From an optimization exercise on the open Yosys and OpenROAD flow, aimed at small area and few clock cycles; shortcuts taken in it are not production practice.
RTL that was checked went through simulation tests only; none was proved equivalent to the original.
Some runs may be left out. An edit can pass the tests and still lose a function that they never use.
The RTL of runs 2, 4, 5 and 7 to 9 was laid out without a check of its function.

==> run_1/ir_map.png <==
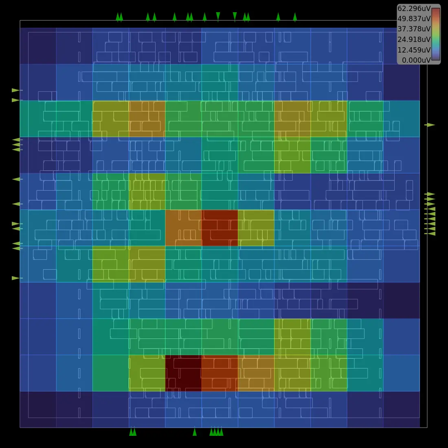
==> run_1/closeup.png <==
Window x 44 to 69, y 44 to 69 um. Cells in gray, sequential cells in the stronger gray; small squares are vias.
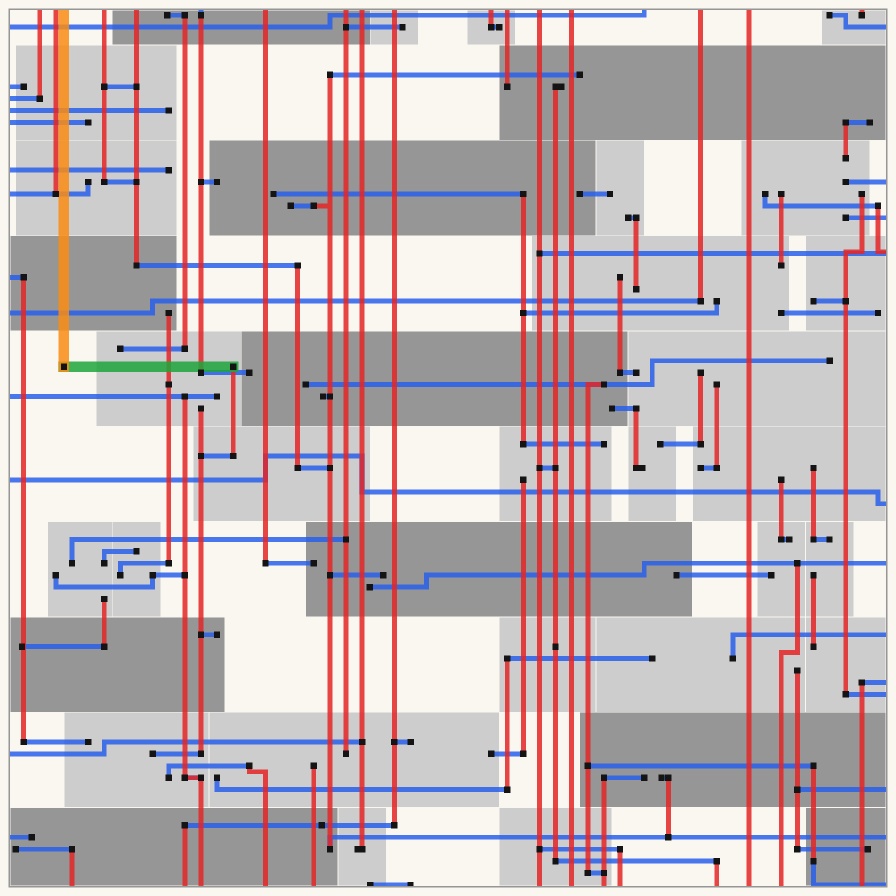
==> run_1/top_view.png <==
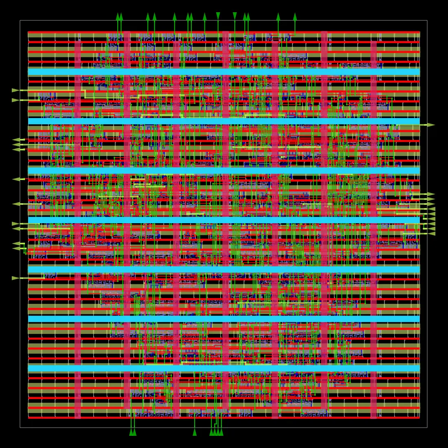
==> run_1/ff_map.png <==
Scale bar: 20 um. Other sequential cells in the stronger gray, the rest of the logic in the fainter gray.
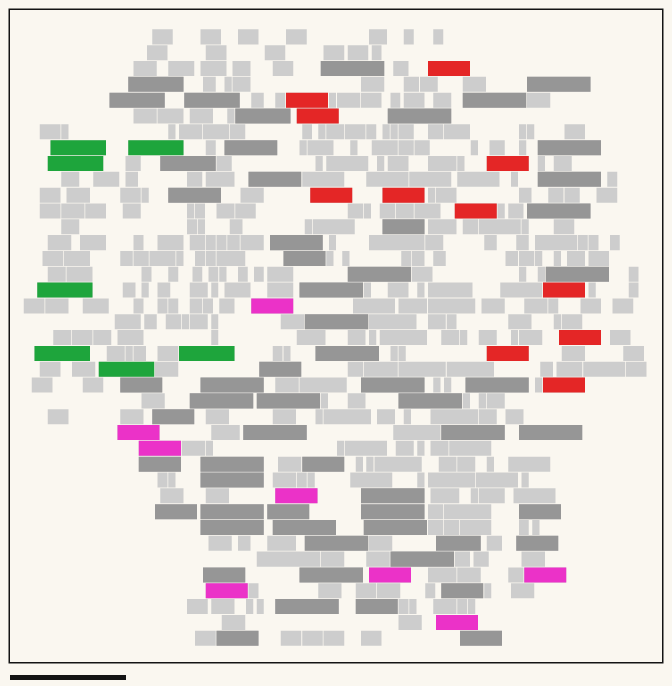
File: design/flow/run.sh
#!/bin/bash
# synth_recipe.tcl (not shown) runs the flow's synth.tcl, then flattens the netlist and writes it again
# the make line also repeats each setting of config.mk as NAME=value (left out here)
make -C /OpenROAD-flow-scripts/flow DESIGN_CONFIG=/design/flow/config.mk WORK_HOME=/design/flow/orfs CLKGATE_MAP_FILE= SYNTH_SCRIPT=/design/flow/synth_recipe.tcl finish
File: design/flow/config.mk
export PLATFORM = sky130hd
export DESIGN_NAME = ELA
export DESIGN_NICKNAME = ELA
export VERILOG_FILES = /design/flow/design.v
export SDC_FILE = /design/flow/constraint.sdc
export NUM_CORES = 4
export LEC_CHECK = 0
export CAP_MARGIN = 20
export CORE_MARGIN = 2
export CORE_UTILIZATION = 40
export CTS_BUF_LIST = sky130_fd_sc_hd__clkbuf_8
export CTS_CLUSTER_DIAMETER = 500
export CTS_CLUSTER_SIZE = 100
export SLEW_MARGIN = 20
File: design/flow/constraint.sdc
create_clock -name core_clock -period 10.0 [get_ports {clk}]
set_input_delay 2.0000 -clock core_clock [delete_from_list [all_inputs] [get_ports {clk}]]
set_output_delay 2.0000 -clock core_clock [all_outputs]
set_load 0.01 [all_outputs]
File: design/flow/design.v
`timescale 1ns/10ps
module ELA(clk, rst, ready, in_data, data_rd, req, wen, addr, data_wr, done);
	input				clk;
	input				rst;
	input				ready;
	input		[7:0]	in_data;
	input		[7:0]	data_rd;
	output				req;
	output				wen;
	output		[12:0]	addr;
	output		[7:0]	data_wr;
	output				done;
reg				mode;
reg		[1:0]	ph;
reg		[6:0]	cnt;
reg		[4:0]	n;
reg				fin;
reg		[7:0]	UA, UB;			 
reg		[7:0]	R0, R1, R2;		 
reg		[7:0]	best_q;			 
reg				best_c;
reg		[7:0]	best_v;			 
reg				eq;				 
reg		[10:0]	tot;			 
function [8:0] add8;			 
	input	[7:0]	a;
	input	[7:0]	b;
	input			ci;
	integer			k;
	reg				c;
	begin
		c = ci;
		for (k = 0; k < 8; k = k + 1) begin
			add8[k] = a[k] ^ b[k] ^ c;
			c = (a[k] & b[k]) | (c & (a[k] ^ b[k]));
		end
		add8[8] = c;
	end
endfunction
function [10:0] add11;			 
	input	[10:0]	a;
	input	[10:0]	b;
	integer			k;
	reg				c;
	begin
		c = 1'b0;
		for (k = 0; k < 11; k = k + 1) begin
			add11[k] = a[k] ^ b[k] ^ c;
			c = (a[k] & b[k]) | (c & (a[k] ^ b[k]));
		end
	end
endfunction
function [7:0] inc8;			 
	input	[7:0]	a;
	input			ci;
	integer			k;
	reg				c;
	begin
		c = ci;
		for (k = 0; k < 8; k = k + 1) begin
			inc8[k] = a[k] ^ c;
			c = a[k] & c;
		end
	end
endfunction
wire	[7:0]	cnt_i8 = inc8({1'b0, cnt}, 1'b1);
wire	[6:0]	cnt_inc = cnt_i8[6:0];
wire	[7:0]	row_i8 = inc8({3'b000, n}, ph[1]);
wire			cnt_hi = &cnt[6:1];
wire			cnt_last = cnt_hi & cnt[0];		 
wire			cnt_126 = cnt_hi & ~cnt[0];
wire			cnt_125 = (cnt == 7'd125);
wire			edge_x = (cnt == 7'd0) | cnt_last;
assign done    = mode & ph[1] & ph[0];
assign req     = ~mode & ph[1] & cnt_hi & (cnt[0] ^ ph[0]);
assign wen     = (ph != 2'd0) & ~done;
assign addr    = {row_i8[4:0], ph[0], ph[0] ? cnt : cnt_inc};
wire	[7:0]	opa = UA;
wire	[7:0]	opb = R0;
wire	[8:0]	t   = add8(opa, ~opb, 1'b0);
wire			c   = t[8];
wire	[7:0]	q   = t[7:0] ^ {8{~c}};
wire	[8:0]	s   = add8(opa, opb, 1'b0);
wire	[8:0]	y   = add8(q, ~best_q, c);
wire			y1s = &y[7:0];
wire			y0s = ~|y[7:0];
wire			lt  = best_c ? ~y[8] : (~y[8] & ~y1s);
wire			eqd = best_c ? (y[8] & y0s) : (~y[8] & y1s);
wire	[10:0]	ts  = add11(tot, {2'b00, s});
wire			tie = eq & eqd & ~edge_x;
wire	[7:0]	res = tie ? ts[10:3] : ((~edge_x & lt) ? s[8:1] : best_v);
assign data_wr = ph[1] ? (mode ? R0 : in_data) : res;
always @(posedge clk) begin
	if (ph == 2'd0)
		UA <= data_rd;
	else if (ph == 2'd2) begin
		UA <= UB;
		UB <= UA;
	end
	if (ph == 2'd1) begin
		R0 <= R2;
		R1 <= data_rd;
		R2 <= R1;
	end
	else begin
		R0 <= R1;
		R1 <= R2;
		R2 <= R0;
	end
end
always @(posedge clk) begin
	if (ph[1] || (!edge_x && lt)) begin
		best_q <= q;
		best_c <= c;
		best_v <= s[8:1];
	end
	eq  <= eqd;
	tot <= ph[1] ? {1'b0, s, 1'b0} : ts;
end
always @(posedge clk or posedge rst) begin
	if (rst) begin
		mode <= 1'b0;
		ph   <= 2'd0;
		cnt  <= 7'd127;
		n    <= 5'd31;
		fin  <= 1'b0;
	end
	else if (!mode) begin
		case (ph)
		2'd0: if (ready) ph <= 2'd2;
		2'd2: begin
			if (cnt_126)
				ph <= 2'd3;
			else
				cnt <= cnt_inc;
		end
		2'd3: begin
			cnt <= cnt_inc;
			if (cnt_125) begin
				mode <= 1'b1;
				ph   <= 2'd1;
				n    <= row_i8[4:0];
				fin  <= 1'b1;
			end
		end
		default: ;
		endcase
	end
	else begin
		case (ph)
		2'd0: ph <= 2'd1;
		2'd1: begin
			if (fin && cnt_last) begin
				fin <= 1'b0;
				cnt <= 7'd126;
				if (n == 5'd30)
					ph <= 2'd3;
				else begin
					mode <= 1'b0;
					ph   <= 2'd3;
				end
			end
			else
				ph <= 2'd2;
		end
		2'd2: begin
			cnt <= cnt_inc;
			ph  <= 2'd0;
			if (cnt_126)
				fin <= ~fin;
		end
		default: ;
		endcase
	end
end
endmodule
==> impl_metrics.ini, run 1 <==
[detailed_routing]
wire_per_inst_um = 16.1
antenna_left = 0
firstDrtPassIters = 4
vias_per_cell = 5.06
first_iter_violations = 119
detail_route.drc_violations = 0
dr_total_vias = 2973

[synthesis]
syn-num-nets = 453
ys_ff_latch = 85
postSynth.asyncResetShare_pct = 18.8
synth-edff-count = 33
synthCells = 386
synthDominantCellAreaShare_pct = 21.2
ys.flop_type = sky130_fd_sc_hd__dfxtp_1
synth_most_common_cell = sky130_fd_sc_hd__inv_1
ys.warnings.count = 1
post_synth_mux_area_share_pct = 13.0
synthDistinctLibCells = 50
arithmetic_cell_share_of_the_synthesized_area_counting_full_adders_half_adders_and_majority_gates_pct = 17.5
yosys.area_share.xor_xnor_pct = 2.63
synthesis.area_per_instance_um2 = 12.1
netlist_area_um2 = 4670
yosys-top-cells-area = sky130_fd_sc_hd__edfxtp_1 21%, sky130_fd_sc_hd__dfxtp_1 15%, sky130_fd_sc_hd__fa_1 12%
synthSimpleGateAreaFrac_pct = 7.37
largest_family_of_logic_cells_by_synthesized_area = adder cells
compound_cell_area_share_of_the_yosys_netlist_pct = 8.41
yosysSeqAreaShare_pct = 45.5
yosys-top-cells-count = 49 x sky130_fd_sc_hd__inv_1, 45 x sky130_fd_sc_hd__mux2_2, 36 x sky130_fd_sc_hd__dfxtp_1, 33 x sky130_fd_sc_hd__edfxtp_1, 29 x sky130_fd_sc_hd__fa_1
synthDominantAreaCellType = sky130_fd_sc_hd__edfxtp_1

[final_layout]
layout.nets = 507
synthToLayoutAreaGrowth_pct = 19.0
antenna_cells = 0
filler_cell_count = 1089
final_layout_size_suffix_gt1_share_pct = 29.4
multi_input_gate_area_um2 = 2350

[floorplan]
dieWidth_um = 112
floorplan.die.height_um = 112
design.core.area_um2 = 11400
start_util_pct = 40.9
rows = 39
die-area_um2 = 12600
io_pins = 43

[critical_path]
worstPathBufferInverterCount = 6
ff2ff_path_depth = 25
critical_path.top_delay_family = adder cells
cp_max_fo = 5
worstReg2RegStart = UA[0]
type_of_the_setup_path_with_the_least_slack = flop to primary output
worst_path_largest_cell_delay_ns = 0.50
critPathSlowestCell = sky130_fd_sc_hd__or4b_4
worstReg2RegEnd = best_q[4]
worst_path_most_repeated_cell = sky130_fd_sc_hd__fa_2
start_kind = flop
setup.reg_to_reg.worst_slack_ns = 2.61
worst-endpoint-required_ns = 8.00
cp.arrival_ns = 7.77
endpoint_kind = primary output

[cts]
worst_skew_pair.late_latency_ns = 0.37
cts_sinks = 85
cts.root.buffer_cell = sky130_fd_sc_hd__clkbuf_8
clkSlewWorstSetupHoldPaths_ns = 0.09
cts_buffer_depth = 2
numCtsBuffers = 9
htreeDepth = 3
clock_tree_from_tritoncts = built

[worst_hold_path]
holdPathEnd = R2[4]
holdCritStartpoint = R1[4]
min_path_cells = 2
holdCritPathClass = flop to flop

[sta]
worst_pin_slew_ns = 0.870
final.setup.worst_slack_ns = 0.232
clock.fmax_mhz = 102
period_needed_ns = 9.77
setup_clock_skew_after_layout_ns = 0.0141
finalHoldViolations = 0
setup_total_negative_slack_ns = 0
final.hold.worst_slack_ns = 0.465
setup_repair_after_global_routing_missed_its_margin = yes
slew_headroom_pct = 42.0
setup_viol = 0
timing.final.crit_share_pct = 97.7
timing.final.max_slew_violations = 0

[job]
drv_cap = 0

[outcome]
outcome = finished clean

[global_route]
antenna_violations_before_repair = 0
grt_max_degree = 27
grt_first_pass_wirelength_um = 15900
first_global_vias = 3147
grt-ovfl-total = 0
grt_resource_usage_total_pct = 16.2

[placement]
buffer_ports.inserted = 42
hpwl_dp_um = 7120
dpl_cell_area_um2 = 5260
worst_slack_at_placement_ns = -0.205
place.detailed.instances = 563
globalplace.congestion = 0.807
Testbench counts for the RTL of run 1, summed over its fixed seeds: cycles 258,016.
## Picture notes: ir_map.png

## Picture notes: closeup.png
| layer | color |
|---|---|
| M1 | blue |
| M4 | orange |
| M3 | green |
| M2 | red |
most frequent: edfxtp_1 (6), inv_1 (4), fa_2 (3)
netlist names of flops here include: best_q (4)
cells with their middle in the window: 29
sequential cells in the window: 8

## Picture notes: top_view.png
total detailed-routing wirelength: 9470 um
fin area: 5560 um2
filler-free cell count of the finished design: 588
utilization of the core after routing: 48.7%

## Picture notes: ff_map.png
| netlist name | color | placed flops |
|---|---|---|
| R1 | magenta | 8 |
| tot | red | 11 |
| cnt | green | 7 |
not colored: 59
sequential cell area in the final layout: 2130 um2
sequential share of cell area: 38.3%

-- run 1: layout by cell type, fill, tap and decap left out, drive strengths merged, types with 4 or more instances in the layout --
cell type | synthesis | routed
nor2 | 10 | 10
o21ai | 13 | 13
clkdlybuf4s50 | 0 | 34
dfstp | 12 | 12
mux2i | 10 | 10
mux2 | 45 | 45
ha | 19 | 19
a21oi | 13 | 13
dfxtp | 36 | 36
edfxtp | 33 | 33
clkbuf | 14 | 14
nor4 | 4 | 4
o22a | 5 | 5
dfrtp | 4 | 4
fa | 29 | 29
nand2 | 18 | 18
o22ai | 5 | 5
nand3 | 8 | 8
a21boi | 4 | 4
inv | 49 | 51
buf | 3 | 20
o31ai | 4 | 4
xnor2 | 11 | 11
-- run 1: per-layer routing --
metal,global-route usage (%),wire length (um)
met5,0,0
met1,20.4,4280
met4,5.28,161
met3,4.05,350
met2,27.6,4680
-- run 1: worst max path at each step --
stage / start / to / depth (start not counted)
5_1_grt: UA[0] / data_wr[3] / 28
2_1_floorplan: UA[0] / data_wr[7] / 27
4_1_cts: UA[0] / data_wr[7] / 26
3_3_place_gp: UA[0] / data_wr[7] / 26
3_5_place_dp: UA[0] / data_wr[7] / 26
6_report: UA[0] / data_wr[6] / 27
-- run 1: repair_timing --
item / CTS / global route
resized for setup: 15 / 32
hold buffers: 0 / 0
endpoints found under the hold margin: 0 / 0
setup buffers: 4 / 5
endpoints found under the setup margin: 8 / 8
pin swaps: 3 / 12
-- run 1: registers in the layout (all words and copies together), names as in the netlist, 2 cells and up --
name and cells:
UA 8, tot 11, n 5, best_q 8, R1 8, best_v 8, ph 2, R0 8
cnt 7, UB 8, R2 8
-- run 1: cell type report --
cell class	count	area share [%]
Clock buffer	9	2.23
Clock inverter	7	1.33
Inverter	49	3.31
Multi-Input combinational cell	235	42.3
Sequential cell	85	38.3
Tap cell	143	3.22
Timing Repair Buffer	60	9.34
==> run_1/clock_wires.png <==
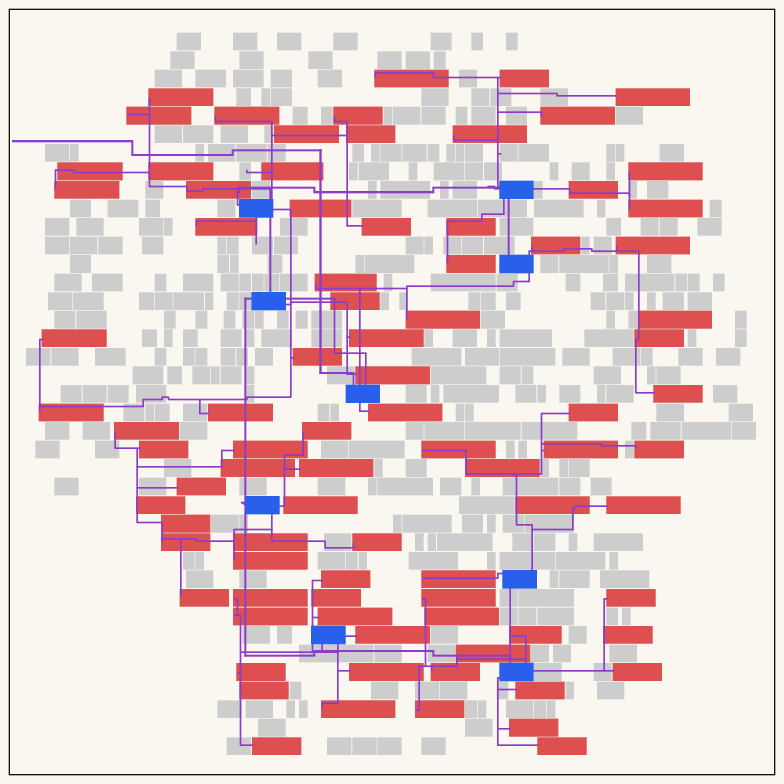

==> run 1 -> run 2 <==
--- a/design/flow/design.v
+++ b/design/flow/design.v
@@ -76,5 +76,5 @@
 assign wen     = (ph != 2'd0) & ~done;
 assign addr    = {row_i8[4:0], ph[0], ph[0] ? cnt : cnt_inc};
-wire	[7:0]	opa = UA;
+wire	[7:0]	opa = (ph == 2'd0) ? UA : UB;
 wire	[7:0]	opb = R0;
 wire	[8:0]	t   = add8(opa, ~opb, 1'b0);
@@ -92,9 +92,7 @@
 assign data_wr = ph[1] ? (mode ? R0 : in_data) : res;
 always @(posedge clk) begin
-	if (ph == 2'd0)
-		UA <= data_rd;
-	else if (ph == 2'd2) begin
+	if (ph == 2'd0) begin
 		UA <= UB;
-		UB <= UA;
+		UB <= data_rd;
 	end
 	if (ph == 2'd1) begin
--- a/design/flow/config.mk
+++ b/design/flow/config.mk
@@ -9,6 +9,3 @@
 export CORE_MARGIN = 2
 export CORE_UTILIZATION = 40
-export CTS_BUF_LIST = sky130_fd_sc_hd__clkbuf_8
-export CTS_CLUSTER_DIAMETER = 500
-export CTS_CLUSTER_SIZE = 100
 export SLEW_MARGIN = 20
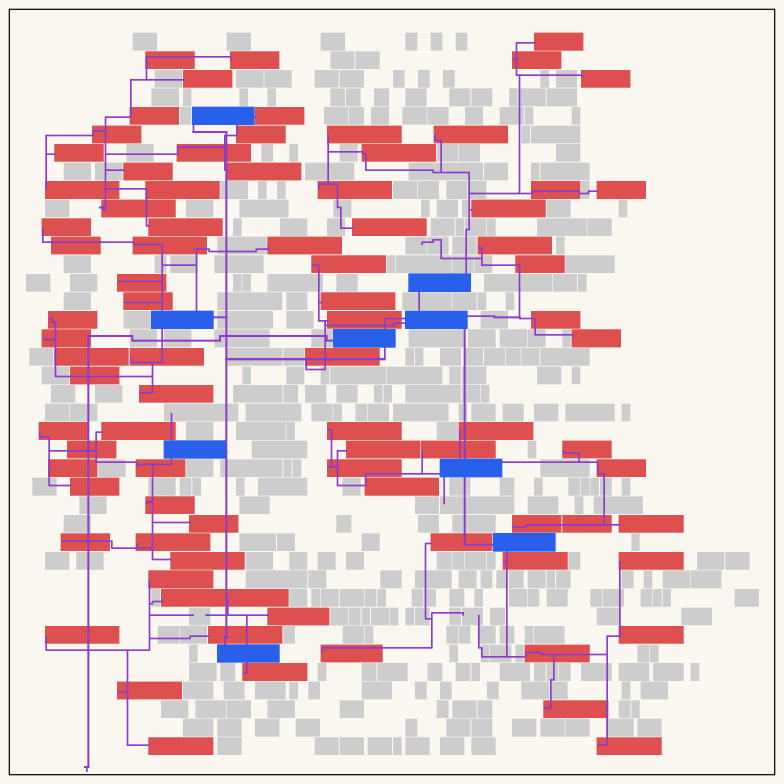
(run_2/clock_wires.png)
[clock wires] purple | length: 1130 um
[clock-net drivers] blue | count: 9
[flip-flops] red | count: 85
flops lie: widely spread
clock latency on the worst-skew pair: 0.34 ns

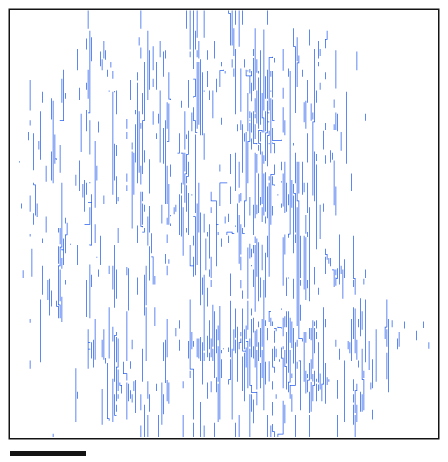
(run_2/m2.png)
Scale bar: 20 um.
longest straight run: 42.7 um
share of all routed wire: 47%

==> run 2 against run 1 <==
- the layout now fails its checks (setup timing)
- synthesized area about the same
- non-clock buffer count fell by 3
- global-route usage down 0.26 points
- maximum frequency down 2.7%
- worst hold slack got worse by 0.018 ns
- routed wire length decreased by 1.1%
- clock skew decreased by 0.0043 ns
- largest cell class unchanged
- highest routed layer unchanged
==> impl_metrics.ini, run 2 <==
[outcome]
outcome = failed layout checks
violatedChecks = setup timing

[synthesis]
synthDominantCellAreaShare_pct = 21.2
synth_most_common_cell = sky130_fd_sc_hd__inv_1
ys_ff_latch = 85
ys.warnings.count = 1
synth-edff-count = 33
postSynth.asyncResetShare_pct = 18.8
ys.flop_type = sky130_fd_sc_hd__dfxtp_1
syn-num-nets = 459
synthDominantAreaCellType = sky130_fd_sc_hd__edfxtp_1
netlist_area_um2 = 4670
synthCells = 392
yosys-top-cells-area = sky130_fd_sc_hd__edfxtp_1 21%, sky130_fd_sc_hd__dfxtp_1 15%, sky130_fd_sc_hd__fa_1 12%
synthesis.area_per_instance_um2 = 11.9
yosys-top-cells-count = 48 x sky130_fd_sc_hd__inv_1, 39 x sky130_fd_sc_hd__mux2_2, 36 x sky130_fd_sc_hd__dfxtp_1, 33 x sky130_fd_sc_hd__edfxtp_1, 29 x sky130_fd_sc_hd__fa_1
synthDistinctLibCells = 52
yosysSeqAreaShare_pct = 45.5

[global_route]
grt_resource_usage_total_pct = 15.9
first_global_vias = 3153
antenna_violations_before_repair = 0
grt_max_degree = 33
grt_first_pass_wirelength_um = 15700
grt-ovfl-total = 0

[detailed_routing]
vias_per_cell = 5.13
firstDrtPassIters = 4
detail_route.drc_violations = 0
totalWireLength_um = 9370
first_iter_violations = 157
wire_per_inst_um = 15.9
dr_total_vias = 3033
antenna_left = 0

[final_layout]
filler_cell_count = 1047
max_flop_register = tot
layout.cells.most_common = sky130_fd_sc_hd__inv_1
synthToLayoutAreaGrowth_pct = 22.7
antenna_cells = 0
layout.nets = 510
final_layout_size_suffix_gt1_share_pct = 29.2
largest_register_ff_count = 11
final_cell_mix = 44 x sky130_fd_sc_hd__inv_1, 38 x sky130_fd_sc_hd__mux2_2, 36 x sky130_fd_sc_hd__dfxtp_1, 34 x sky130_fd_sc_hd__clkdlybuf4s50_1, 33 x sky130_fd_sc_hd__edfxtp_1

[critical_path]
ff2ff_path_depth = 27
setup.reg_to_reg.worst_slack_ns = 2.21
type_of_the_setup_path_with_the_least_slack = flop to primary output
critPathSlowestCell = sky130_fd_sc_hd__or4b_1
worst_path_largest_cell_delay_ns = 0.49
start_kind = flop
cp_max_fo = 4
worstReg2RegStart = ph[1]
timing.critical_path.depth = 31
worstPathBufferInverterCount = 8
worstReg2RegEnd = best_q[0]
worst-endpoint-required_ns = 8.00
cp.arrival_ns = 8.04
endpoint_kind = primary output
worst_path_most_repeated_cell = sky130_fd_sc_hd__fa_2
critical_path.top_delay_family = adder cells
worstSetupStartpoint = ph[1]

[floorplan]
die-area_um2 = 12600
dieWidth_um = 112
rows = 39
design.core.area_um2 = 11400
io_pins = 43
floorplan.die.height_um = 112
start_util_pct = 40.9

[cts]
clock_tree_from_tritoncts = built
cts_sinks = 85
cts_buffer_depth = 2
numCtsBuffers = 9
clkSlewWorstSetupHoldPaths_ns = 0.06
cts.root.buffer_cell = sky130_fd_sc_hd__clkbuf_16
htreeDepth = 3

[sta]
setup_clock_skew_after_layout_ns = 0.00982
finalHoldViolations = 0
setup_total_negative_slack_ns = -0.191
setup_viol = 7
worst_pin_slew_ns = 0.851
setup_repair_after_global_routing_missed_its_margin = yes
period_needed_ns = 10.04
clock.fmax_mhz = 99.6
timing.final.max_slew_violations = 0
slew_headroom_pct = 43.3
final.setup.worst_slack_ns = -0.0359
timing.final.crit_share_pct = 100

[job]
drv_cap = 0

[worst_hold_path]
holdCritStartpoint = UB[5]
holdCritPathClass = flop to flop
min_path_cells = 0
holdPathEnd = UA[5]

[placement]
hpwl_dp_um = 6950
globalplace.congestion = 0.820
buffer_ports.inserted = 42
-- run 2: final cells by class --
cell class	instances	area, um2	share of cell area, %
Inverter	49	185	3.23
Timing Repair Buffer	57	500	8.73
Multi-Input combinational cell	241	2400	41.8
Sequential cell	85	2130	37.1
Clock buffer	9	225	3.93
Tap cell	143	179	3.12
Clock inverter	7	121	2.12
-- run 2: logic make-up (layout without fill, tap and decap cells) --
kind of cell             Yosys count  in the layout  synth area share (%)
buffers and inverters             66            122                  5.41
XOR/XNOR                          14             14                  2.62
flip-flops                        85             85                  45.5
AO/OA/AOI/OAI                     54             54                  7.76
adder cells (fa/ha/maj)           48             48                  17.5
AND/OR/NAND/NOR                   70             70                  8.35
multiplexers                      55             55                  12.8
-- run 2: per-stage QoR --
step | utilization (%) | worst slack [ns] | hold WS (ns) | instance area, um2 | std cells
after floorplan | - | -0.00464 | 0.422 | 4800 | 392
after global routing | 50.2 | -0.268 | 0.471 | 5730 | 591
after CTS | 50.1 | -0.182 | 0.452 | 5720 | 589
final | 50.2 | -0.0359 | 0.447 | 5730 | 591
after global placement | 46.9 | 0.0995 | 0.432 | 5360 | 568
after detailed placement | 46.9 | 0.00897 | 0.436 | 5360 | 568
-- run 2: what timing repair did --
action                     CTS  global route
resized for setup           35             0
hold buffers                 0             0
pin swaps                    4             3
setup endpoints to repair    8             8
setup buffers                5             2
-- run 2: worst max-delay path by stage --
stage	end	slack, ns
3_3_place_gp	data_wr[2]	0.1
3_5_place_dp	data_wr[1]	0.009
5_1_grt	data_wr[2]	-0.27
6_report	data_wr[2]	-0.04
2_1_floorplan	data_wr[0]	-0.005
4_1_cts	data_wr[2]	-0.18
-- run 2: routing by layer --
layer / track usage [%] / part of all wire [%]
met5: 0 / 0
met4: 7.24 / 2.3
met3: 2.43 / 2.8
met2: 25.0 / 47
met1: 22.0 / 47
==> run_2/ff_map.png <==
Scale bar: 20 um. Other sequential cells in the stronger gray, the rest of the logic in the fainter gray.
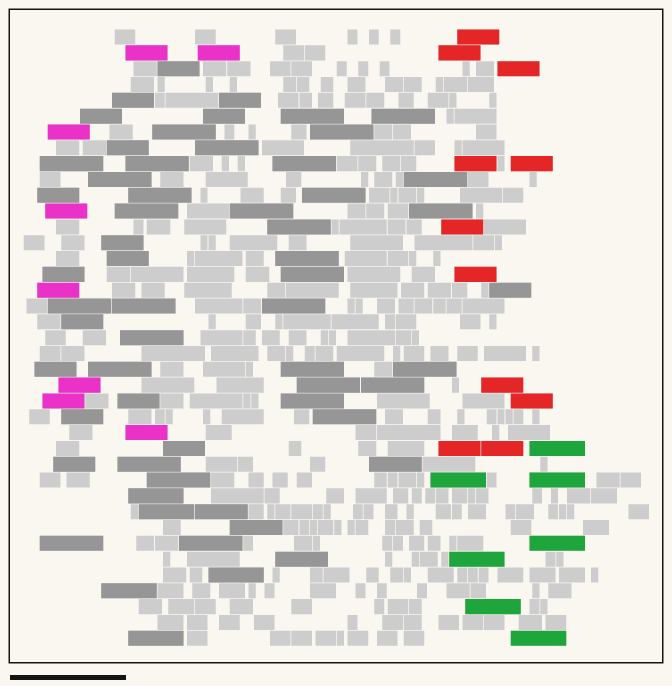

==> run 2 -> run 3 <==
--- a/design/flow/design.v
+++ b/design/flow/design.v
@@ -76,5 +76,5 @@
 assign wen     = (ph != 2'd0) & ~done;
 assign addr    = {row_i8[4:0], ph[0], ph[0] ? cnt : cnt_inc};
-wire	[7:0]	opa = (ph == 2'd0) ? UA : UB;
+wire	[7:0]	opa = UA;
 wire	[7:0]	opb = R0;
 wire	[8:0]	t   = add8(opa, ~opb, 1'b0);
@@ -92,7 +92,9 @@
 assign data_wr = ph[1] ? (mode ? R0 : in_data) : res;
 always @(posedge clk) begin
-	if (ph == 2'd0) begin
+	if (ph == 2'd0)
+		UA <= data_rd;
+	else if (ph == 2'd2) begin
 		UA <= UB;
-		UB <= data_rd;
+		UB <= UA;
 	end
 	if (ph == 2'd1) begin
==> design/flow/flow/run.sh (new file) <==
#!/bin/bash
# The standard layout (standard.sh, standard synthesis included), with
# the port buffers made from the smallest buffer cell instead of the one
# buffer_ports picks by default.  Each tool's output goes to orfs/logs; this
# script's own output goes to flow_standard.log.
set -euo pipefail
cd "$(dirname "$0")/.."
bash standard.sh "BUFFER_PORTS_ARGS=-buffer_cell sky130_fd_sc_hd__buf_1" finish > flow_standard.log 2>&1
==> design/flow/standard.sh (new file) <==
#!/bin/bash
# synth_recipe.tcl (not shown) runs the flow's synth.tcl, then flattens the netlist and writes it again
# the make line also repeats each setting of config.mk as NAME=value (left out here)
make -C /OpenROAD-flow-scripts/flow DESIGN_CONFIG=/design/flow/config.mk WORK_HOME=/design/flow/orfs CLKGATE_MAP_FILE= SYNTH_SCRIPT=/design/flow/synth_recipe.tcl "${@:-finish}"
--- a/design/flow/config.mk
+++ b/design/flow/config.mk
@@ -9,3 +9,6 @@
 export CORE_MARGIN = 2
 export CORE_UTILIZATION = 40
+export CTS_BUF_LIST = sky130_fd_sc_hd__clkbuf_8
+export CTS_CLUSTER_DIAMETER = 500
+export CTS_CLUSTER_SIZE = 100
 export SLEW_MARGIN = 20
removed: design/flow/run.sh
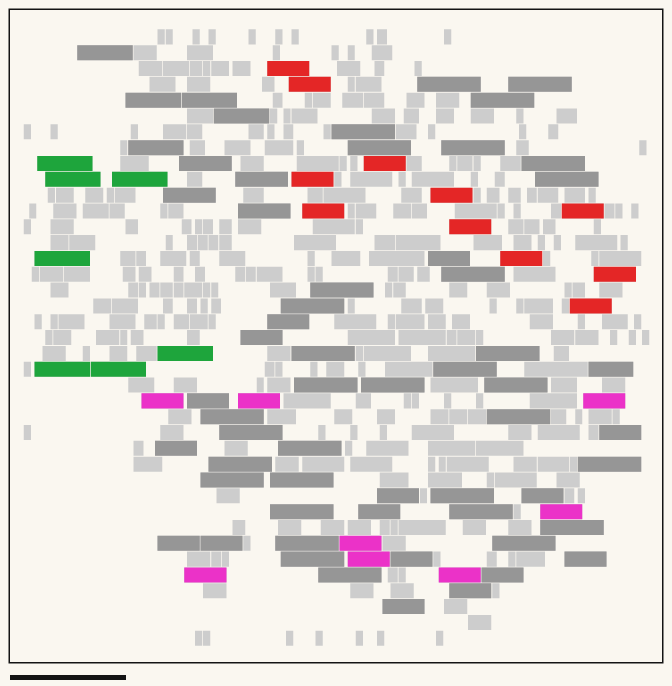
(run_3/ff_map.png)
Scale bar: 20 um. Other sequential cells in the stronger gray, the rest of the logic in the fainter gray.
| netlist name | color | placed flops |
|---|---|---|
| R1 | magenta | 8 |
| cnt | green | 7 |
| tot | red | 11 |
utilization of the core after routing: 45.6%
sequential share of cell area: 40.9%

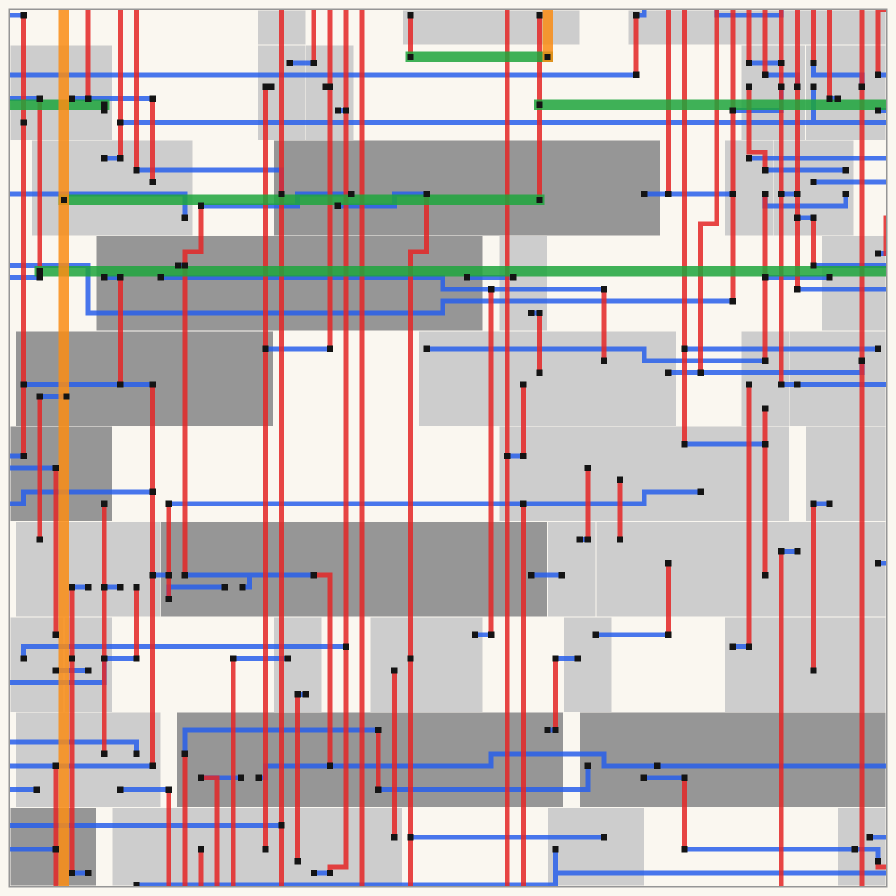
(run_3/closeup.png)
Window x 44 to 69, y 44 to 69 um. Cells in gray, sequential cells in the stronger gray; small squares are vias.
| layer | color |
|---|---|
| M2 | red |
| M4 | orange |
| M3 | green |
| M1 | blue |
cells with their middle in the window: 32
most frequent: inv_1 (7), edfxtp_1 (5), fa_2 (4)
netlist names of flops here include: best_q (4)
sequential cells in the window: 6

==> run 3 against run 2 <==
- the run now finishes clean
- sequential share of layout area grew 3.8 points
- synthesized area is essentially flat
- clock skew grew 0.0061 ns
- register-to-register slack gained 0.42 ns
- cell count shrank 2.5%
- utilization shrank 4.6 points
- synthesized cell count shrank 1.5%
- global-route usage grew 0.50 points
- non-clock buffer count shrank 9
- critical path depth shrank 5
==> impl_metrics.ini, run 3 <==
[outcome]
outcome = finished clean

[synthesis]
synth-edff-count = 33
synthDominantAreaCellType = sky130_fd_sc_hd__edfxtp_1
ys_ff_latch = 85
netlist_area_um2 = 4670
synth_most_common_cell = sky130_fd_sc_hd__inv_1
yosys-top-cells-area = sky130_fd_sc_hd__edfxtp_1 21%, sky130_fd_sc_hd__dfxtp_1 15%, sky130_fd_sc_hd__fa_1 12%
yosys-top-cells-count = 49 x sky130_fd_sc_hd__inv_1, 45 x sky130_fd_sc_hd__mux2_2, 36 x sky130_fd_sc_hd__dfxtp_1, 33 x sky130_fd_sc_hd__edfxtp_1, 29 x sky130_fd_sc_hd__fa_1
ys.flop_type = sky130_fd_sc_hd__dfxtp_1
synthCells = 386
syn-num-nets = 453
ys.warnings.count = 1
postSynth.asyncResetShare_pct = 18.8
synthDistinctLibCells = 50
yosysSeqAreaShare_pct = 45.5
synthDominantCellAreaShare_pct = 21.2
synthesis.area_per_instance_um2 = 12.1

[sta]
finalHoldViolations = 0
timing.final.max_slew_violations = 0
worst_pin_slew_ns = 0.850
setup_viol = 0
period_needed_ns = 9.70
timing.final.crit_share_pct = 97.0
setup_repair_after_global_routing_missed_its_margin = no
slew_headroom_pct = 42.8
final.setup.worst_slack_ns = 0.300
setup_total_negative_slack_ns = 0
clock.fmax_mhz = 103
setup_clock_skew_after_layout_ns = 0.0159
final.hold.worst_slack_ns = 0.453

[final_layout]
max_flop_register = tot
final_cell_mix = 51 x sky130_fd_sc_hd__inv_1, 45 x sky130_fd_sc_hd__mux2_2, 41 x sky130_fd_sc_hd__buf_1, 35 x sky130_fd_sc_hd__dfxtp_1, 33 x sky130_fd_sc_hd__edfxtp_1
layout.cells.most_common = sky130_fd_sc_hd__inv_1
largest_register_ff_count = 11
synthToLayoutAreaGrowth_pct = 11.5
final_layout_size_suffix_gt1_share_pct = 23.8
antenna_cells = 0
filler_cell_count = 1110
layout.nets = 495

[critical_path]
cp.arrival_ns = 7.70
worst_path_most_repeated_cell = sky130_fd_sc_hd__fa_2
cp_max_fo = 8
worst-endpoint-required_ns = 8.00
type_of_the_setup_path_with_the_least_slack = flop to primary output
start_kind = flop
endpoint_kind = primary output
critPathSlowestCell = sky130_fd_sc_hd__or4b_4
worst_path_largest_cell_delay_ns = 0.52

[cts]
clock_tree_from_tritoncts = built
postCtsHoldBufs = 0
cts_setup_buffers = 1
htreeDepth = 3
cts_buffer_depth = 2
clkSlewWorstSetupHoldPaths_ns = 0.09
cts_sinks = 85
cts.root.buffer_cell = sky130_fd_sc_hd__clkbuf_8
worst_skew_pair.late_latency_ns = 0.37
numCtsBuffers = 9
post_cts_resize_count = 4

[floorplan]
die-area_um2 = 12600
start_util_pct = 40.9
rows = 39
design.core.area_um2 = 11400
io_pins = 43
floorplan.die.height_um = 112
dieWidth_um = 112

[placement]
worst_slack_at_placement_ns = 0.0704
globalplace.congestion = 0.803
hpwl_dp_um = 7220
buffer_ports.inserted = 42

[global_route]
grt_first_pass_wirelength_um = 15900
first_global_vias = 3132
grt_max_degree = 37
antenna_violations_before_repair = 0
grt-ovfl-total = 0
grt_resource_usage_total_pct = 16.4

[worst_hold_path]
holdCritPathClass = flop to flop

[job]
drv_cap = 0

[detailed_routing]
antenna_left = 0
first_iter_violations = 75
totalWireLength_um = 9620
wire_per_inst_um = 16.7
firstDrtPassIters = 4
vias_per_cell = 5.10
detail_route.drc_violations = 0
dr_total_vias = 2940
Testbench counts for the RTL of run 3, summed over its fixed seeds: cycles 258,016.
==> run 3: cell count changes after synthesis, moves of 6 or more <==
cell / before / now
sky130_fd_sc_hd__mux2i_1: 16 / 10
sky130_fd_sc_hd__a31o_2: 7 / 1
sky130_fd_sc_hd__mux2_2: 39 / 45
sky130_fd_sc_hd__a211oi_1: 7 / 0
sky130_fd_sc_hd__nor2b_1: 9 / 2
==> run 3: logic make-up after synthesis <==
logic type                 share of synthesized area, %
AOI/OAI and AO/OA                                  8.41
xor gates and xnor gates                           2.63
adders and majority gates                          17.5
buffers and inverters                              5.55
DFF                                                45.5
muxes                                              13.0
and+or+nand+nor                                    7.37
==> run 3: final timing paths <==
| path | startpoint | to | slack (ns) | cells after the start |
|---|---|---|---|---|
| max | UA[0] | data_wr[7] | 0.30 | 26 |
| min | R1[0] | R2[0] | 0.45 | 2 |
| max reg2reg | UA[0] | best_q[3] | 2.63 | 25 |
| min reg2reg | R1[0] | R2[0] | 0.45 | 2 |
| max in group asynchronous | rst | mode | 7.93 | 2 |
| min in group asynchronous | rst | ph[1] | 1.67 | 2 |
==> run 3: worst max-delay path, delay by kind of cell (launching register included) <==
kind                     cells  cell delay (ns)
buffers and inverters        5             0.40
XOR/XNOR                     1             0.20
AND/OR/NAND/NOR              3             1.10
flip-flops                   1             0.41
adder cells (fa/ha/maj)     15             4.72
AO/OA/AOI/OAI                2             0.47
==> run 3: per-stage QoR <==
step / cell area (um2) / std cells
after floorplan: 4670 / 386
after global placement: 4960 / 558
after detailed placement: 4960 / 558
after CTS: 5160 / 575
after global routing: 5210 / 576
final: 5210 / 576
==> run 3: layout make-up <==
class / count / area (um2) / area share, %
clock inverter: 7 / 53.8 / 1.03
tap: 143 / 179 / 3.44
timing repair buffer: 48 / 204 / 3.92
inverter: 49 / 184 / 3.53
sequential: 85 / 2130 / 40.9
multi-input combinational: 235 / 2340 / 44.8
clock buffer: 9 / 124 / 2.38
==> run 3: routing by layer <==
| layer | track usage [%] | routed length (um) |
|---|---|---|
| met1 | 20.6 | 4380 |
| met2 | 28.5 | 4780 |
| met3 | 4.43 | 361 |
| met4 | 4.07 | 99 |
| met5 | 0 | 0 |
==> run_3/m2.png <==
Scale bar: 20 um.
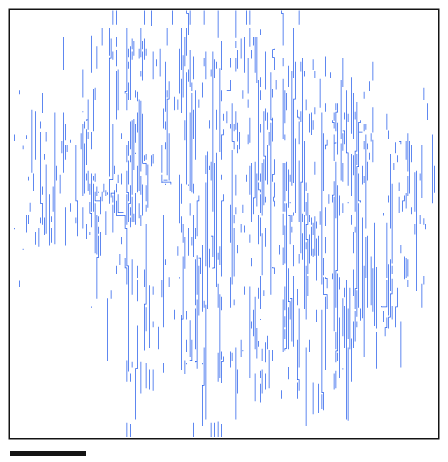

==> run 3 -> run 4 <==
--- a/design/flow/design.v
+++ b/design/flow/design.v
@@ -22,5 +22,5 @@
 reg		[7:0]	best_v;			 
 reg				eq;				 
-reg		[10:0]	tot;			 
+reg		[8:0]	tot;			 
 function [8:0] add8;			 
 	input	[7:0]	a;
@@ -38,15 +38,16 @@
 	end
 endfunction
-function [10:0] add11;			 
-	input	[10:0]	a;
-	input	[10:0]	b;
+function [9:0] add9;			 
+	input	[8:0]	a;
+	input	[8:0]	b;
 	integer			k;
 	reg				c;
 	begin
 		c = 1'b0;
-		for (k = 0; k < 11; k = k + 1) begin
-			add11[k] = a[k] ^ b[k] ^ c;
+		for (k = 0; k < 9; k = k + 1) begin
+			add9[k] = a[k] ^ b[k] ^ c;
 			c = (a[k] & b[k]) | (c & (a[k] ^ b[k]));
 		end
+		add9[9] = c;
 	end
 endfunction
@@ -76,5 +77,5 @@
 assign wen     = (ph != 2'd0) & ~done;
 assign addr    = {row_i8[4:0], ph[0], ph[0] ? cnt : cnt_inc};
-wire	[7:0]	opa = UA;
+wire	[7:0]	opa = (ph == 2'd0) ? data_rd : UA;
 wire	[7:0]	opb = R0;
 wire	[8:0]	t   = add8(opa, ~opb, 1'b0);
@@ -87,18 +88,16 @@
 wire			lt  = best_c ? ~y[8] : (~y[8] & ~y1s);
 wire			eqd = best_c ? (y[8] & y0s) : (~y[8] & y1s);
-wire	[10:0]	ts  = add11(tot, {2'b00, s});
+wire	[9:0]	ts  = add9(tot, s);
 wire			tie = eq & eqd & ~edge_x;
-wire	[7:0]	res = tie ? ts[10:3] : ((~edge_x & lt) ? s[8:1] : best_v);
-assign data_wr = ph[1] ? (mode ? R0 : in_data) : res;
+wire	[7:0]	res = tie ? ts[9:2] : ((edge_x | lt | eqd) ? s[8:1] : best_v);
+assign data_wr = ph[1] ? (mode ? R2 : in_data) : res;
 always @(posedge clk) begin
-	if (ph == 2'd0)
-		UA <= data_rd;
-	else if (ph == 2'd2) begin
+	if (ph == 2'd0) begin
 		UA <= UB;
-		UB <= UA;
+		UB <= data_rd;
 	end
 	if (ph == 2'd1) begin
-		R0 <= R2;
-		R1 <= data_rd;
+		R0 <= data_rd;
+		R1 <= R0;
 		R2 <= R1;
 	end
@@ -110,5 +109,5 @@
 end
 always @(posedge clk) begin
-	if (ph[1] || (!edge_x && lt)) begin
+	if (ph[1] || lt) begin
 		best_q <= q;
 		best_c <= c;
@@ -116,5 +115,5 @@
 	end
 	eq  <= eqd;
-	tot <= ph[1] ? {1'b0, s, 1'b0} : ts;
+	tot <= ph[1] ? s : ts[9:1];
 end
 always @(posedge clk or posedge rst) begin
==> design/flow/run.sh (new file) <==
#!/bin/bash
# synth_recipe.tcl (not shown) runs the flow's synth.tcl, then flattens the netlist and writes it again
# the make line also repeats each setting of config.mk as NAME=value (left out here)
make -C /OpenROAD-flow-scripts/flow DESIGN_CONFIG=/design/flow/config.mk WORK_HOME=/design/flow/orfs CLKGATE_MAP_FILE= SYNTH_SCRIPT=/design/flow/synth_recipe.tcl finish
--- a/design/flow/config.mk
+++ b/design/flow/config.mk
@@ -9,6 +9,3 @@
 export CORE_MARGIN = 2
 export CORE_UTILIZATION = 40
-export CTS_BUF_LIST = sky130_fd_sc_hd__clkbuf_8
-export CTS_CLUSTER_DIAMETER = 500
-export CTS_CLUSTER_SIZE = 100
 export SLEW_MARGIN = 20
removed: design/flow/flow/run.sh
removed: design/flow/standard.sh
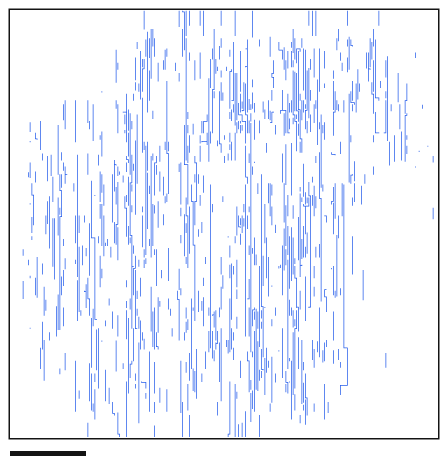
(run_4/m2.png)
Scale bar: 20 um.
longest straight run: 60.0 um
nets with wire on the layer: 455
wire length on this layer: 4390 um
main direction: vertical
share of all routed wire: 46%
vias after detailed routing: 3076
met2 track demand over resource: 25.1%
total detailed-routing wirelength: 9660 um

==> run 4 against run 3 <==
- now fails the layout checks on setup timing
- maximum frequency decreased by 10%
- register-to-register slack improved by 0.02 ns
- design area increased by 12%
- cell count up 5.7%
- flip-flop and latch count is 2 lower
- sequential share of layout area fell by 5.1 points
==> impl_metrics.ini, run 4 <==
[critical_path]
critPathSlowestCell = sky130_fd_sc_hd__fa_2
worst_path_largest_cell_delay_ns = 0.44
worst_path_most_repeated_cell = sky130_fd_sc_hd__fa_2
start_kind = input port
cp.arrival_ns = 8.79
worst-endpoint-required_ns = 8.00
cp_max_fo = 4
type_of_the_setup_path_with_the_least_slack = input port to primary output
endpoint_kind = primary output

[cts]
cts.root.buffer_cell = sky130_fd_sc_hd__clkbuf_16
worst_skew_pair.late_latency_ns = 0.34
cts_buffer_depth = 2
clock_tree_from_tritoncts = built
cts_sinks = 83
numCtsBuffers = 9
htreeDepth = 3
clkSlewWorstSetupHoldPaths_ns = 0.06

[sta]
period_needed_ns = 10.79
slew_headroom_pct = 48.2
setup_viol = 8
final.setup.worst_slack_ns = -0.791
worst_pin_slew_ns = 0.777
setup_total_negative_slack_ns = -6.25
timing.final.max_slew_violations = 0
setup_clock_skew_after_layout_ns = 0.00497
setup_repair_after_global_routing_missed_its_margin = yes
finalHoldViolations = 0
timing.final.crit_share_pct = 108
clock.fmax_mhz = 92.7

[final_layout]
layout.nets = 526
synthToLayoutAreaGrowth_pct = 24.4
max_flop_register = tot
largest_register_ff_count = 9
postLayoutCoreUtil_pct = 51.2
final_cell_mix = 36 x sky130_fd_sc_hd__inv_1, 34 x sky130_fd_sc_hd__dfxtp_1, 33 x sky130_fd_sc_hd__edfxtp_1, 33 x sky130_fd_sc_hd__mux2_2, 31 x sky130_fd_sc_hd__clkdlybuf4s50_1
final_layout_size_suffix_gt1_share_pct = 31.3
antenna_cells = 0
layout.cells.most_common = sky130_fd_sc_hd__inv_1

[synthesis]
post_synth_mux_area_share_pct = 12.7
synthCells = 391
synthDistinctLibCells = 59
yosys-top-cells-area = sky130_fd_sc_hd__edfxtp_1 21%, sky130_fd_sc_hd__dfxtp_1 14%, sky130_fd_sc_hd__fa_1 12%
synthesis.area_per_instance_um2 = 12.0
compound_cell_area_share_of_the_yosys_netlist_pct = 7.67
postSynth.asyncResetShare_pct = 19.3
ys.warnings.count = 1
synthDominantAreaCellType = sky130_fd_sc_hd__edfxtp_1
synthDominantCellAreaShare_pct = 21.1
yosys-top-cells-count = 42 x sky130_fd_sc_hd__inv_1, 36 x sky130_fd_sc_hd__mux2_2, 34 x sky130_fd_sc_hd__dfxtp_1, 33 x sky130_fd_sc_hd__edfxtp_1, 29 x sky130_fd_sc_hd__fa_1
largest_family_of_logic_cells_by_synthesized_area = adder cells
yosysSeqAreaShare_pct = 44.4
ys.flop_type = sky130_fd_sc_hd__dfxtp_1
synthSimpleGateAreaFrac_pct = 10.2
ys_ff_latch = 83
netlist_area_um2 = 4700
arithmetic_cell_share_of_the_synthesized_area_counting_full_adders_half_adders_and_majority_gates_pct = 16.9
syn-num-nets = 456
synth_most_common_cell = sky130_fd_sc_hd__inv_1
synth-edff-count = 33
yosys.area_share.xor_xnor_pct = 2.77

[detailed_routing]
first_iter_violations = 153
vias_per_cell = 5.05
wire_per_inst_um = 15.9
antenna_left = 0
detail_route.drc_violations = 0
firstDrtPassIters = 4

[floorplan]
io_pins = 43
floorplan.die.height_um = 112
die-area_um2 = 12600
start_util_pct = 41.1
rows = 39
dieWidth_um = 112
design.core.area_um2 = 11400

[placement]
worst_slack_at_placement_ns = -1.69
hpwl_dp_um = 6990
buffer_ports.inserted = 42
globalplace.congestion = 0.776

[job]
drv_cap = 0

[global_route]
grt_first_pass_wirelength_um = 16200
grt-ovfl-total = 0
first_global_vias = 3141
grt_max_degree = 31
antenna_violations_before_repair = 0
grt_resource_usage_total_pct = 16.6

[outcome]
violatedChecks = setup timing
outcome = failed layout checks

[worst_hold_path]
holdCritPathClass = flop to flop
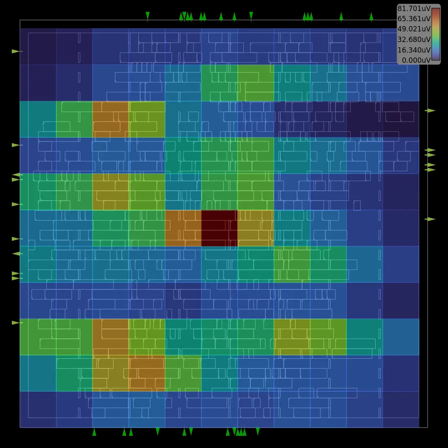
(run_4/ir_map.png)

## run 4: cell count changes after synthesis, sizes merged, moves of 5 or more
cell,delta
a21oi,+7
a22o,+7
clkbuf,-6
inv,-5
mux2,-8
mux2i,+8
nand2,+10
nor2,+6
o22ai,-5
## run 4: per-layer routing
layer  up-vias  part of all wire, %  track usage, %
li1       1504                    -               -
met5         -                    0               0
met2        38                   46            25.1
met3        11                  2.7            3.56
met4         0                  1.5            5.61
met1      1523                   50            23.7
## run 4: kinds of logic after synthesis
| logic type | count (synthesis) |
|---|---|
| flip-flops | 83 |
| buffers and inverters | 60 |
| adder cells (fa/ha/maj) | 46 |
| multiplexers | 55 |
| AND/OR/NAND/NOR | 81 |
| XOR/XNOR | 14 |
| AO/OA/AOI/OAI | 52 |
## run 4: final cells by class
type,count,area [um2]
clock inverters,3,37.5
repair buffers,74,656
flip-flops and latches,83,2090
fillers,1051,5580
multi-input cells,248,2460
well taps,143,179
inverters,45,169
clock buffers,13,250
## run 4: what timing repair did
action                                  CTS  global route
gates resized for setup                  46             5
hold buffers                              0             0
endpoints found under the setup margin    8             8
buffers inserted                          6             1
pin swaps                                27            20
## run 4: critical path, delay by kind of cell
family / cells / cell delay [ns]
compound gates: 3 / 0.52
xor+xnor: 1 / 0.18
fa+ha+maj: 15 / 4.66
buf+inv: 9 / 0.76
mux: 1 / 0.15
simple gates: 2 / 0.50
## run 4: worst paths after layout
path	to	start	slack (ns)	depth (start not counted)
min	UA[6]	UB[6]	0.42	0
min in group asynchronous	ph[1]	rst	2.05	2
max	data_wr[7]	data_rd[0]	-0.79	31
max in group asynchronous	mode	rst	7.54	2
min reg2reg	UA[6]	UB[6]	0.42	0
max reg2reg	best_v[7]	ph[0]	2.65	27
## run 4: metrics by stage
step / cell area, um2 / instances / hold WS (ns)
final: 5840 / 609 / 0.417
after global routing: 5840 / 609 / 0.441
after CTS: 5830 / 608 / 0.419
after detailed placement: 5510 / 586 / 0.405
after global placement: 5510 / 586 / 0.402
after floorplan: 4790 / 391 / 0.400
==> run_4/clock_wires.png <==
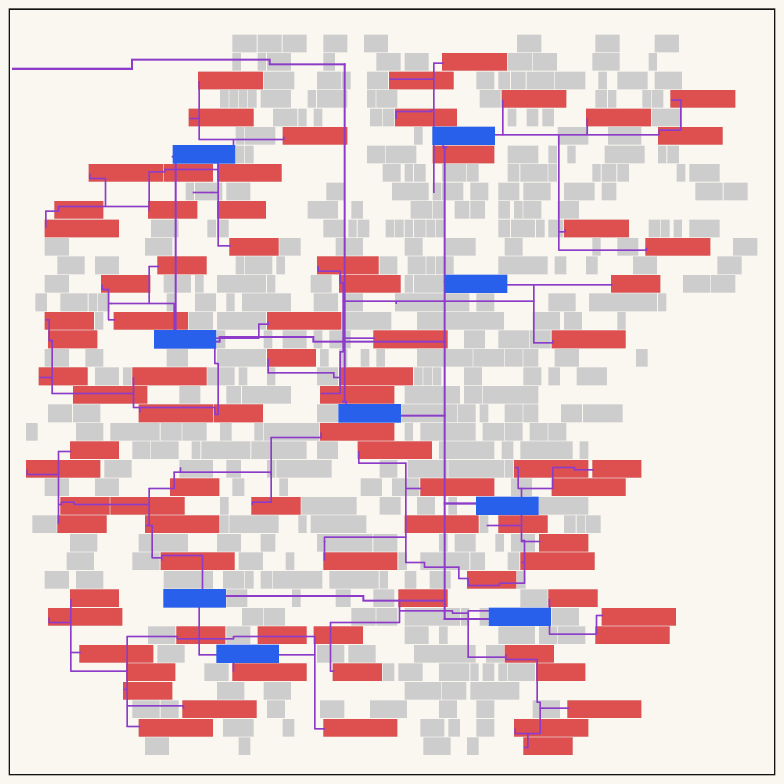

==> run 4 -> run 5 <==
--- a/design/flow/config.mk
+++ b/design/flow/config.mk
@@ -9,3 +9,6 @@
 export CORE_MARGIN = 2
 export CORE_UTILIZATION = 40
+export CTS_BUF_LIST = sky130_fd_sc_hd__clkbuf_8
+export CTS_CLUSTER_DIAMETER = 500
+export CTS_CLUSTER_SIZE = 100
 export SLEW_MARGIN = 20
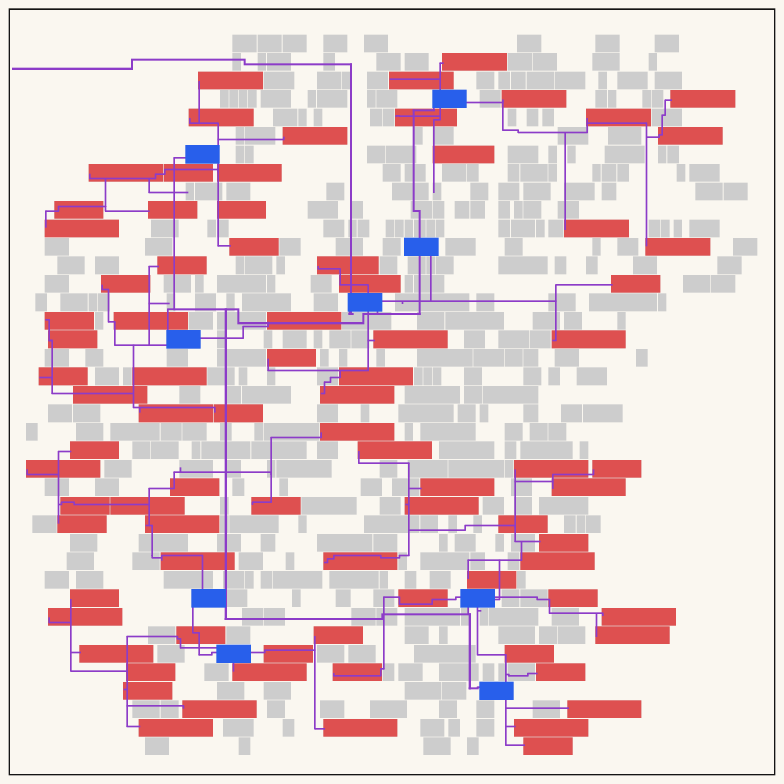
(run_5/clock_wires.png)
[clock wires] purple | length: 1130 um
[flip-flops] red | count: 83
[clock-net drivers] blue | count: 9
flops lie: widely spread
routed clock nets: 10

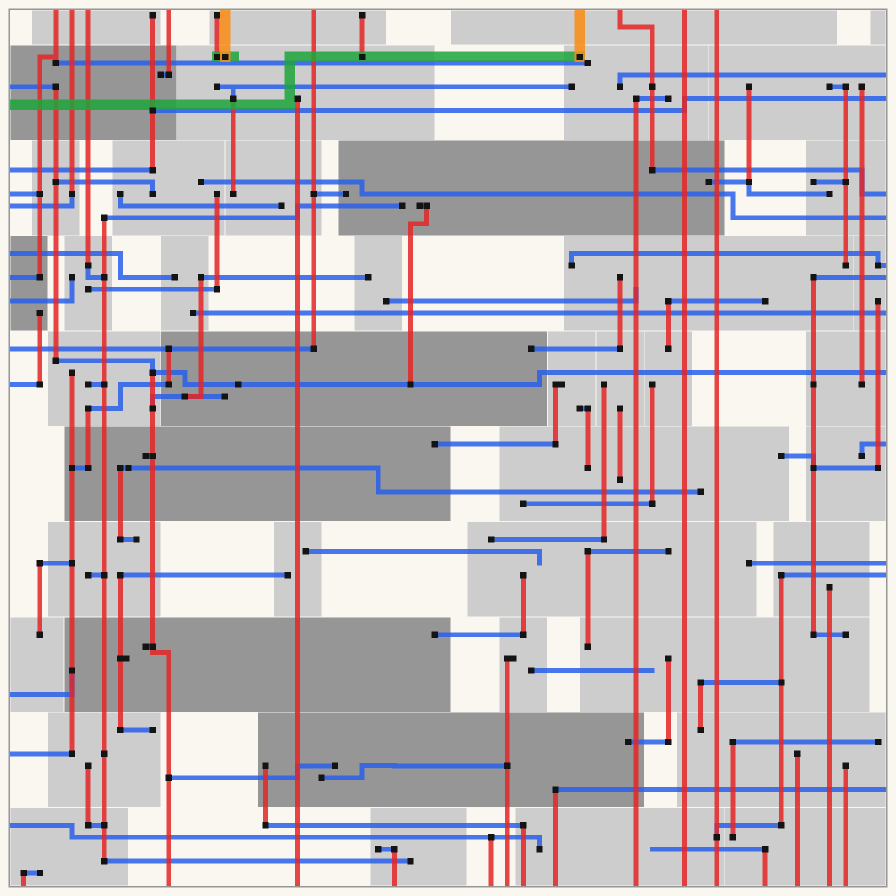
(run_5/closeup.png)
Window x 44 to 69, y 44 to 69 um. Cells in gray, sequential cells in the stronger gray; small squares are vias.
| layer | color |
|---|---|
| M4 | orange |
| M3 | green |
| M2 | red |
| M1 | blue |
most frequent: fa_2 (6)
netlist names of flops here include: best_q (4), best_c (1)
cells with their middle in the window: 34
sequential cells in the window: 5

==> run 5 against run 4 <==
- the layout still fails its checks (setup timing)
- critical path depth stayed put
- critical endpoint unchanged
- flip-flop and latch count stayed put
- highest routed layer unchanged
- non-clock buffer count stayed put
- routed wire length is 0.91% lower
- sequential share of layout area is 0.63 points higher
- register-to-register slack better by 0.02 ns
- synthesized cell count stayed put
- synthesized area stayed put
- maximum frequency is 0.13% higher
- clock skew is 0.0025 ns higher
==> impl_metrics.ini, run 5 <==
[outcome]
outcome = failed layout checks
violatedChecks = setup timing

[cts]
numCtsBuffers = 9
cts.root.buffer_cell = sky130_fd_sc_hd__clkbuf_8
cts_sinks = 83
cts_buffer_depth = 2
postCtsHoldBufs = 0
htreeDepth = 3
worst_skew_pair.late_latency_ns = 0.36
cts_setup_buffers = 5
clock_tree_from_tritoncts = built
clkSlewWorstSetupHoldPaths_ns = 0.08
post_cts_resize_count = 46

[final_layout]
final_layout_size_suffix_gt1_share_pct = 31.3
filler_cell_count = 1069
largest_register_ff_count = 9
final_cell_mix = 39 x sky130_fd_sc_hd__inv_1, 34 x sky130_fd_sc_hd__dfxtp_1, 33 x sky130_fd_sc_hd__edfxtp_1, 33 x sky130_fd_sc_hd__mux2_2, 31 x sky130_fd_sc_hd__clkdlybuf4s50_1
max_flop_register = tot
synthToLayoutAreaGrowth_pct = 22.2
ff_latch_area_um2 = 2090
layout.cells.most_common = sky130_fd_sc_hd__inv_1
layout.nets = 526
antenna_cells = 0

[detailed_routing]
detail_route.drc_violations = 0
firstDrtPassIters = 4
antenna_left = 0
wire_per_inst_um = 15.7
vias_per_cell = 4.96
dr_total_vias = 3022

[sta]
finalHoldViolations = 0
slew_headroom_pct = 48.8
setup_repair_after_global_routing_missed_its_margin = yes
final.setup.worst_slack_ns = -0.778
timing.final.max_slew_violations = 0
setup_clock_skew_after_layout_ns = 0.00744
setup_viol = 8
setup_total_negative_slack_ns = -6.14

[critical_path]
critPathSlowestCell = sky130_fd_sc_hd__fa_2
start_kind = input port
setup.reg_to_reg.worst_slack_ns = 2.67
worst_path_most_repeated_cell = sky130_fd_sc_hd__fa_2
worstPathBufferInverterCount = 9
worst-endpoint-required_ns = 8.00
type_of_the_setup_path_with_the_least_slack = input port to primary output
cp.arrival_ns = 8.78
cp_max_fo = 4
endpoint_kind = primary output
worst_path_largest_cell_delay_ns = 0.44
critical_path.top_delay_family = adder cells

[synthesis]
synthDominantCellAreaShare_pct = 21.1
ys.warnings.count = 1
synthDistinctLibCells = 59
syn-num-nets = 456
synthCells = 391
ys.flop_type = sky130_fd_sc_hd__dfxtp_1
synth-edff-count = 33
yosys-top-cells-count = 42 x sky130_fd_sc_hd__inv_1, 36 x sky130_fd_sc_hd__mux2_2, 34 x sky130_fd_sc_hd__dfxtp_1, 33 x sky130_fd_sc_hd__edfxtp_1, 29 x sky130_fd_sc_hd__fa_1
netlist_area_um2 = 4700
yosys-top-cells-area = sky130_fd_sc_hd__edfxtp_1 21%, sky130_fd_sc_hd__dfxtp_1 14%, sky130_fd_sc_hd__fa_1 12%
synthDominantAreaCellType = sky130_fd_sc_hd__edfxtp_1
postSynth.asyncResetShare_pct = 19.3
synth_most_common_cell = sky130_fd_sc_hd__inv_1
synthesis.area_per_instance_um2 = 12.0

[job]
drv_cap = 0

[floorplan]
rows = 39
floorplan.die.height_um = 112
die-area_um2 = 12600
start_util_pct = 41.1
dieWidth_um = 112
io_pins = 43
design.core.area_um2 = 11400

[global_route]
grt_first_pass_wirelength_um = 16100
grt_resource_usage_total_pct = 16.5
grt-ovfl-total = 0
first_global_vias = 3119
antenna_violations_before_repair = 0

[placement]
globalplace.congestion = 0.776
buffer_ports.inserted = 42
[run 5: cell counts after synthesis]
Identical to the previous run, type by type.
[run 5: kinds of logic (layout without fill, tap and decap cells)]
| logic type | count (synthesis) | in the layout | share of synthesized area, % |
|---|---|---|---|
| AO/OA/AOI/OAI | 52 | 52 | 7.67 |
| XOR/XNOR | 14 | 14 | 2.77 |
| adder cells (fa/ha/maj) | 46 | 46 | 16.9 |
| buffers and inverters | 60 | 135 | 5.33 |
| flip-flops | 83 | 83 | 44.4 |
| multiplexers | 55 | 55 | 12.7 |
| AND/OR/NAND/NOR | 81 | 81 | 10.2 |
[run 5: path summary, 6_finish.rpt]
path / start / endpoint / cells past startpoint
worst max-delay path: data_rd[0] / data_wr[7] / 31
worst min-delay path: UB[6] / UA[6] / 0
worst max register to register: ph[0] / best_v[2] / 27
worst min register to register: UB[6] / UA[6] / 0
max in group asynchronous: rst / ph[0] / 2
min in group asynchronous: rst / mode / 2
[run 5: per-layer routing]
metal / share of wire (%) / up-vias / track usage, %
li1: - / 1488 / -
met1: 51 / 1492 / 24.1
met2: 45 / 32 / 24.5
met3: 2.4 / 10 / 3.40
met4: 1.3 / 0 / 5.85
met5: 0 / - / 0
[run 5: cell type report]
class	instances	area share [%]
multi-input combinational	248	42.9
sequential	83	36.4
timing repair buffer	74	11.4
tap	143	3.12
inverter	45	2.94
clock buffer	10	2.40
clock inverter	6	0.850
[run 5: worst register-to-register path: cells and delay by family (launching register included)]
family / cells / cell delay (ns)
AND/OR/NAND/NOR: 2 / 0.44
buffers and inverters: 6 / 0.33
multiplexers: 1 / 0.23
XOR/XNOR: 1 / 0.18
flip-flops: 1 / 0.38
AO/OA/AOI/OAI: 1 / 0.46
adder cells (fa/ha/maj): 16 / 4.96
[run 5: through the flow]
stage | hold slack, ns | setup WS [ns] | cell area (um2) | cells | utilization, %
3_5_place_dp | 0.405 | -1.69 | 5510 | 586 | 48.3
6_report | 0.423 | -0.778 | 5740 | 609 | 50.3
5_1_grt | 0.447 | -1.03 | 5740 | 609 | 50.3
4_1_cts | 0.425 | -1.15 | 5720 | 607 | 50.1
3_3_place_gp | 0.402 | -1.59 | 5510 | 586 | 48.3
2_1_floorplan | 0.400 | -0.647 | 4790 | 391 | -
==> run_5/ir_map.png <==
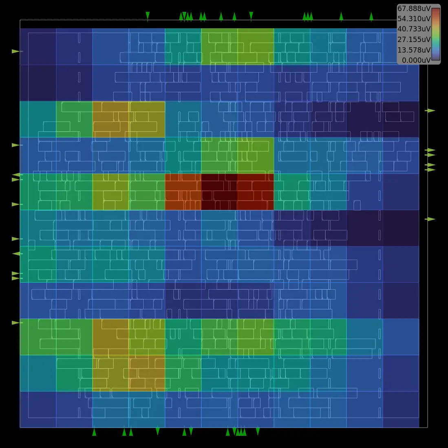

==> run 5 -> run 6 <==
--- a/design/flow/design.v
+++ b/design/flow/design.v
@@ -22,5 +22,5 @@
 reg		[7:0]	best_v;			 
 reg				eq;				 
-reg		[8:0]	tot;			 
+reg		[9:0]	tot;			 
 function [8:0] add8;			 
 	input	[7:0]	a;
@@ -38,16 +38,16 @@
 	end
 endfunction
-function [9:0] add9;			 
-	input	[8:0]	a;
-	input	[8:0]	b;
+function [9:0] add10;			 
+	input	[9:0]	a;
+	input	[9:0]	b;
+	input			ci;
 	integer			k;
 	reg				c;
 	begin
-		c = 1'b0;
-		for (k = 0; k < 9; k = k + 1) begin
-			add9[k] = a[k] ^ b[k] ^ c;
+		c = ci;
+		for (k = 0; k < 10; k = k + 1) begin
+			add10[k] = a[k] ^ b[k] ^ c;
 			c = (a[k] & b[k]) | (c & (a[k] ^ b[k]));
 		end
-		add9[9] = c;
 	end
 endfunction
@@ -77,5 +77,5 @@
 assign wen     = (ph != 2'd0) & ~done;
 assign addr    = {row_i8[4:0], ph[0], ph[0] ? cnt : cnt_inc};
-wire	[7:0]	opa = (ph == 2'd0) ? data_rd : UA;
+wire	[7:0]	opa = UA;
 wire	[7:0]	opb = R0;
 wire	[8:0]	t   = add8(opa, ~opb, 1'b0);
@@ -88,16 +88,18 @@
 wire			lt  = best_c ? ~y[8] : (~y[8] & ~y1s);
 wire			eqd = best_c ? (y[8] & y0s) : (~y[8] & y1s);
-wire	[9:0]	ts  = add9(tot, s);
+wire	[9:0]	ts  = add10(tot, {2'b00, s[8:1]}, ph[0] & s[0]);
 wire			tie = eq & eqd & ~edge_x;
-wire	[7:0]	res = tie ? ts[9:2] : ((edge_x | lt | eqd) ? s[8:1] : best_v);
-assign data_wr = ph[1] ? (mode ? R2 : in_data) : res;
+wire	[7:0]	res = tie ? ts[9:2] : ((~edge_x & lt) ? s[8:1] : best_v);
+assign data_wr = ph[1] ? (mode ? R0 : in_data) : res;
 always @(posedge clk) begin
-	if (ph == 2'd0) begin
+	if (ph == 2'd0)
+		UA <= data_rd;
+	else if (ph == 2'd2) begin
 		UA <= UB;
-		UB <= data_rd;
+		UB <= UA;
 	end
 	if (ph == 2'd1) begin
-		R0 <= data_rd;
-		R1 <= R0;
+		R0 <= R2;
+		R1 <= data_rd;
 		R2 <= R1;
 	end
@@ -109,5 +111,5 @@
 end
 always @(posedge clk) begin
-	if (ph[1] || lt) begin
+	if (ph[1] || (!edge_x && lt)) begin
 		best_q <= q;
 		best_c <= c;
@@ -115,5 +117,5 @@
 	end
 	eq  <= eqd;
-	tot <= ph[1] ? s : ts[9:1];
+	tot <= ph[1] ? {1'b0, s} : ts;
 end
 always @(posedge clk or posedge rst) begin
@@ -165,5 +167,8 @@
 		2'd2: begin
 			cnt <= cnt_inc;
-			ph  <= 2'd0;
+			if (cnt_126 && !fin)
+				ph <= 2'd1;
+			else
+				ph <= 2'd0;
 			if (cnt_126)
 				fin <= ~fin;
==> design/flow/flow/run.sh (new file) <==
#!/bin/bash
# The standard layout (standard.sh, standard synthesis included) with
# two changes that only affect buffering:
#  - the port buffers use the smallest buffer cell instead of the one
#    buffer_ports picks by default;
#  - clock tree synthesis inserts no dummy loads.
# Each tool's output goes to orfs/logs; this script's own output goes to
# flow_standard.log.
set -euo pipefail
cd "$(dirname "$0")/.."
bash standard.sh \
  "BUFFER_PORTS_ARGS=-buffer_cell sky130_fd_sc_hd__buf_1" \
  "CTS_ARGS=-sink_clustering_enable -repair_clock_nets -dont_use_dummy_load -buf_list sky130_fd_sc_hd__clkbuf_8 -sink_clustering_size 100 -sink_clustering_max_diameter 500" \
  finish > flow_standard.log 2>&1
==> design/flow/standard.sh (new file) <==
#!/bin/bash
# synth_recipe.tcl (not shown) runs the flow's synth.tcl, then flattens the netlist and writes it again
# the make line also repeats each setting of config.mk as NAME=value (left out here)
make -C /OpenROAD-flow-scripts/flow DESIGN_CONFIG=/design/flow/config.mk WORK_HOME=/design/flow/orfs CLKGATE_MAP_FILE= SYNTH_SCRIPT=/design/flow/synth_recipe.tcl "${@:-finish}"
removed: design/flow/run.sh
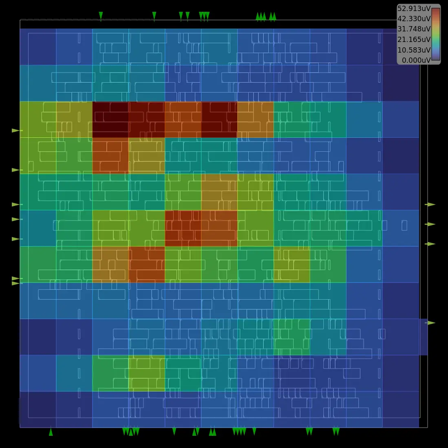
(run_6/ir_map.png)

==> run 6 against run 5 <==
- the run now finishes clean
- cell count fell by 3.8%
- first-iteration DRC count increased by 19%
- maximum frequency rose by 11%
- routed wire length down 4.2%
- via count fell by 1.4%
- non-clock buffer count down 24
- design area fell by 9.8%
- count of clock-buffer cells in the layout decreased by 1
- setup slack improved by 1.1 ns
==> impl_metrics.ini, run 6 <==
[outcome]
outcome = finished clean

[synthesis]
synthDominantAreaCellType = sky130_fd_sc_hd__edfxtp_1
synth_most_common_cell = sky130_fd_sc_hd__inv_1
yosysSeqAreaShare_pct = 44.8
yosys-top-cells-count = 48 x sky130_fd_sc_hd__inv_1, 35 x sky130_fd_sc_hd__dfxtp_1, 34 x sky130_fd_sc_hd__mux2_2, 33 x sky130_fd_sc_hd__edfxtp_1, 29 x sky130_fd_sc_hd__fa_1
ys.flop_type = sky130_fd_sc_hd__dfxtp_1
ys_ff_latch = 84
synth-edff-count = 33
synthesis.area_per_instance_um2 = 11.7
syn-num-nets = 469
postSynth.asyncResetShare_pct = 19.0
synthCells = 403
ys.warnings.count = 1
synthDistinctLibCells = 53
netlist_area_um2 = 4700
yosys-top-cells-area = sky130_fd_sc_hd__edfxtp_1 21%, sky130_fd_sc_hd__dfxtp_1 15%, sky130_fd_sc_hd__fa_1 12%
synthDominantCellAreaShare_pct = 21.1

[critical_path]
critPathSlowestCell = sky130_fd_sc_hd__or4b_4
worst-endpoint-required_ns = 8.00
worstPathBufferInverterCount = 6
start_kind = flop
cp.arrival_ns = 7.67
endpoint_kind = primary output
critical_path.top_delay_family = adder cells
worst_path_largest_cell_delay_ns = 0.54
cp_max_fo = 13
ff2ff_path_depth = 25
type_of_the_setup_path_with_the_least_slack = flop to primary output
timing.critical_path.depth = 27

[final_layout]
max_flop_register = tot
layout.cells.most_common = sky130_fd_sc_hd__inv_1
largest_register_ff_count = 10
layout.nets = 511
final_layout_size_suffix_gt1_share_pct = 19.2
final_cell_mix = 48 x sky130_fd_sc_hd__inv_1, 41 x sky130_fd_sc_hd__buf_1, 34 x sky130_fd_sc_hd__dfxtp_1, 34 x sky130_fd_sc_hd__mux2_2, 33 x sky130_fd_sc_hd__edfxtp_1
antenna_cells = 0
synthToLayoutAreaGrowth_pct = 10.0

[sta]
setup_clock_skew_after_layout_ns = 0.0187
setup_viol = 0
setup_total_negative_slack_ns = 0
timing.final.max_slew_violations = 0
period_needed_ns = 9.67
worst_pin_slew_ns = 0.860
finalHoldViolations = 0
setup_repair_after_global_routing_missed_its_margin = no
clock.fmax_mhz = 103
slew_headroom_pct = 42.7
final.setup.worst_slack_ns = 0.329
timing.final.crit_share_pct = 96.7

[floorplan]
design.core.area_um2 = 11500
start_util_pct = 41.0
io_pins = 43
floorplan.die.height_um = 112
die-area_um2 = 12600
dieWidth_um = 112
rows = 39

[detailed_routing]
dr_total_vias = 2979
first_iter_violations = 146
antenna_left = 0
wire_per_inst_um = 15.6
firstDrtPassIters = 4
detail_route.drc_violations = 0
vias_per_cell = 5.08
totalWireLength_um = 9170

[global_route]
antenna_violations_before_repair = 0
grt-ovfl-total = 0
first_global_vias = 3013
grt_first_pass_wirelength_um = 15000
grt_resource_usage_total_pct = 15.3
grt_max_degree = 37

[cts]
cts_sinks = 84
clkSlewWorstSetupHoldPaths_ns = 0.08
cts_buffer_depth = 2
numCtsBuffers = 9
clock_tree_from_tritoncts = built
worst_skew_pair.late_latency_ns = 0.36
postCtsHoldBufs = 0
cts.root.buffer_cell = sky130_fd_sc_hd__clkbuf_8
htreeDepth = 3

[worst_hold_path]
min_path_cells = 2
holdCritPathClass = flop to flop

[placement]
worst_slack_at_placement_ns = 0.160
hpwl_dp_um = 6870
globalplace.congestion = 0.795
buffer_ports.inserted = 42

[job]
drv_cap = 0
Testbench counts for the RTL of run 6, summed over its fixed seeds: cycles 257,520.
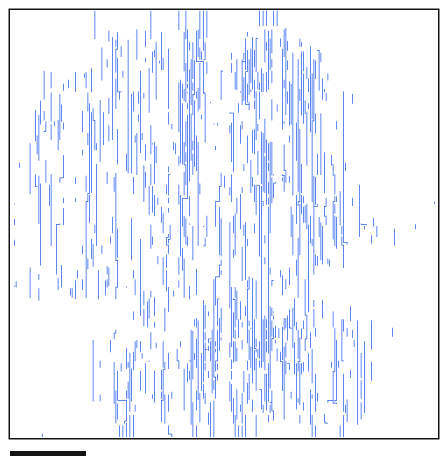
(run_6/m2.png)
Scale bar: 20 um.
nets with wire on the layer: 432
share of all routed wire: 47%
wire length on this layer: 4320 um
longest straight run: 43.2 um
main direction: vertical

run 6: logic make-up after synthesis:
logic type | count (synthesis) | share of synthesized area, %
multiplexers | 52 | 12.0
AO/OA/AOI/OAI | 60 | 8.25
buffers and inverters | 67 | 5.99
flip-flops | 84 | 44.8
adder cells (fa/ha/maj) | 47 | 17.1
XOR/XNOR | 14 | 2.61
AND/OR/NAND/NOR | 79 | 9.26
run 6: path summary, 6_finish.rpt:
kind	start	end	slack, ns
worst max-delay path	UA[0]	data_wr[3]	0.33
worst min-delay path	R1[5]	R2[5]	0.46
worst max register to register	UA[0]	best_q[7]	2.60
worst min register to register	R1[5]	R2[5]	0.46
max in group asynchronous	rst	ph[0]	7.86
min in group asynchronous	rst	mode	1.72
run 6: cell type report:
class                      instances  area [um2]
clock buffer                       9         124
timing repair buffer              50         231
fill                            1065        6290
multi-input combinational        252        2350
inverter                          48         180
tap                              143         179
sequential                        84        2110
run 6: per-stage QoR:
stage,hold WS [ns],std cells,utilization (%),area [um2]
after global placement,0.435,573,43.3,4970
after global routing,0.487,586,45.1,5170
after CTS,0.471,584,44.8,5130
after floorplan,0.424,403,-,4700
final,0.463,586,45.1,5170
after detailed placement,0.445,573,43.3,4970
run 6: tightest hold or removal path: cells and delay by family, from the launching register on:
| family | cells | cell delay, ns |
|---|---|---|
| compound gates | 1 | 0.05 |
| flops | 1 | 0.33 |
| simple gates | 1 | 0.05 |
run 6: per-layer routing:
metal  vias up  share of wire (%)  track usage, %  routed length, um
met1      1455                 48            21.2               4410
li1       1465                  -               -                  -
met5         -                  0               0                  0
met2        47                 47            23.9               4320
met4         0                1.6            6.10                146
met3        12                3.2            2.86                293
run 6: timing repair:
action	in CTS	in global routing
pin swaps	2	6
endpoints found under the setup margin	8	8
buffers inserted	2	2
resized for setup	3	10
cloned	0	0
==> run_6/closeup.png <==
Window x 44 to 69, y 44 to 69 um. Cells in gray, sequential cells in the stronger gray; small squares are vias.
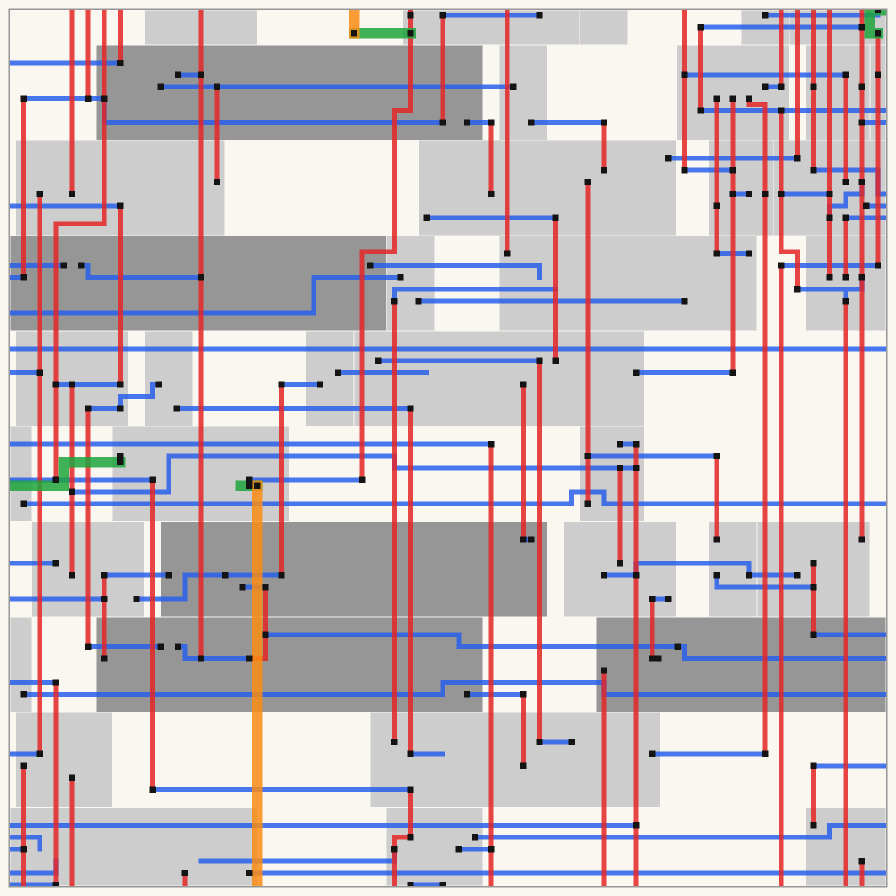

==> run 6 -> run 7 <==
--- a/design/flow/design.v
+++ b/design/flow/design.v
@@ -17,10 +17,10 @@
 reg				fin;
 reg		[7:0]	UA, UB;			 
-reg		[7:0]	R0, R1, R2;		 
+reg		[7:0]	R0, R1, R2, R3;	 
 reg		[7:0]	best_q;			 
 reg				best_c;
 reg		[7:0]	best_v;			 
 reg				eq;				 
-reg		[9:0]	tot;			 
+reg		[10:0]	tot;			 
 function [8:0] add8;			 
 	input	[7:0]	a;
@@ -38,7 +38,7 @@
 	end
 endfunction
-function [9:0] add10;			 
-	input	[9:0]	a;
-	input	[9:0]	b;
+function [10:0] add11;			 
+	input	[10:0]	a;
+	input	[10:0]	b;
 	input			ci;
 	integer			k;
@@ -46,6 +46,6 @@
 	begin
 		c = ci;
-		for (k = 0; k < 10; k = k + 1) begin
-			add10[k] = a[k] ^ b[k] ^ c;
+		for (k = 0; k < 11; k = k + 1) begin
+			add11[k] = a[k] ^ b[k] ^ c;
 			c = (a[k] & b[k]) | (c & (a[k] ^ b[k]));
 		end
@@ -88,28 +88,18 @@
 wire			lt  = best_c ? ~y[8] : (~y[8] & ~y1s);
 wire			eqd = best_c ? (y[8] & y0s) : (~y[8] & y1s);
-wire	[9:0]	ts  = add10(tot, {2'b00, s[8:1]}, ph[0] & s[0]);
+wire	[10:0]	ts  = add11(tot, {2'b00, s}, ph[0] & s[0]);
 wire			tie = eq & eqd & ~edge_x;
-wire	[7:0]	res = tie ? ts[9:2] : ((~edge_x & lt) ? s[8:1] : best_v);
-assign data_wr = ph[1] ? (mode ? R0 : in_data) : res;
+wire	[7:0]	res = tie ? ts[10:3] : ((edge_x ? cnt[0] : lt) ? s[8:1] : best_v);
+assign data_wr = ph[1] ? (mode ? R3 : in_data) : res;
 always @(posedge clk) begin
-	if (ph == 2'd0)
-		UA <= data_rd;
-	else if (ph == 2'd2) begin
-		UA <= UB;
-		UB <= UA;
-	end
-	if (ph == 2'd1) begin
-		R0 <= R2;
-		R1 <= data_rd;
-		R2 <= R1;
-	end
-	else begin
-		R0 <= R1;
-		R1 <= R2;
-		R2 <= R0;
-	end
+	UA <= (ph == 2'd0) ? data_rd : UB;
+	UB <= UA;
+	R0 <= (ph == 2'd1) ? data_rd : R3;
+	R1 <= R0;
+	R2 <= R1;
+	R3 <= R2;
 end
 always @(posedge clk) begin
-	if (ph[1] || (!edge_x && lt)) begin
+	if (ph[1] || lt || eqd || edge_x) begin
 		best_q <= q;
 		best_c <= c;
@@ -117,5 +107,5 @@
 	end
 	eq  <= eqd;
-	tot <= ph[1] ? {1'b0, s} : ts;
+	tot <= ph[1] ? {3'b000, s[8:1]} : {ts[9:0], 1'b0};
 end
 always @(posedge clk or posedge rst) begin
@@ -167,8 +157,5 @@
 		2'd2: begin
 			cnt <= cnt_inc;
-			if (cnt_126 && !fin)
-				ph <= 2'd1;
-			else
-				ph <= 2'd0;
+			ph  <= (cnt_126 && !fin) ? 2'd1 : 2'd0;
 			if (cnt_126)
 				fin <= ~fin;
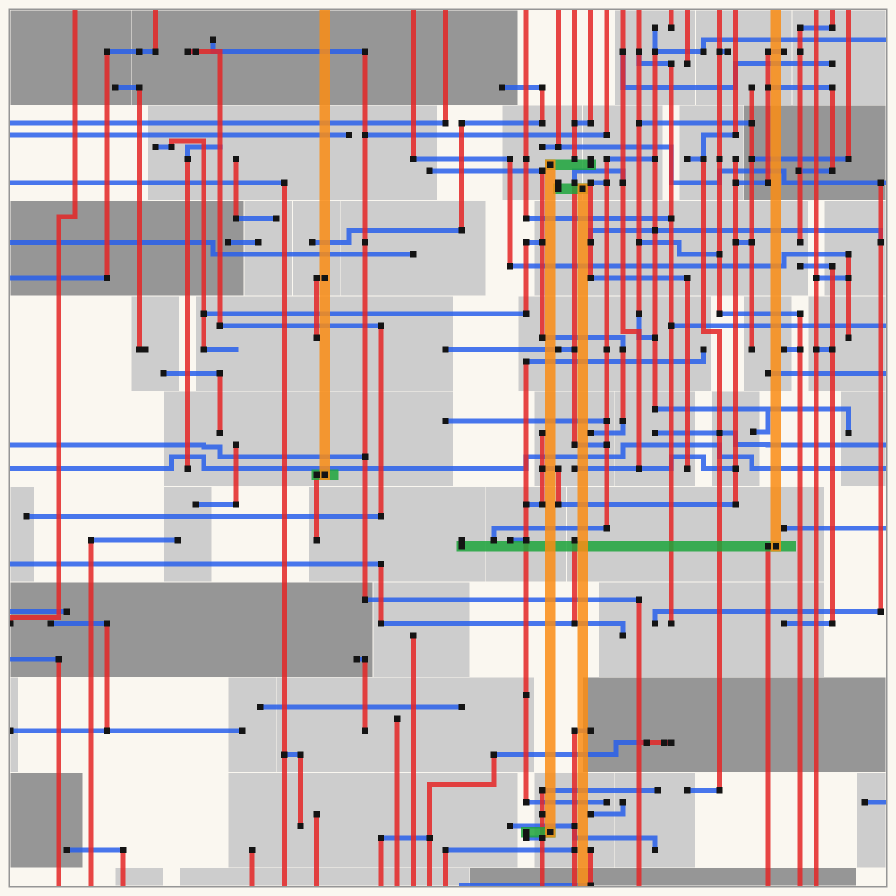
(run_7/closeup.png)
Window x 43 to 68, y 43 to 68 um. Cells in gray, sequential cells in the stronger gray; small squares are vias.
| layer | color |
|---|---|
| M3 | green |
| M2 | red |
| M4 | orange |
| M1 | blue |
most frequent: inv_1 (5), edfxtp_1 (4)
sequential cells in the window: 5
netlist names of flops here include: best_q (3)
cells with their middle in the window: 36

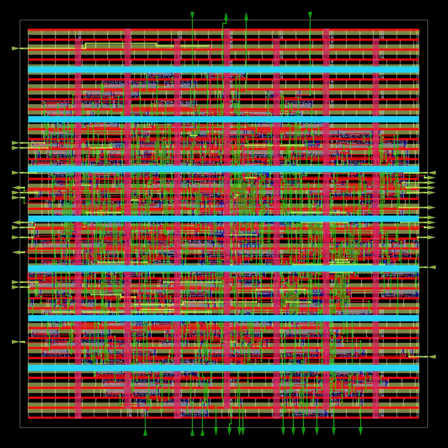
(run_7/top_view.png)
die footprint: 12400 um2
total detailed-routing wirelength: 9680 um
utilization of the core after routing: 45.3%
number of ports placed on the die boundary: 43

==> run 7 against run 6 <==
- critical endpoint is now data_wr[7]
- critical path depth is 2 higher
- worst hold slack worse by 0.13 ns
- cell count is 0.85% lower
- die area fell by 1.7%
- register-to-register slack worse by 0.05 ns
==> impl_metrics.ini, run 7 <==
[outcome]
outcome = finished clean

[critical_path]
start_kind = flop
worst-endpoint-required_ns = 8.00
worst_path_most_repeated_cell = sky130_fd_sc_hd__fa_1
type_of_the_setup_path_with_the_least_slack = flop to primary output
cp_max_fo = 5
critPathSlowestCell = sky130_fd_sc_hd__fa_1
worst_path_largest_cell_delay_ns = 0.44
cp.arrival_ns = 7.67
endpoint_kind = primary output

[synthesis]
ys.flop_type = sky130_fd_sc_hd__dfxtp_1
yosys-top-cells-count = 60 x sky130_fd_sc_hd__dfxtp_1, 48 x sky130_fd_sc_hd__inv_1, 30 x sky130_fd_sc_hd__fa_1, 28 x sky130_fd_sc_hd__mux2_2
synthesis.area_per_instance_um2 = 11.7
yosysSeqAreaShare_pct = 46.0
netlist_area_um2 = 4620
ys.warnings.count = 1
ys_ff_latch = 93
yosys-top-cells-area = sky130_fd_sc_hd__dfxtp_1 26%, sky130_fd_sc_hd__fa_1 13%, sky130_fd_sc_hd__edfxtp_1 11%
syn-num-nets = 462
synthDominantAreaCellType = sky130_fd_sc_hd__dfxtp_1
synthDistinctLibCells = 60
synthCells = 395
synth_most_common_cell = sky130_fd_sc_hd__dfxtp_1
synthDominantCellAreaShare_pct = 26.0
postSynth.asyncResetShare_pct = 17.2
synth-edff-count = 17

[cts]
clkSlewWorstSetupHoldPaths_ns = 0.07
cts_buffer_depth = 2
clock_tree_from_tritoncts = built
cts.root.buffer_cell = sky130_fd_sc_hd__clkbuf_8
htreeDepth = 3
numCtsBuffers = 9
postCtsHoldBufs = 0
worst_skew_pair.late_latency_ns = 0.37
cts_sinks = 93

[detailed_routing]
wire_per_inst_um = 16.7
antenna_left = 0
vias_per_cell = 5.04
first_iter_violations = 111
detail_route.drc_violations = 0
dr_total_vias = 2928
firstDrtPassIters = 5

[final_layout]
largest_register_ff_count = 11
layout.cells.most_common = sky130_fd_sc_hd__dfxtp_1
max_flop_register = tot
layout.nets = 507
antenna_cells = 0
synthToLayoutAreaGrowth_pct = 11.1
postLayoutCellArea_um2 = 5130
final_cell_mix = 60 x sky130_fd_sc_hd__dfxtp_1, 48 x sky130_fd_sc_hd__inv_1, 40 x sky130_fd_sc_hd__buf_1, 28 x sky130_fd_sc_hd__mux2_2, 24 x sky130_fd_sc_hd__fa_1
final_layout_size_suffix_gt1_share_pct = 19.2

[sta]
timing.final.max_slew_violations = 0
finalHoldViolations = 0
worst_pin_slew_ns = 0.815
period_needed_ns = 9.67
setup_repair_after_global_routing_missed_its_margin = no
final.hold.worst_slack_ns = 0.329
setup_viol = 0
slew_headroom_pct = 45.7
setup_clock_skew_after_layout_ns = 0.0292
clock.fmax_mhz = 103
timing.final.crit_share_pct = 96.7
setup_total_negative_slack_ns = 0
final.setup.worst_slack_ns = 0.331

[global_route]
grt_first_pass_wirelength_um = 15600
grt_resource_usage_total_pct = 16.2
grt_max_degree = 29
grt-ovfl-total = 0
first_global_vias = 3060
antenna_violations_before_repair = 0

[floorplan]
rows = 39
floorplan.die.height_um = 111
design.core.area_um2 = 11300
dieWidth_um = 111
start_util_pct = 40.8

[placement]
dpl_cell_area_um2 = 4900
hpwl_dp_um = 7090
worst_slack_at_placement_ns = 0.272
globalplace.congestion = 0.883
buffer_ports.inserted = 42

[job]
drv_cap = 0

[worst_hold_path]
holdCritPathClass = flop to flop
run 7: layout make-up:
class	count	area, um2
multi-input cells	238	2280
well taps	143	179
inverters	48	180
fillers	1070	6190
flip-flops and latches	93	2130
repair buffers	50	236
clock buffers	9	124
run 7: final timing paths:
kind	start	endpoint	slack, ns	cells past startpoint
setup / recovery	R0[0]	data_wr[7]	0.33	29
hold / removal	R1[7]	R2[7]	0.33	0
setup reg to reg	R0[0]	best_q[3]	2.55	26
hold reg to reg	R1[7]	R2[7]	0.33	0
max in group asynchronous	rst	ph[0]	7.91	2
min in group asynchronous	rst	mode	1.69	2
run 7: kinds of logic (layout without fill, tap and decap cells):
kind of cell	after synthesis	in the layout	synth area share, %
adder cells (fa/ha/maj)	48	48	17.9
XOR/XNOR	14	14	2.82
buffers and inverters	64	107	5.69
AO/OA/AOI/OAI	55	55	8.34
flip-flops	93	93	46.0
AND/OR/NAND/NOR	79	79	9.37
multiplexers	42	42	9.86
run 7: repair_timing:
item                                    4_1_cts  5_1_grt
endpoints found under the hold margin         0        0
endpoints found under the setup margin        3        8
resized for setup                             2       12
pin swaps                                     0        4
setup buffers                                 0        4
run 7: metal layers:
metal | vias up | global-route usage [%] | part of all wire (%)
li1 | 1425 | - | -
met1 | 1418 | 20.6 | 45
met2 | 70 | 26.8 | 49
met3 | 15 | 3.48 | 4.4
met4 | 0 | 7.16 | 2.0
met5 | - | 0 | 0
run 7: worst max-delay path, delay by kind of cell (launching register included):
kind | cells | cell delay, ns
fa+ha+maj | 15 | 5.02
buf+inv | 7 | 0.68
simple gates | 3 | 0.67
compound gates | 3 | 0.42
flops | 1 | 0.35
xor+xnor | 1 | 0.18
run 7: through the flow:
step / util, % / cells
floorplan: - / 395
global placement: 43.2 / 567
detailed placement: 43.2 / 567
CTS: 44.5 / 576
global route: 45.3 / 581
finish: 45.3 / 581
==> run_7/m2.png <==
Scale bar: 20 um.
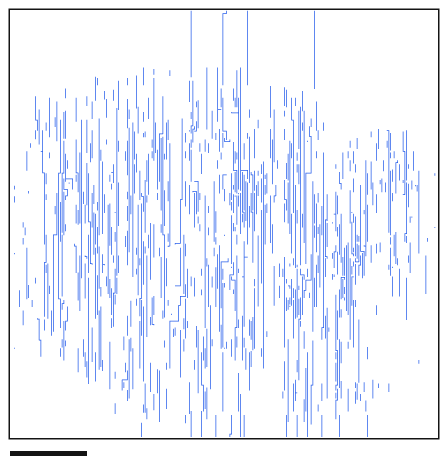

==> run 7 -> run 8 <==
--- a/design/flow/config.mk
+++ b/design/flow/config.mk
@@ -8,5 +8,5 @@
 export CAP_MARGIN = 20
 export CORE_MARGIN = 2
-export CORE_UTILIZATION = 40
+export CORE_UTILIZATION = 60
 export CTS_BUF_LIST = sky130_fd_sc_hd__clkbuf_8
 export CTS_CLUSTER_DIAMETER = 500
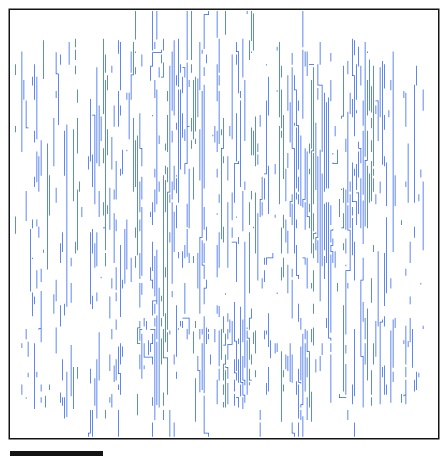
(run_8/m2.png)
Scale bar: 20 um.
share of all routed wire: 46%
wire length on this layer: 4230 um
total detailed-routing wirelength: 9240 um
vias after detailed routing: 2945

==> run 8 against run 7 <==
- maximum frequency decreased by 1.2%
- flip-flop and latch count is the same
- critical path depth down 1
- setup slack worse by 0.12 ns
- routed wire length down 4.5%
- utilization grew 23 points
- count of clock-buffer cells in the layout is the same
- design area down 2.0%
- largest cell class unchanged
- highest routed layer unchanged
==> impl_metrics.ini, run 8 <==
[outcome]
outcome = finished clean

[synthesis]
yosys-top-cells-count = 60 x sky130_fd_sc_hd__dfxtp_1, 48 x sky130_fd_sc_hd__inv_1, 30 x sky130_fd_sc_hd__fa_1, 28 x sky130_fd_sc_hd__mux2_2
synthDistinctLibCells = 60
yosysSeqAreaShare_pct = 46.0
postSynth.asyncResetShare_pct = 17.2
yosys-top-cells-area = sky130_fd_sc_hd__dfxtp_1 26%, sky130_fd_sc_hd__fa_1 13%, sky130_fd_sc_hd__edfxtp_1 11%
synthDominantAreaCellType = sky130_fd_sc_hd__dfxtp_1
synthCells = 395
ys.warnings.count = 1
ys_ff_latch = 93
synthDominantCellAreaShare_pct = 26.0
netlist_area_um2 = 4620
ys.flop_type = sky130_fd_sc_hd__dfxtp_1
synthesis.area_per_instance_um2 = 11.7
synth-edff-count = 17
synth_most_common_cell = sky130_fd_sc_hd__dfxtp_1
syn-num-nets = 462

[placement]
globalplace.congestion = 0.851
worst_slack_at_placement_ns = 0.249
buffer_ports.inserted = 42
hpwl_dp_um = 6760

[sta]
setup_repair_after_global_routing_missed_its_margin = no
clock.fmax_mhz = 102
setup_total_negative_slack_ns = 0
slew_headroom_pct = 32.5
setup_viol = 0
worst_pin_slew_ns = 1.01
final.setup.worst_slack_ns = 0.215
timing.final.max_slew_violations = 0
period_needed_ns = 9.79
timing.final.crit_share_pct = 97.9
setup_clock_skew_after_layout_ns = 0.0391
finalHoldViolations = 0

[floorplan]
io_pins = 43
start_util_pct = 62.7
design.core.area_um2 = 7370
floorplan.die.height_um = 91.7
rows = 31
die-area_um2 = 8420
dieWidth_um = 91.7

[final_layout]
layout.nets = 504
synthToLayoutAreaGrowth_pct = 8.88
antenna_cells = 0
layout.cells.most_common = sky130_fd_sc_hd__dfxtp_1
largest_register_ff_count = 11
max_flop_register = tot
final_cell_mix = 59 x sky130_fd_sc_hd__dfxtp_1, 48 x sky130_fd_sc_hd__inv_1, 39 x sky130_fd_sc_hd__buf_1, 28 x sky130_fd_sc_hd__mux2_2, 24 x sky130_fd_sc_hd__fa_1
final_layout_size_suffix_gt1_share_pct = 19.1

[critical_path]
worst_path_most_repeated_cell = sky130_fd_sc_hd__fa_1
type_of_the_setup_path_with_the_least_slack = flop to primary output
worst_path_largest_cell_delay_ns = 0.47
cp.arrival_ns = 7.79
start_kind = flop
endpoint_kind = primary output
worst-endpoint-required_ns = 8.00
critPathSlowestCell = sky130_fd_sc_hd__fa_1
cp_max_fo = 8

[cts]
postCtsHoldBufs = 0
numCtsBuffers = 9
worst_skew_pair.late_latency_ns = 0.37
clock_tree_from_tritoncts = built
cts.root.buffer_cell = sky130_fd_sc_hd__clkbuf_8
cts_sinks = 93
clkSlewWorstSetupHoldPaths_ns = 0.10
cts_buffer_depth = 2
htreeDepth = 3

[detailed_routing]
first_iter_violations = 128
wire_per_inst_um = 17.3
vias_per_cell = 5.51
firstDrtPassIters = 5
detail_route.drc_violations = 0
antenna_left = 0

[job]
drv_cap = 0

[global_route]
use_met2_pct = 36.0
grt.met1_usage_pct = 34.4
grt-busiest-layer = met2
grt_resource_usage_total_pct = 23.7
grt-ovfl-total = 0
antenna_violations_before_repair = 0
first_global_vias = 2903
grt_first_pass_wirelength_um = 14900
grt_max_degree = 29
met3_usage_pct = 5.67

[worst_hold_path]
holdCritPathClass = flop to flop
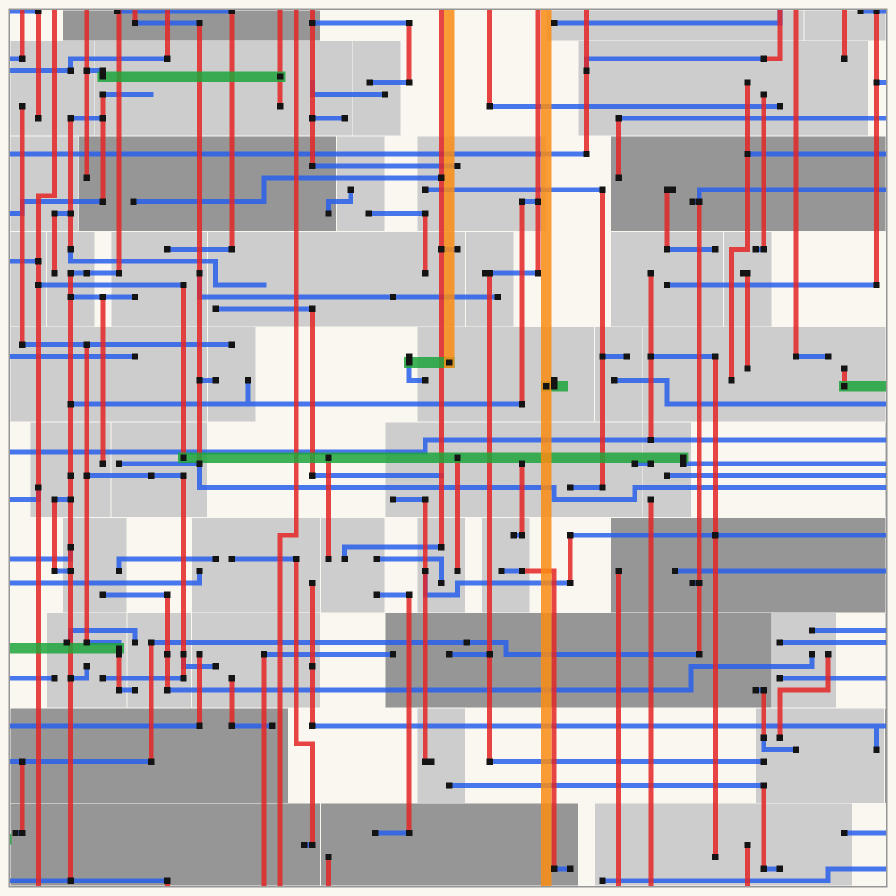
(run_8/closeup.png)
Window x 33 to 58, y 33 to 58 um. Cells in gray, sequential cells in the stronger gray; small squares are vias.
| layer | color |
|---|---|
| M1 | blue |
| M2 | red |
| M4 | orange |
| M3 | green |
netlist names of flops here include: best_v (4), tot (2)
cells with their middle in the window: 40
sequential cells in the window: 7
most frequent: inv_1 (7), fa_1 (6), edfxtp_1 (5)

[run 8: cell counts after synthesis]
Identical to the previous run, type by type.
[run 8: layout make-up]
class	count	area [um2]
fillers	586	2340
multi-input cells	238	2270
flip-flops and latches	93	2130
repair buffers	47	199
inverters	48	180
clock buffers	9	124
well taps	99	124
[run 8: through the flow]
step | utilization [%] | std cells | instance area, um2 | hold WS, ns
4_1_cts | 67.7 | 532 | 4990 | 0.317
3_5_place_dp | 65.6 | 522 | 4830 | 0.314
6_report | 68.3 | 534 | 5030 | 0.315
5_1_grt | 68.3 | 534 | 5030 | 0.313
3_3_place_gp | 65.6 | 522 | 4830 | 0.310
2_1_floorplan | - | 395 | 4620 | 0.310
[run 8: per-layer routing]
layer,share of wire (%),up-vias,wire length [um]
met5,0,-,0
met4,1.4,0,134
met3,5.5,12,513
met2,46,73,4230
met1,47,1441,4360
li1,-,1419,-
[run 8: cells by family (layout without fill, tap and decap cells)]
logic type / count (synthesis) / after routing / synth area share (%)
xor+xnor: 14 / 14 / 2.82
simple gates: 79 / 79 / 9.37
compound gates: 55 / 55 / 8.34
buf+inv: 64 / 104 / 5.69
flops: 93 / 93 / 46.0
fa+ha+maj: 48 / 48 / 17.9
mux: 42 / 42 / 9.86
[run 8: what timing repair did]
item                                    4_1_cts  5_1_grt
gates resized for setup                       7        8
setup buffers                                 1        2
pin swaps                                     4        3
endpoints found under the setup margin        8        8
[run 8: worst max-delay path, delay by kind of cell (launching register included)]
kind            cells  cell delay, ns
simple gates        4            1.04
compound gates      2            0.23
flops               1            0.35
buf+inv             6            0.48
xor+xnor            1            0.16
fa+ha+maj          15            5.15
[run 8: path summary, 6_finish.rpt]
path | end | slack [ns] | cells after the start | start
max | data_wr[3] | 0.21 | 28 | R0[0]
min | R2[3] | 0.32 | 0 | R1[3]
max reg2reg | best_v[6] | 2.37 | 24 | R0[0]
min reg2reg | R2[3] | 0.32 | 0 | R1[3]
max in group asynchronous | fin | 7.87 | 2 | rst
min in group asynchronous | mode | 1.68 | 2 | rst
==> run_8/top_view.png <==
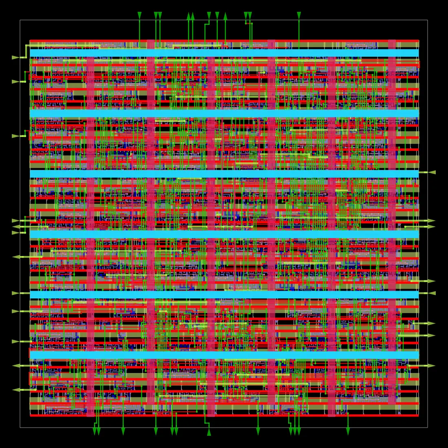

==> run 8 -> run 9 <==
--- a/design/flow/design.v
+++ b/design/flow/design.v
@@ -75,5 +75,6 @@
 assign done    = mode & ph[1] & ph[0];
 assign req     = ~mode & ph[1] & cnt_hi & (cnt[0] ^ ph[0]);
-assign wen     = (ph != 2'd0) & ~done;
+wire			lead = mode & (fin ? cnt_126 : (cnt_last & ph == 2'd1));
+assign wen     = (ph != 2'd0) & ~done & ~lead;
 assign addr    = {row_i8[4:0], ph[0], ph[0] ? cnt : cnt_inc};
 wire	[7:0]	opa = UA;
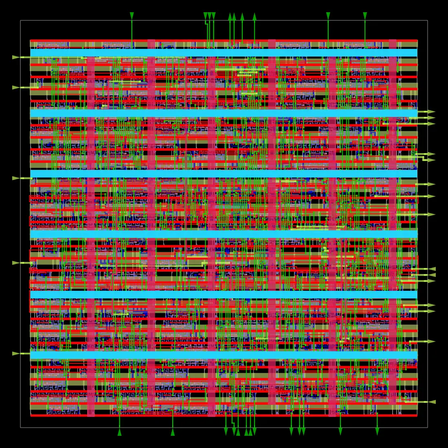
(run_9/top_view.png)
filler-free cell count of the finished design: 535
Placement Rows: 31
height of the chip: 91.6 um

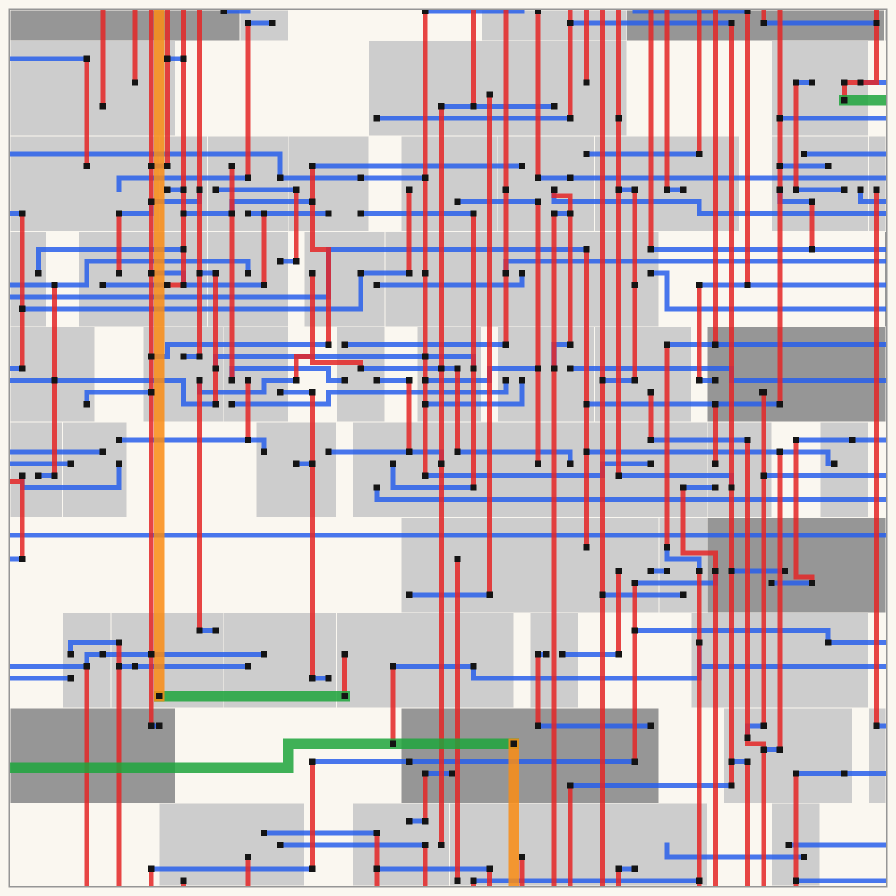
(run_9/closeup.png)
Window x 33 to 58, y 33 to 58 um. Cells in gray, sequential cells in the stronger gray; small squares are vias.
| layer | color |
|---|---|
| M3 | green |
| M1 | blue |
| M2 | red |
| M4 | orange |
most frequent: fa_1 (5)
cells with their middle in the window: 43
sequential cells in the window: 2
netlist names of flops here include: tot (2)

==> run 9 against run 8 <==
- still clean on timing, DRC and antenna
- die area decreased by 0.32%
- first-iteration DRC count decreased by 26%
- via count decreased by 1.6%
- register-to-register slack improved by 0.09 ns
- global-route usage decreased by 1.5 points
- synthesized cell count unchanged
- flip-flop and latch count unchanged
- sequential share of layout area decreased by 0.12 points
- design area increased by 0.22%
- utilization increased by 0.51 points
==> impl_metrics.ini, run 9 <==
[final_layout]
area_share_clock_buf_inv_pct = 2.46
share_of_cell_area_taken_by_multi_input_logic_gates_pct = 45.4
largest_register_ff_count = 11
layout.non_clock_buffers = 47
max_flop_register = tot
area.share.sequential_pct = 42.2
multi_input_gates = 239
area_share_nonclk_buffers_pct = 3.95
layout.nets = 505
layout.clock_buffers = 9
layout.cells.most_common = sky130_fd_sc_hd__dfxtp_1
final_layout_size_suffix_gt1_share_pct = 16.5
antenna_cells = 0
final_cell_mix = 60 x sky130_fd_sc_hd__dfxtp_1, 48 x sky130_fd_sc_hd__inv_1, 42 x sky130_fd_sc_hd__buf_1, 29 x sky130_fd_sc_hd__mux2_2, 26 x sky130_fd_sc_hd__fa_1
layout.cells.largest_class = multi-input combinational cells
postLayoutCellArea_um2 = 5040
n_sequential_cell = 93
synthToLayoutAreaGrowth_pct = 9.48
multi_input_gate_area_um2 = 2290
ff_latch_area_um2 = 2130
inverters = 48
filler_cell_count = 561

[synthesis]
yosysSeqAreaShare_pct = 46.2
netlist_area_um2 = 4600
synthesis.area_per_instance_um2 = 11.7
postSynth.asyncResetShare_pct = 17.2
synth_most_common_cell = sky130_fd_sc_hd__dfxtp_1
ys.warnings.count = 1
ys.flop_type = sky130_fd_sc_hd__dfxtp_1
synth-edff-count = 17
ys_ff_latch = 93
synthDistinctLibCells = 55
syn-num-nets = 462
yosys-top-cells-count = 60 x sky130_fd_sc_hd__dfxtp_1, 48 x sky130_fd_sc_hd__inv_1, 30 x sky130_fd_sc_hd__fa_1, 29 x sky130_fd_sc_hd__mux2_2
yosys-top-cells-area = sky130_fd_sc_hd__dfxtp_1 26%, sky130_fd_sc_hd__fa_1 13%, sky130_fd_sc_hd__edfxtp_1 11%
synthDominantCellAreaShare_pct = 26.1
synthDominantAreaCellType = sky130_fd_sc_hd__dfxtp_1
synthCells = 395

[global_route]
use_met2_pct = 36.0
grt_first_pass_wirelength_um = 14200
met3_usage_pct = 3.82
antenna_violations_before_repair = 0
grt-ovfl-total = 0
first_global_vias = 2947
grt_resource_usage_total_pct = 22.1
grt_max_degree = 29
grt.met1_usage_pct = 29.5
grt-busiest-layer = met2

[cts]
cts_sinks = 93
cts.root.buffer_cell = sky130_fd_sc_hd__clkbuf_8
clkSlewWorstSetupHoldPaths_ns = 0.10
worst_skew_pair.late_latency_ns = 0.36
clock_tree_from_tritoncts = built
cts_buffer_depth = 2
numCtsBuffers = 9
htreeDepth = 3

[worst_hold_path]
holdCritPathClass = flop to flop

[floorplan]
tap_count = 99
die-area_um2 = 8390
io_pins = 43
design.core.area_um2 = 7330
start_util_pct = 62.8
dieWidth_um = 91.6

[detailed_routing]
wire_per_inst_um = 16.4
firstDrtPassIters = 4
antenna_left = 0
route.met3.wl_um = 266
detail_route.drc_violations = 0
totalWireLength_um = 8770
met1_length_um = 4120
route.top_layer_used = met4
met2WireLength_um = 4190
vias_per_cell = 5.42
first_iter_violations = 95
dr_total_vias = 2899

[critical_path]
worstReg2RegStart = R0[0]
worst_path_largest_cell_delay_ns = 0.45
worst-endpoint-required_ns = 8.00
endpoint_kind = primary output
type_of_the_setup_path_with_the_least_slack = flop to primary output
start_kind = flop
worstSetupStartpoint = R0[0]
ff2ff_path_depth = 25
cp_max_fo = 3
timing.critical_path.to = data_wr[2]
worst_path_most_repeated_cell = sky130_fd_sc_hd__fa_1
worstReg2RegEnd = best_q[0]
cp.arrival_ns = 7.69
critPathSlowestCell = sky130_fd_sc_hd__fa_1
setup.reg_to_reg.worst_slack_ns = 2.46

[sta]
finalHoldViolations = 0
setup_viol = 0
timing.final.crit_share_pct = 96.9
setup_clock_skew_after_layout_ns = 0.0307
setup_total_negative_slack_ns = 0
clock.fmax_mhz = 103
worst_pin_slew_ns = 1.01
period_needed_ns = 9.69
setup_repair_after_global_routing_missed_its_margin = no
slew_headroom_pct = 32.1
timing.final.max_slew_violations = 0

[placement]
dpl_cell_area_um2 = 4850
hpwl_dp_um = 6560
buffer_ports.inserted = 42
globalplace.congestion = 0.898

[outcome]
outcome = finished clean

[job]
drv_cap = 0
run 9: cell types whose count changed after synthesis, moves of 3 or more:
cell / before / now
sky130_fd_sc_hd__nor3_1: 5 / 8
sky130_fd_sc_hd__and4_1: 0 / 3
sky130_fd_sc_hd__o211ai_1: 6 / 2
sky130_fd_sc_hd__or2_2: 5 / 1
sky130_fd_sc_hd__a21oi_1: 11 / 15
sky130_fd_sc_hd__clkbuf_1: 8 / 12
sky130_fd_sc_hd__a211o_1: 0 / 3
run 9: worst min path at each step:
| stage | startpoint | endpoint | slack (ns) | cells after the start |
|---|---|---|---|---|
| finish | R0[3] | R1[3] | 0.33 | 0 |
| global route | R0[3] | R1[3] | 0.32 | 0 |
| CTS | R0[3] | R1[3] | 0.33 | 0 |
| detailed placement | R2[6] | R3[6] | 0.31 | 0 |
| global placement | R2[6] | R3[6] | 0.31 | 0 |
| floorplan | R1[0] | R2[0] | 0.31 | 0 |
run 9: metrics by stage:
stage	hold WS (ns)	setup slack (ns)	util, %	cells
4_1_cts	0.331	0.0385	67.9	534
5_1_grt	0.324	0.000212	68.8	535
3_5_place_dp	0.312	0.421	66.2	525
2_1_floorplan	0.310	0.571	-	395
3_3_place_gp	0.310	0.588	66.2	525
6_report	0.326	0.306	68.8	535
run 9: repair_timing:
action                     4_1_cts  5_1_grt
buffers inserted                 0        1
setup endpoints to repair        0        8
resized for setup                0       11
hold buffers                     0        0
run 9: critical path, delay by kind of cell (launching register included):
| family | cells | cell delay, ns |
|---|---|---|
| adder cells (fa/ha/maj) | 15 | 5.04 |
| buffers and inverters | 7 | 0.66 |
| AO/OA/AOI/OAI | 2 | 0.50 |
| flip-flops | 1 | 0.35 |
| AND/OR/NAND/NOR | 3 | 0.31 |
| multiplexers | 1 | 0.29 |
| XOR/XNOR | 1 | 0.15 |
run 9: logic make-up (layout without fill, tap and decap cells):
kind of cell	after synthesis	in the layout	share of synthesized area [%]
mux	45	45	10.8
buf+inv	63	104	5.24
flops	93	93	46.2
simple gates	77	77	8.78
fa+ha+maj	48	48	17.9
xor+xnor	15	15	2.85
compound gates	54	54	8.18

[what the ideal ports hide]
In the flow no input, the clock included, has a driving cell. The finished layouts below were timed again as built, in two steps.
Step 1, drivers: a clkbuf_16 drives clk and a buf_2 each remaining input, both assumed.
Step 2 times the ports against the registers' clock, not the clock port: input delays grow and output delays shrink by t, the midpoint of the rising clock arrivals with the driver on.
Slacks: ideal ports / drivers / drivers and shift; pairs: ideal ports / drivers.
run	t (ns)	setup WS [ns]	worst hold slack (ns)	pins driven straight from the clock port
run 1	0.400	0.232 / 0.199 / 0.600	0.465 / 0.465 / 0.465	1
run 2	0.374	-0.036 / -0.073 / 0.301	0.447 / 0.447 / 0.447	1
run 3	0.396	0.300 / 0.267 / 0.663	0.453 / 0.453 / 0.453	1
run 4	0.372	-0.791 / -0.828 / -0.828	0.417 / 0.417 / 0.417	1
run 5	0.391	-0.778 / -0.815 / -0.815	0.423 / 0.423 / 0.423	1
run 6	0.379	0.329 / 0.299 / 0.677	0.463 / 0.463 / 0.463	1
run 7	0.392	0.331 / 0.299 / 0.690	0.329 / 0.329 / 0.329	1
run 8	0.380	0.215 / 0.183 / 0.563	0.315 / 0.315 / 0.315	1
run 9	0.374	0.306 / 0.273 / 0.648	0.326 / 0.326 / 0.326	1
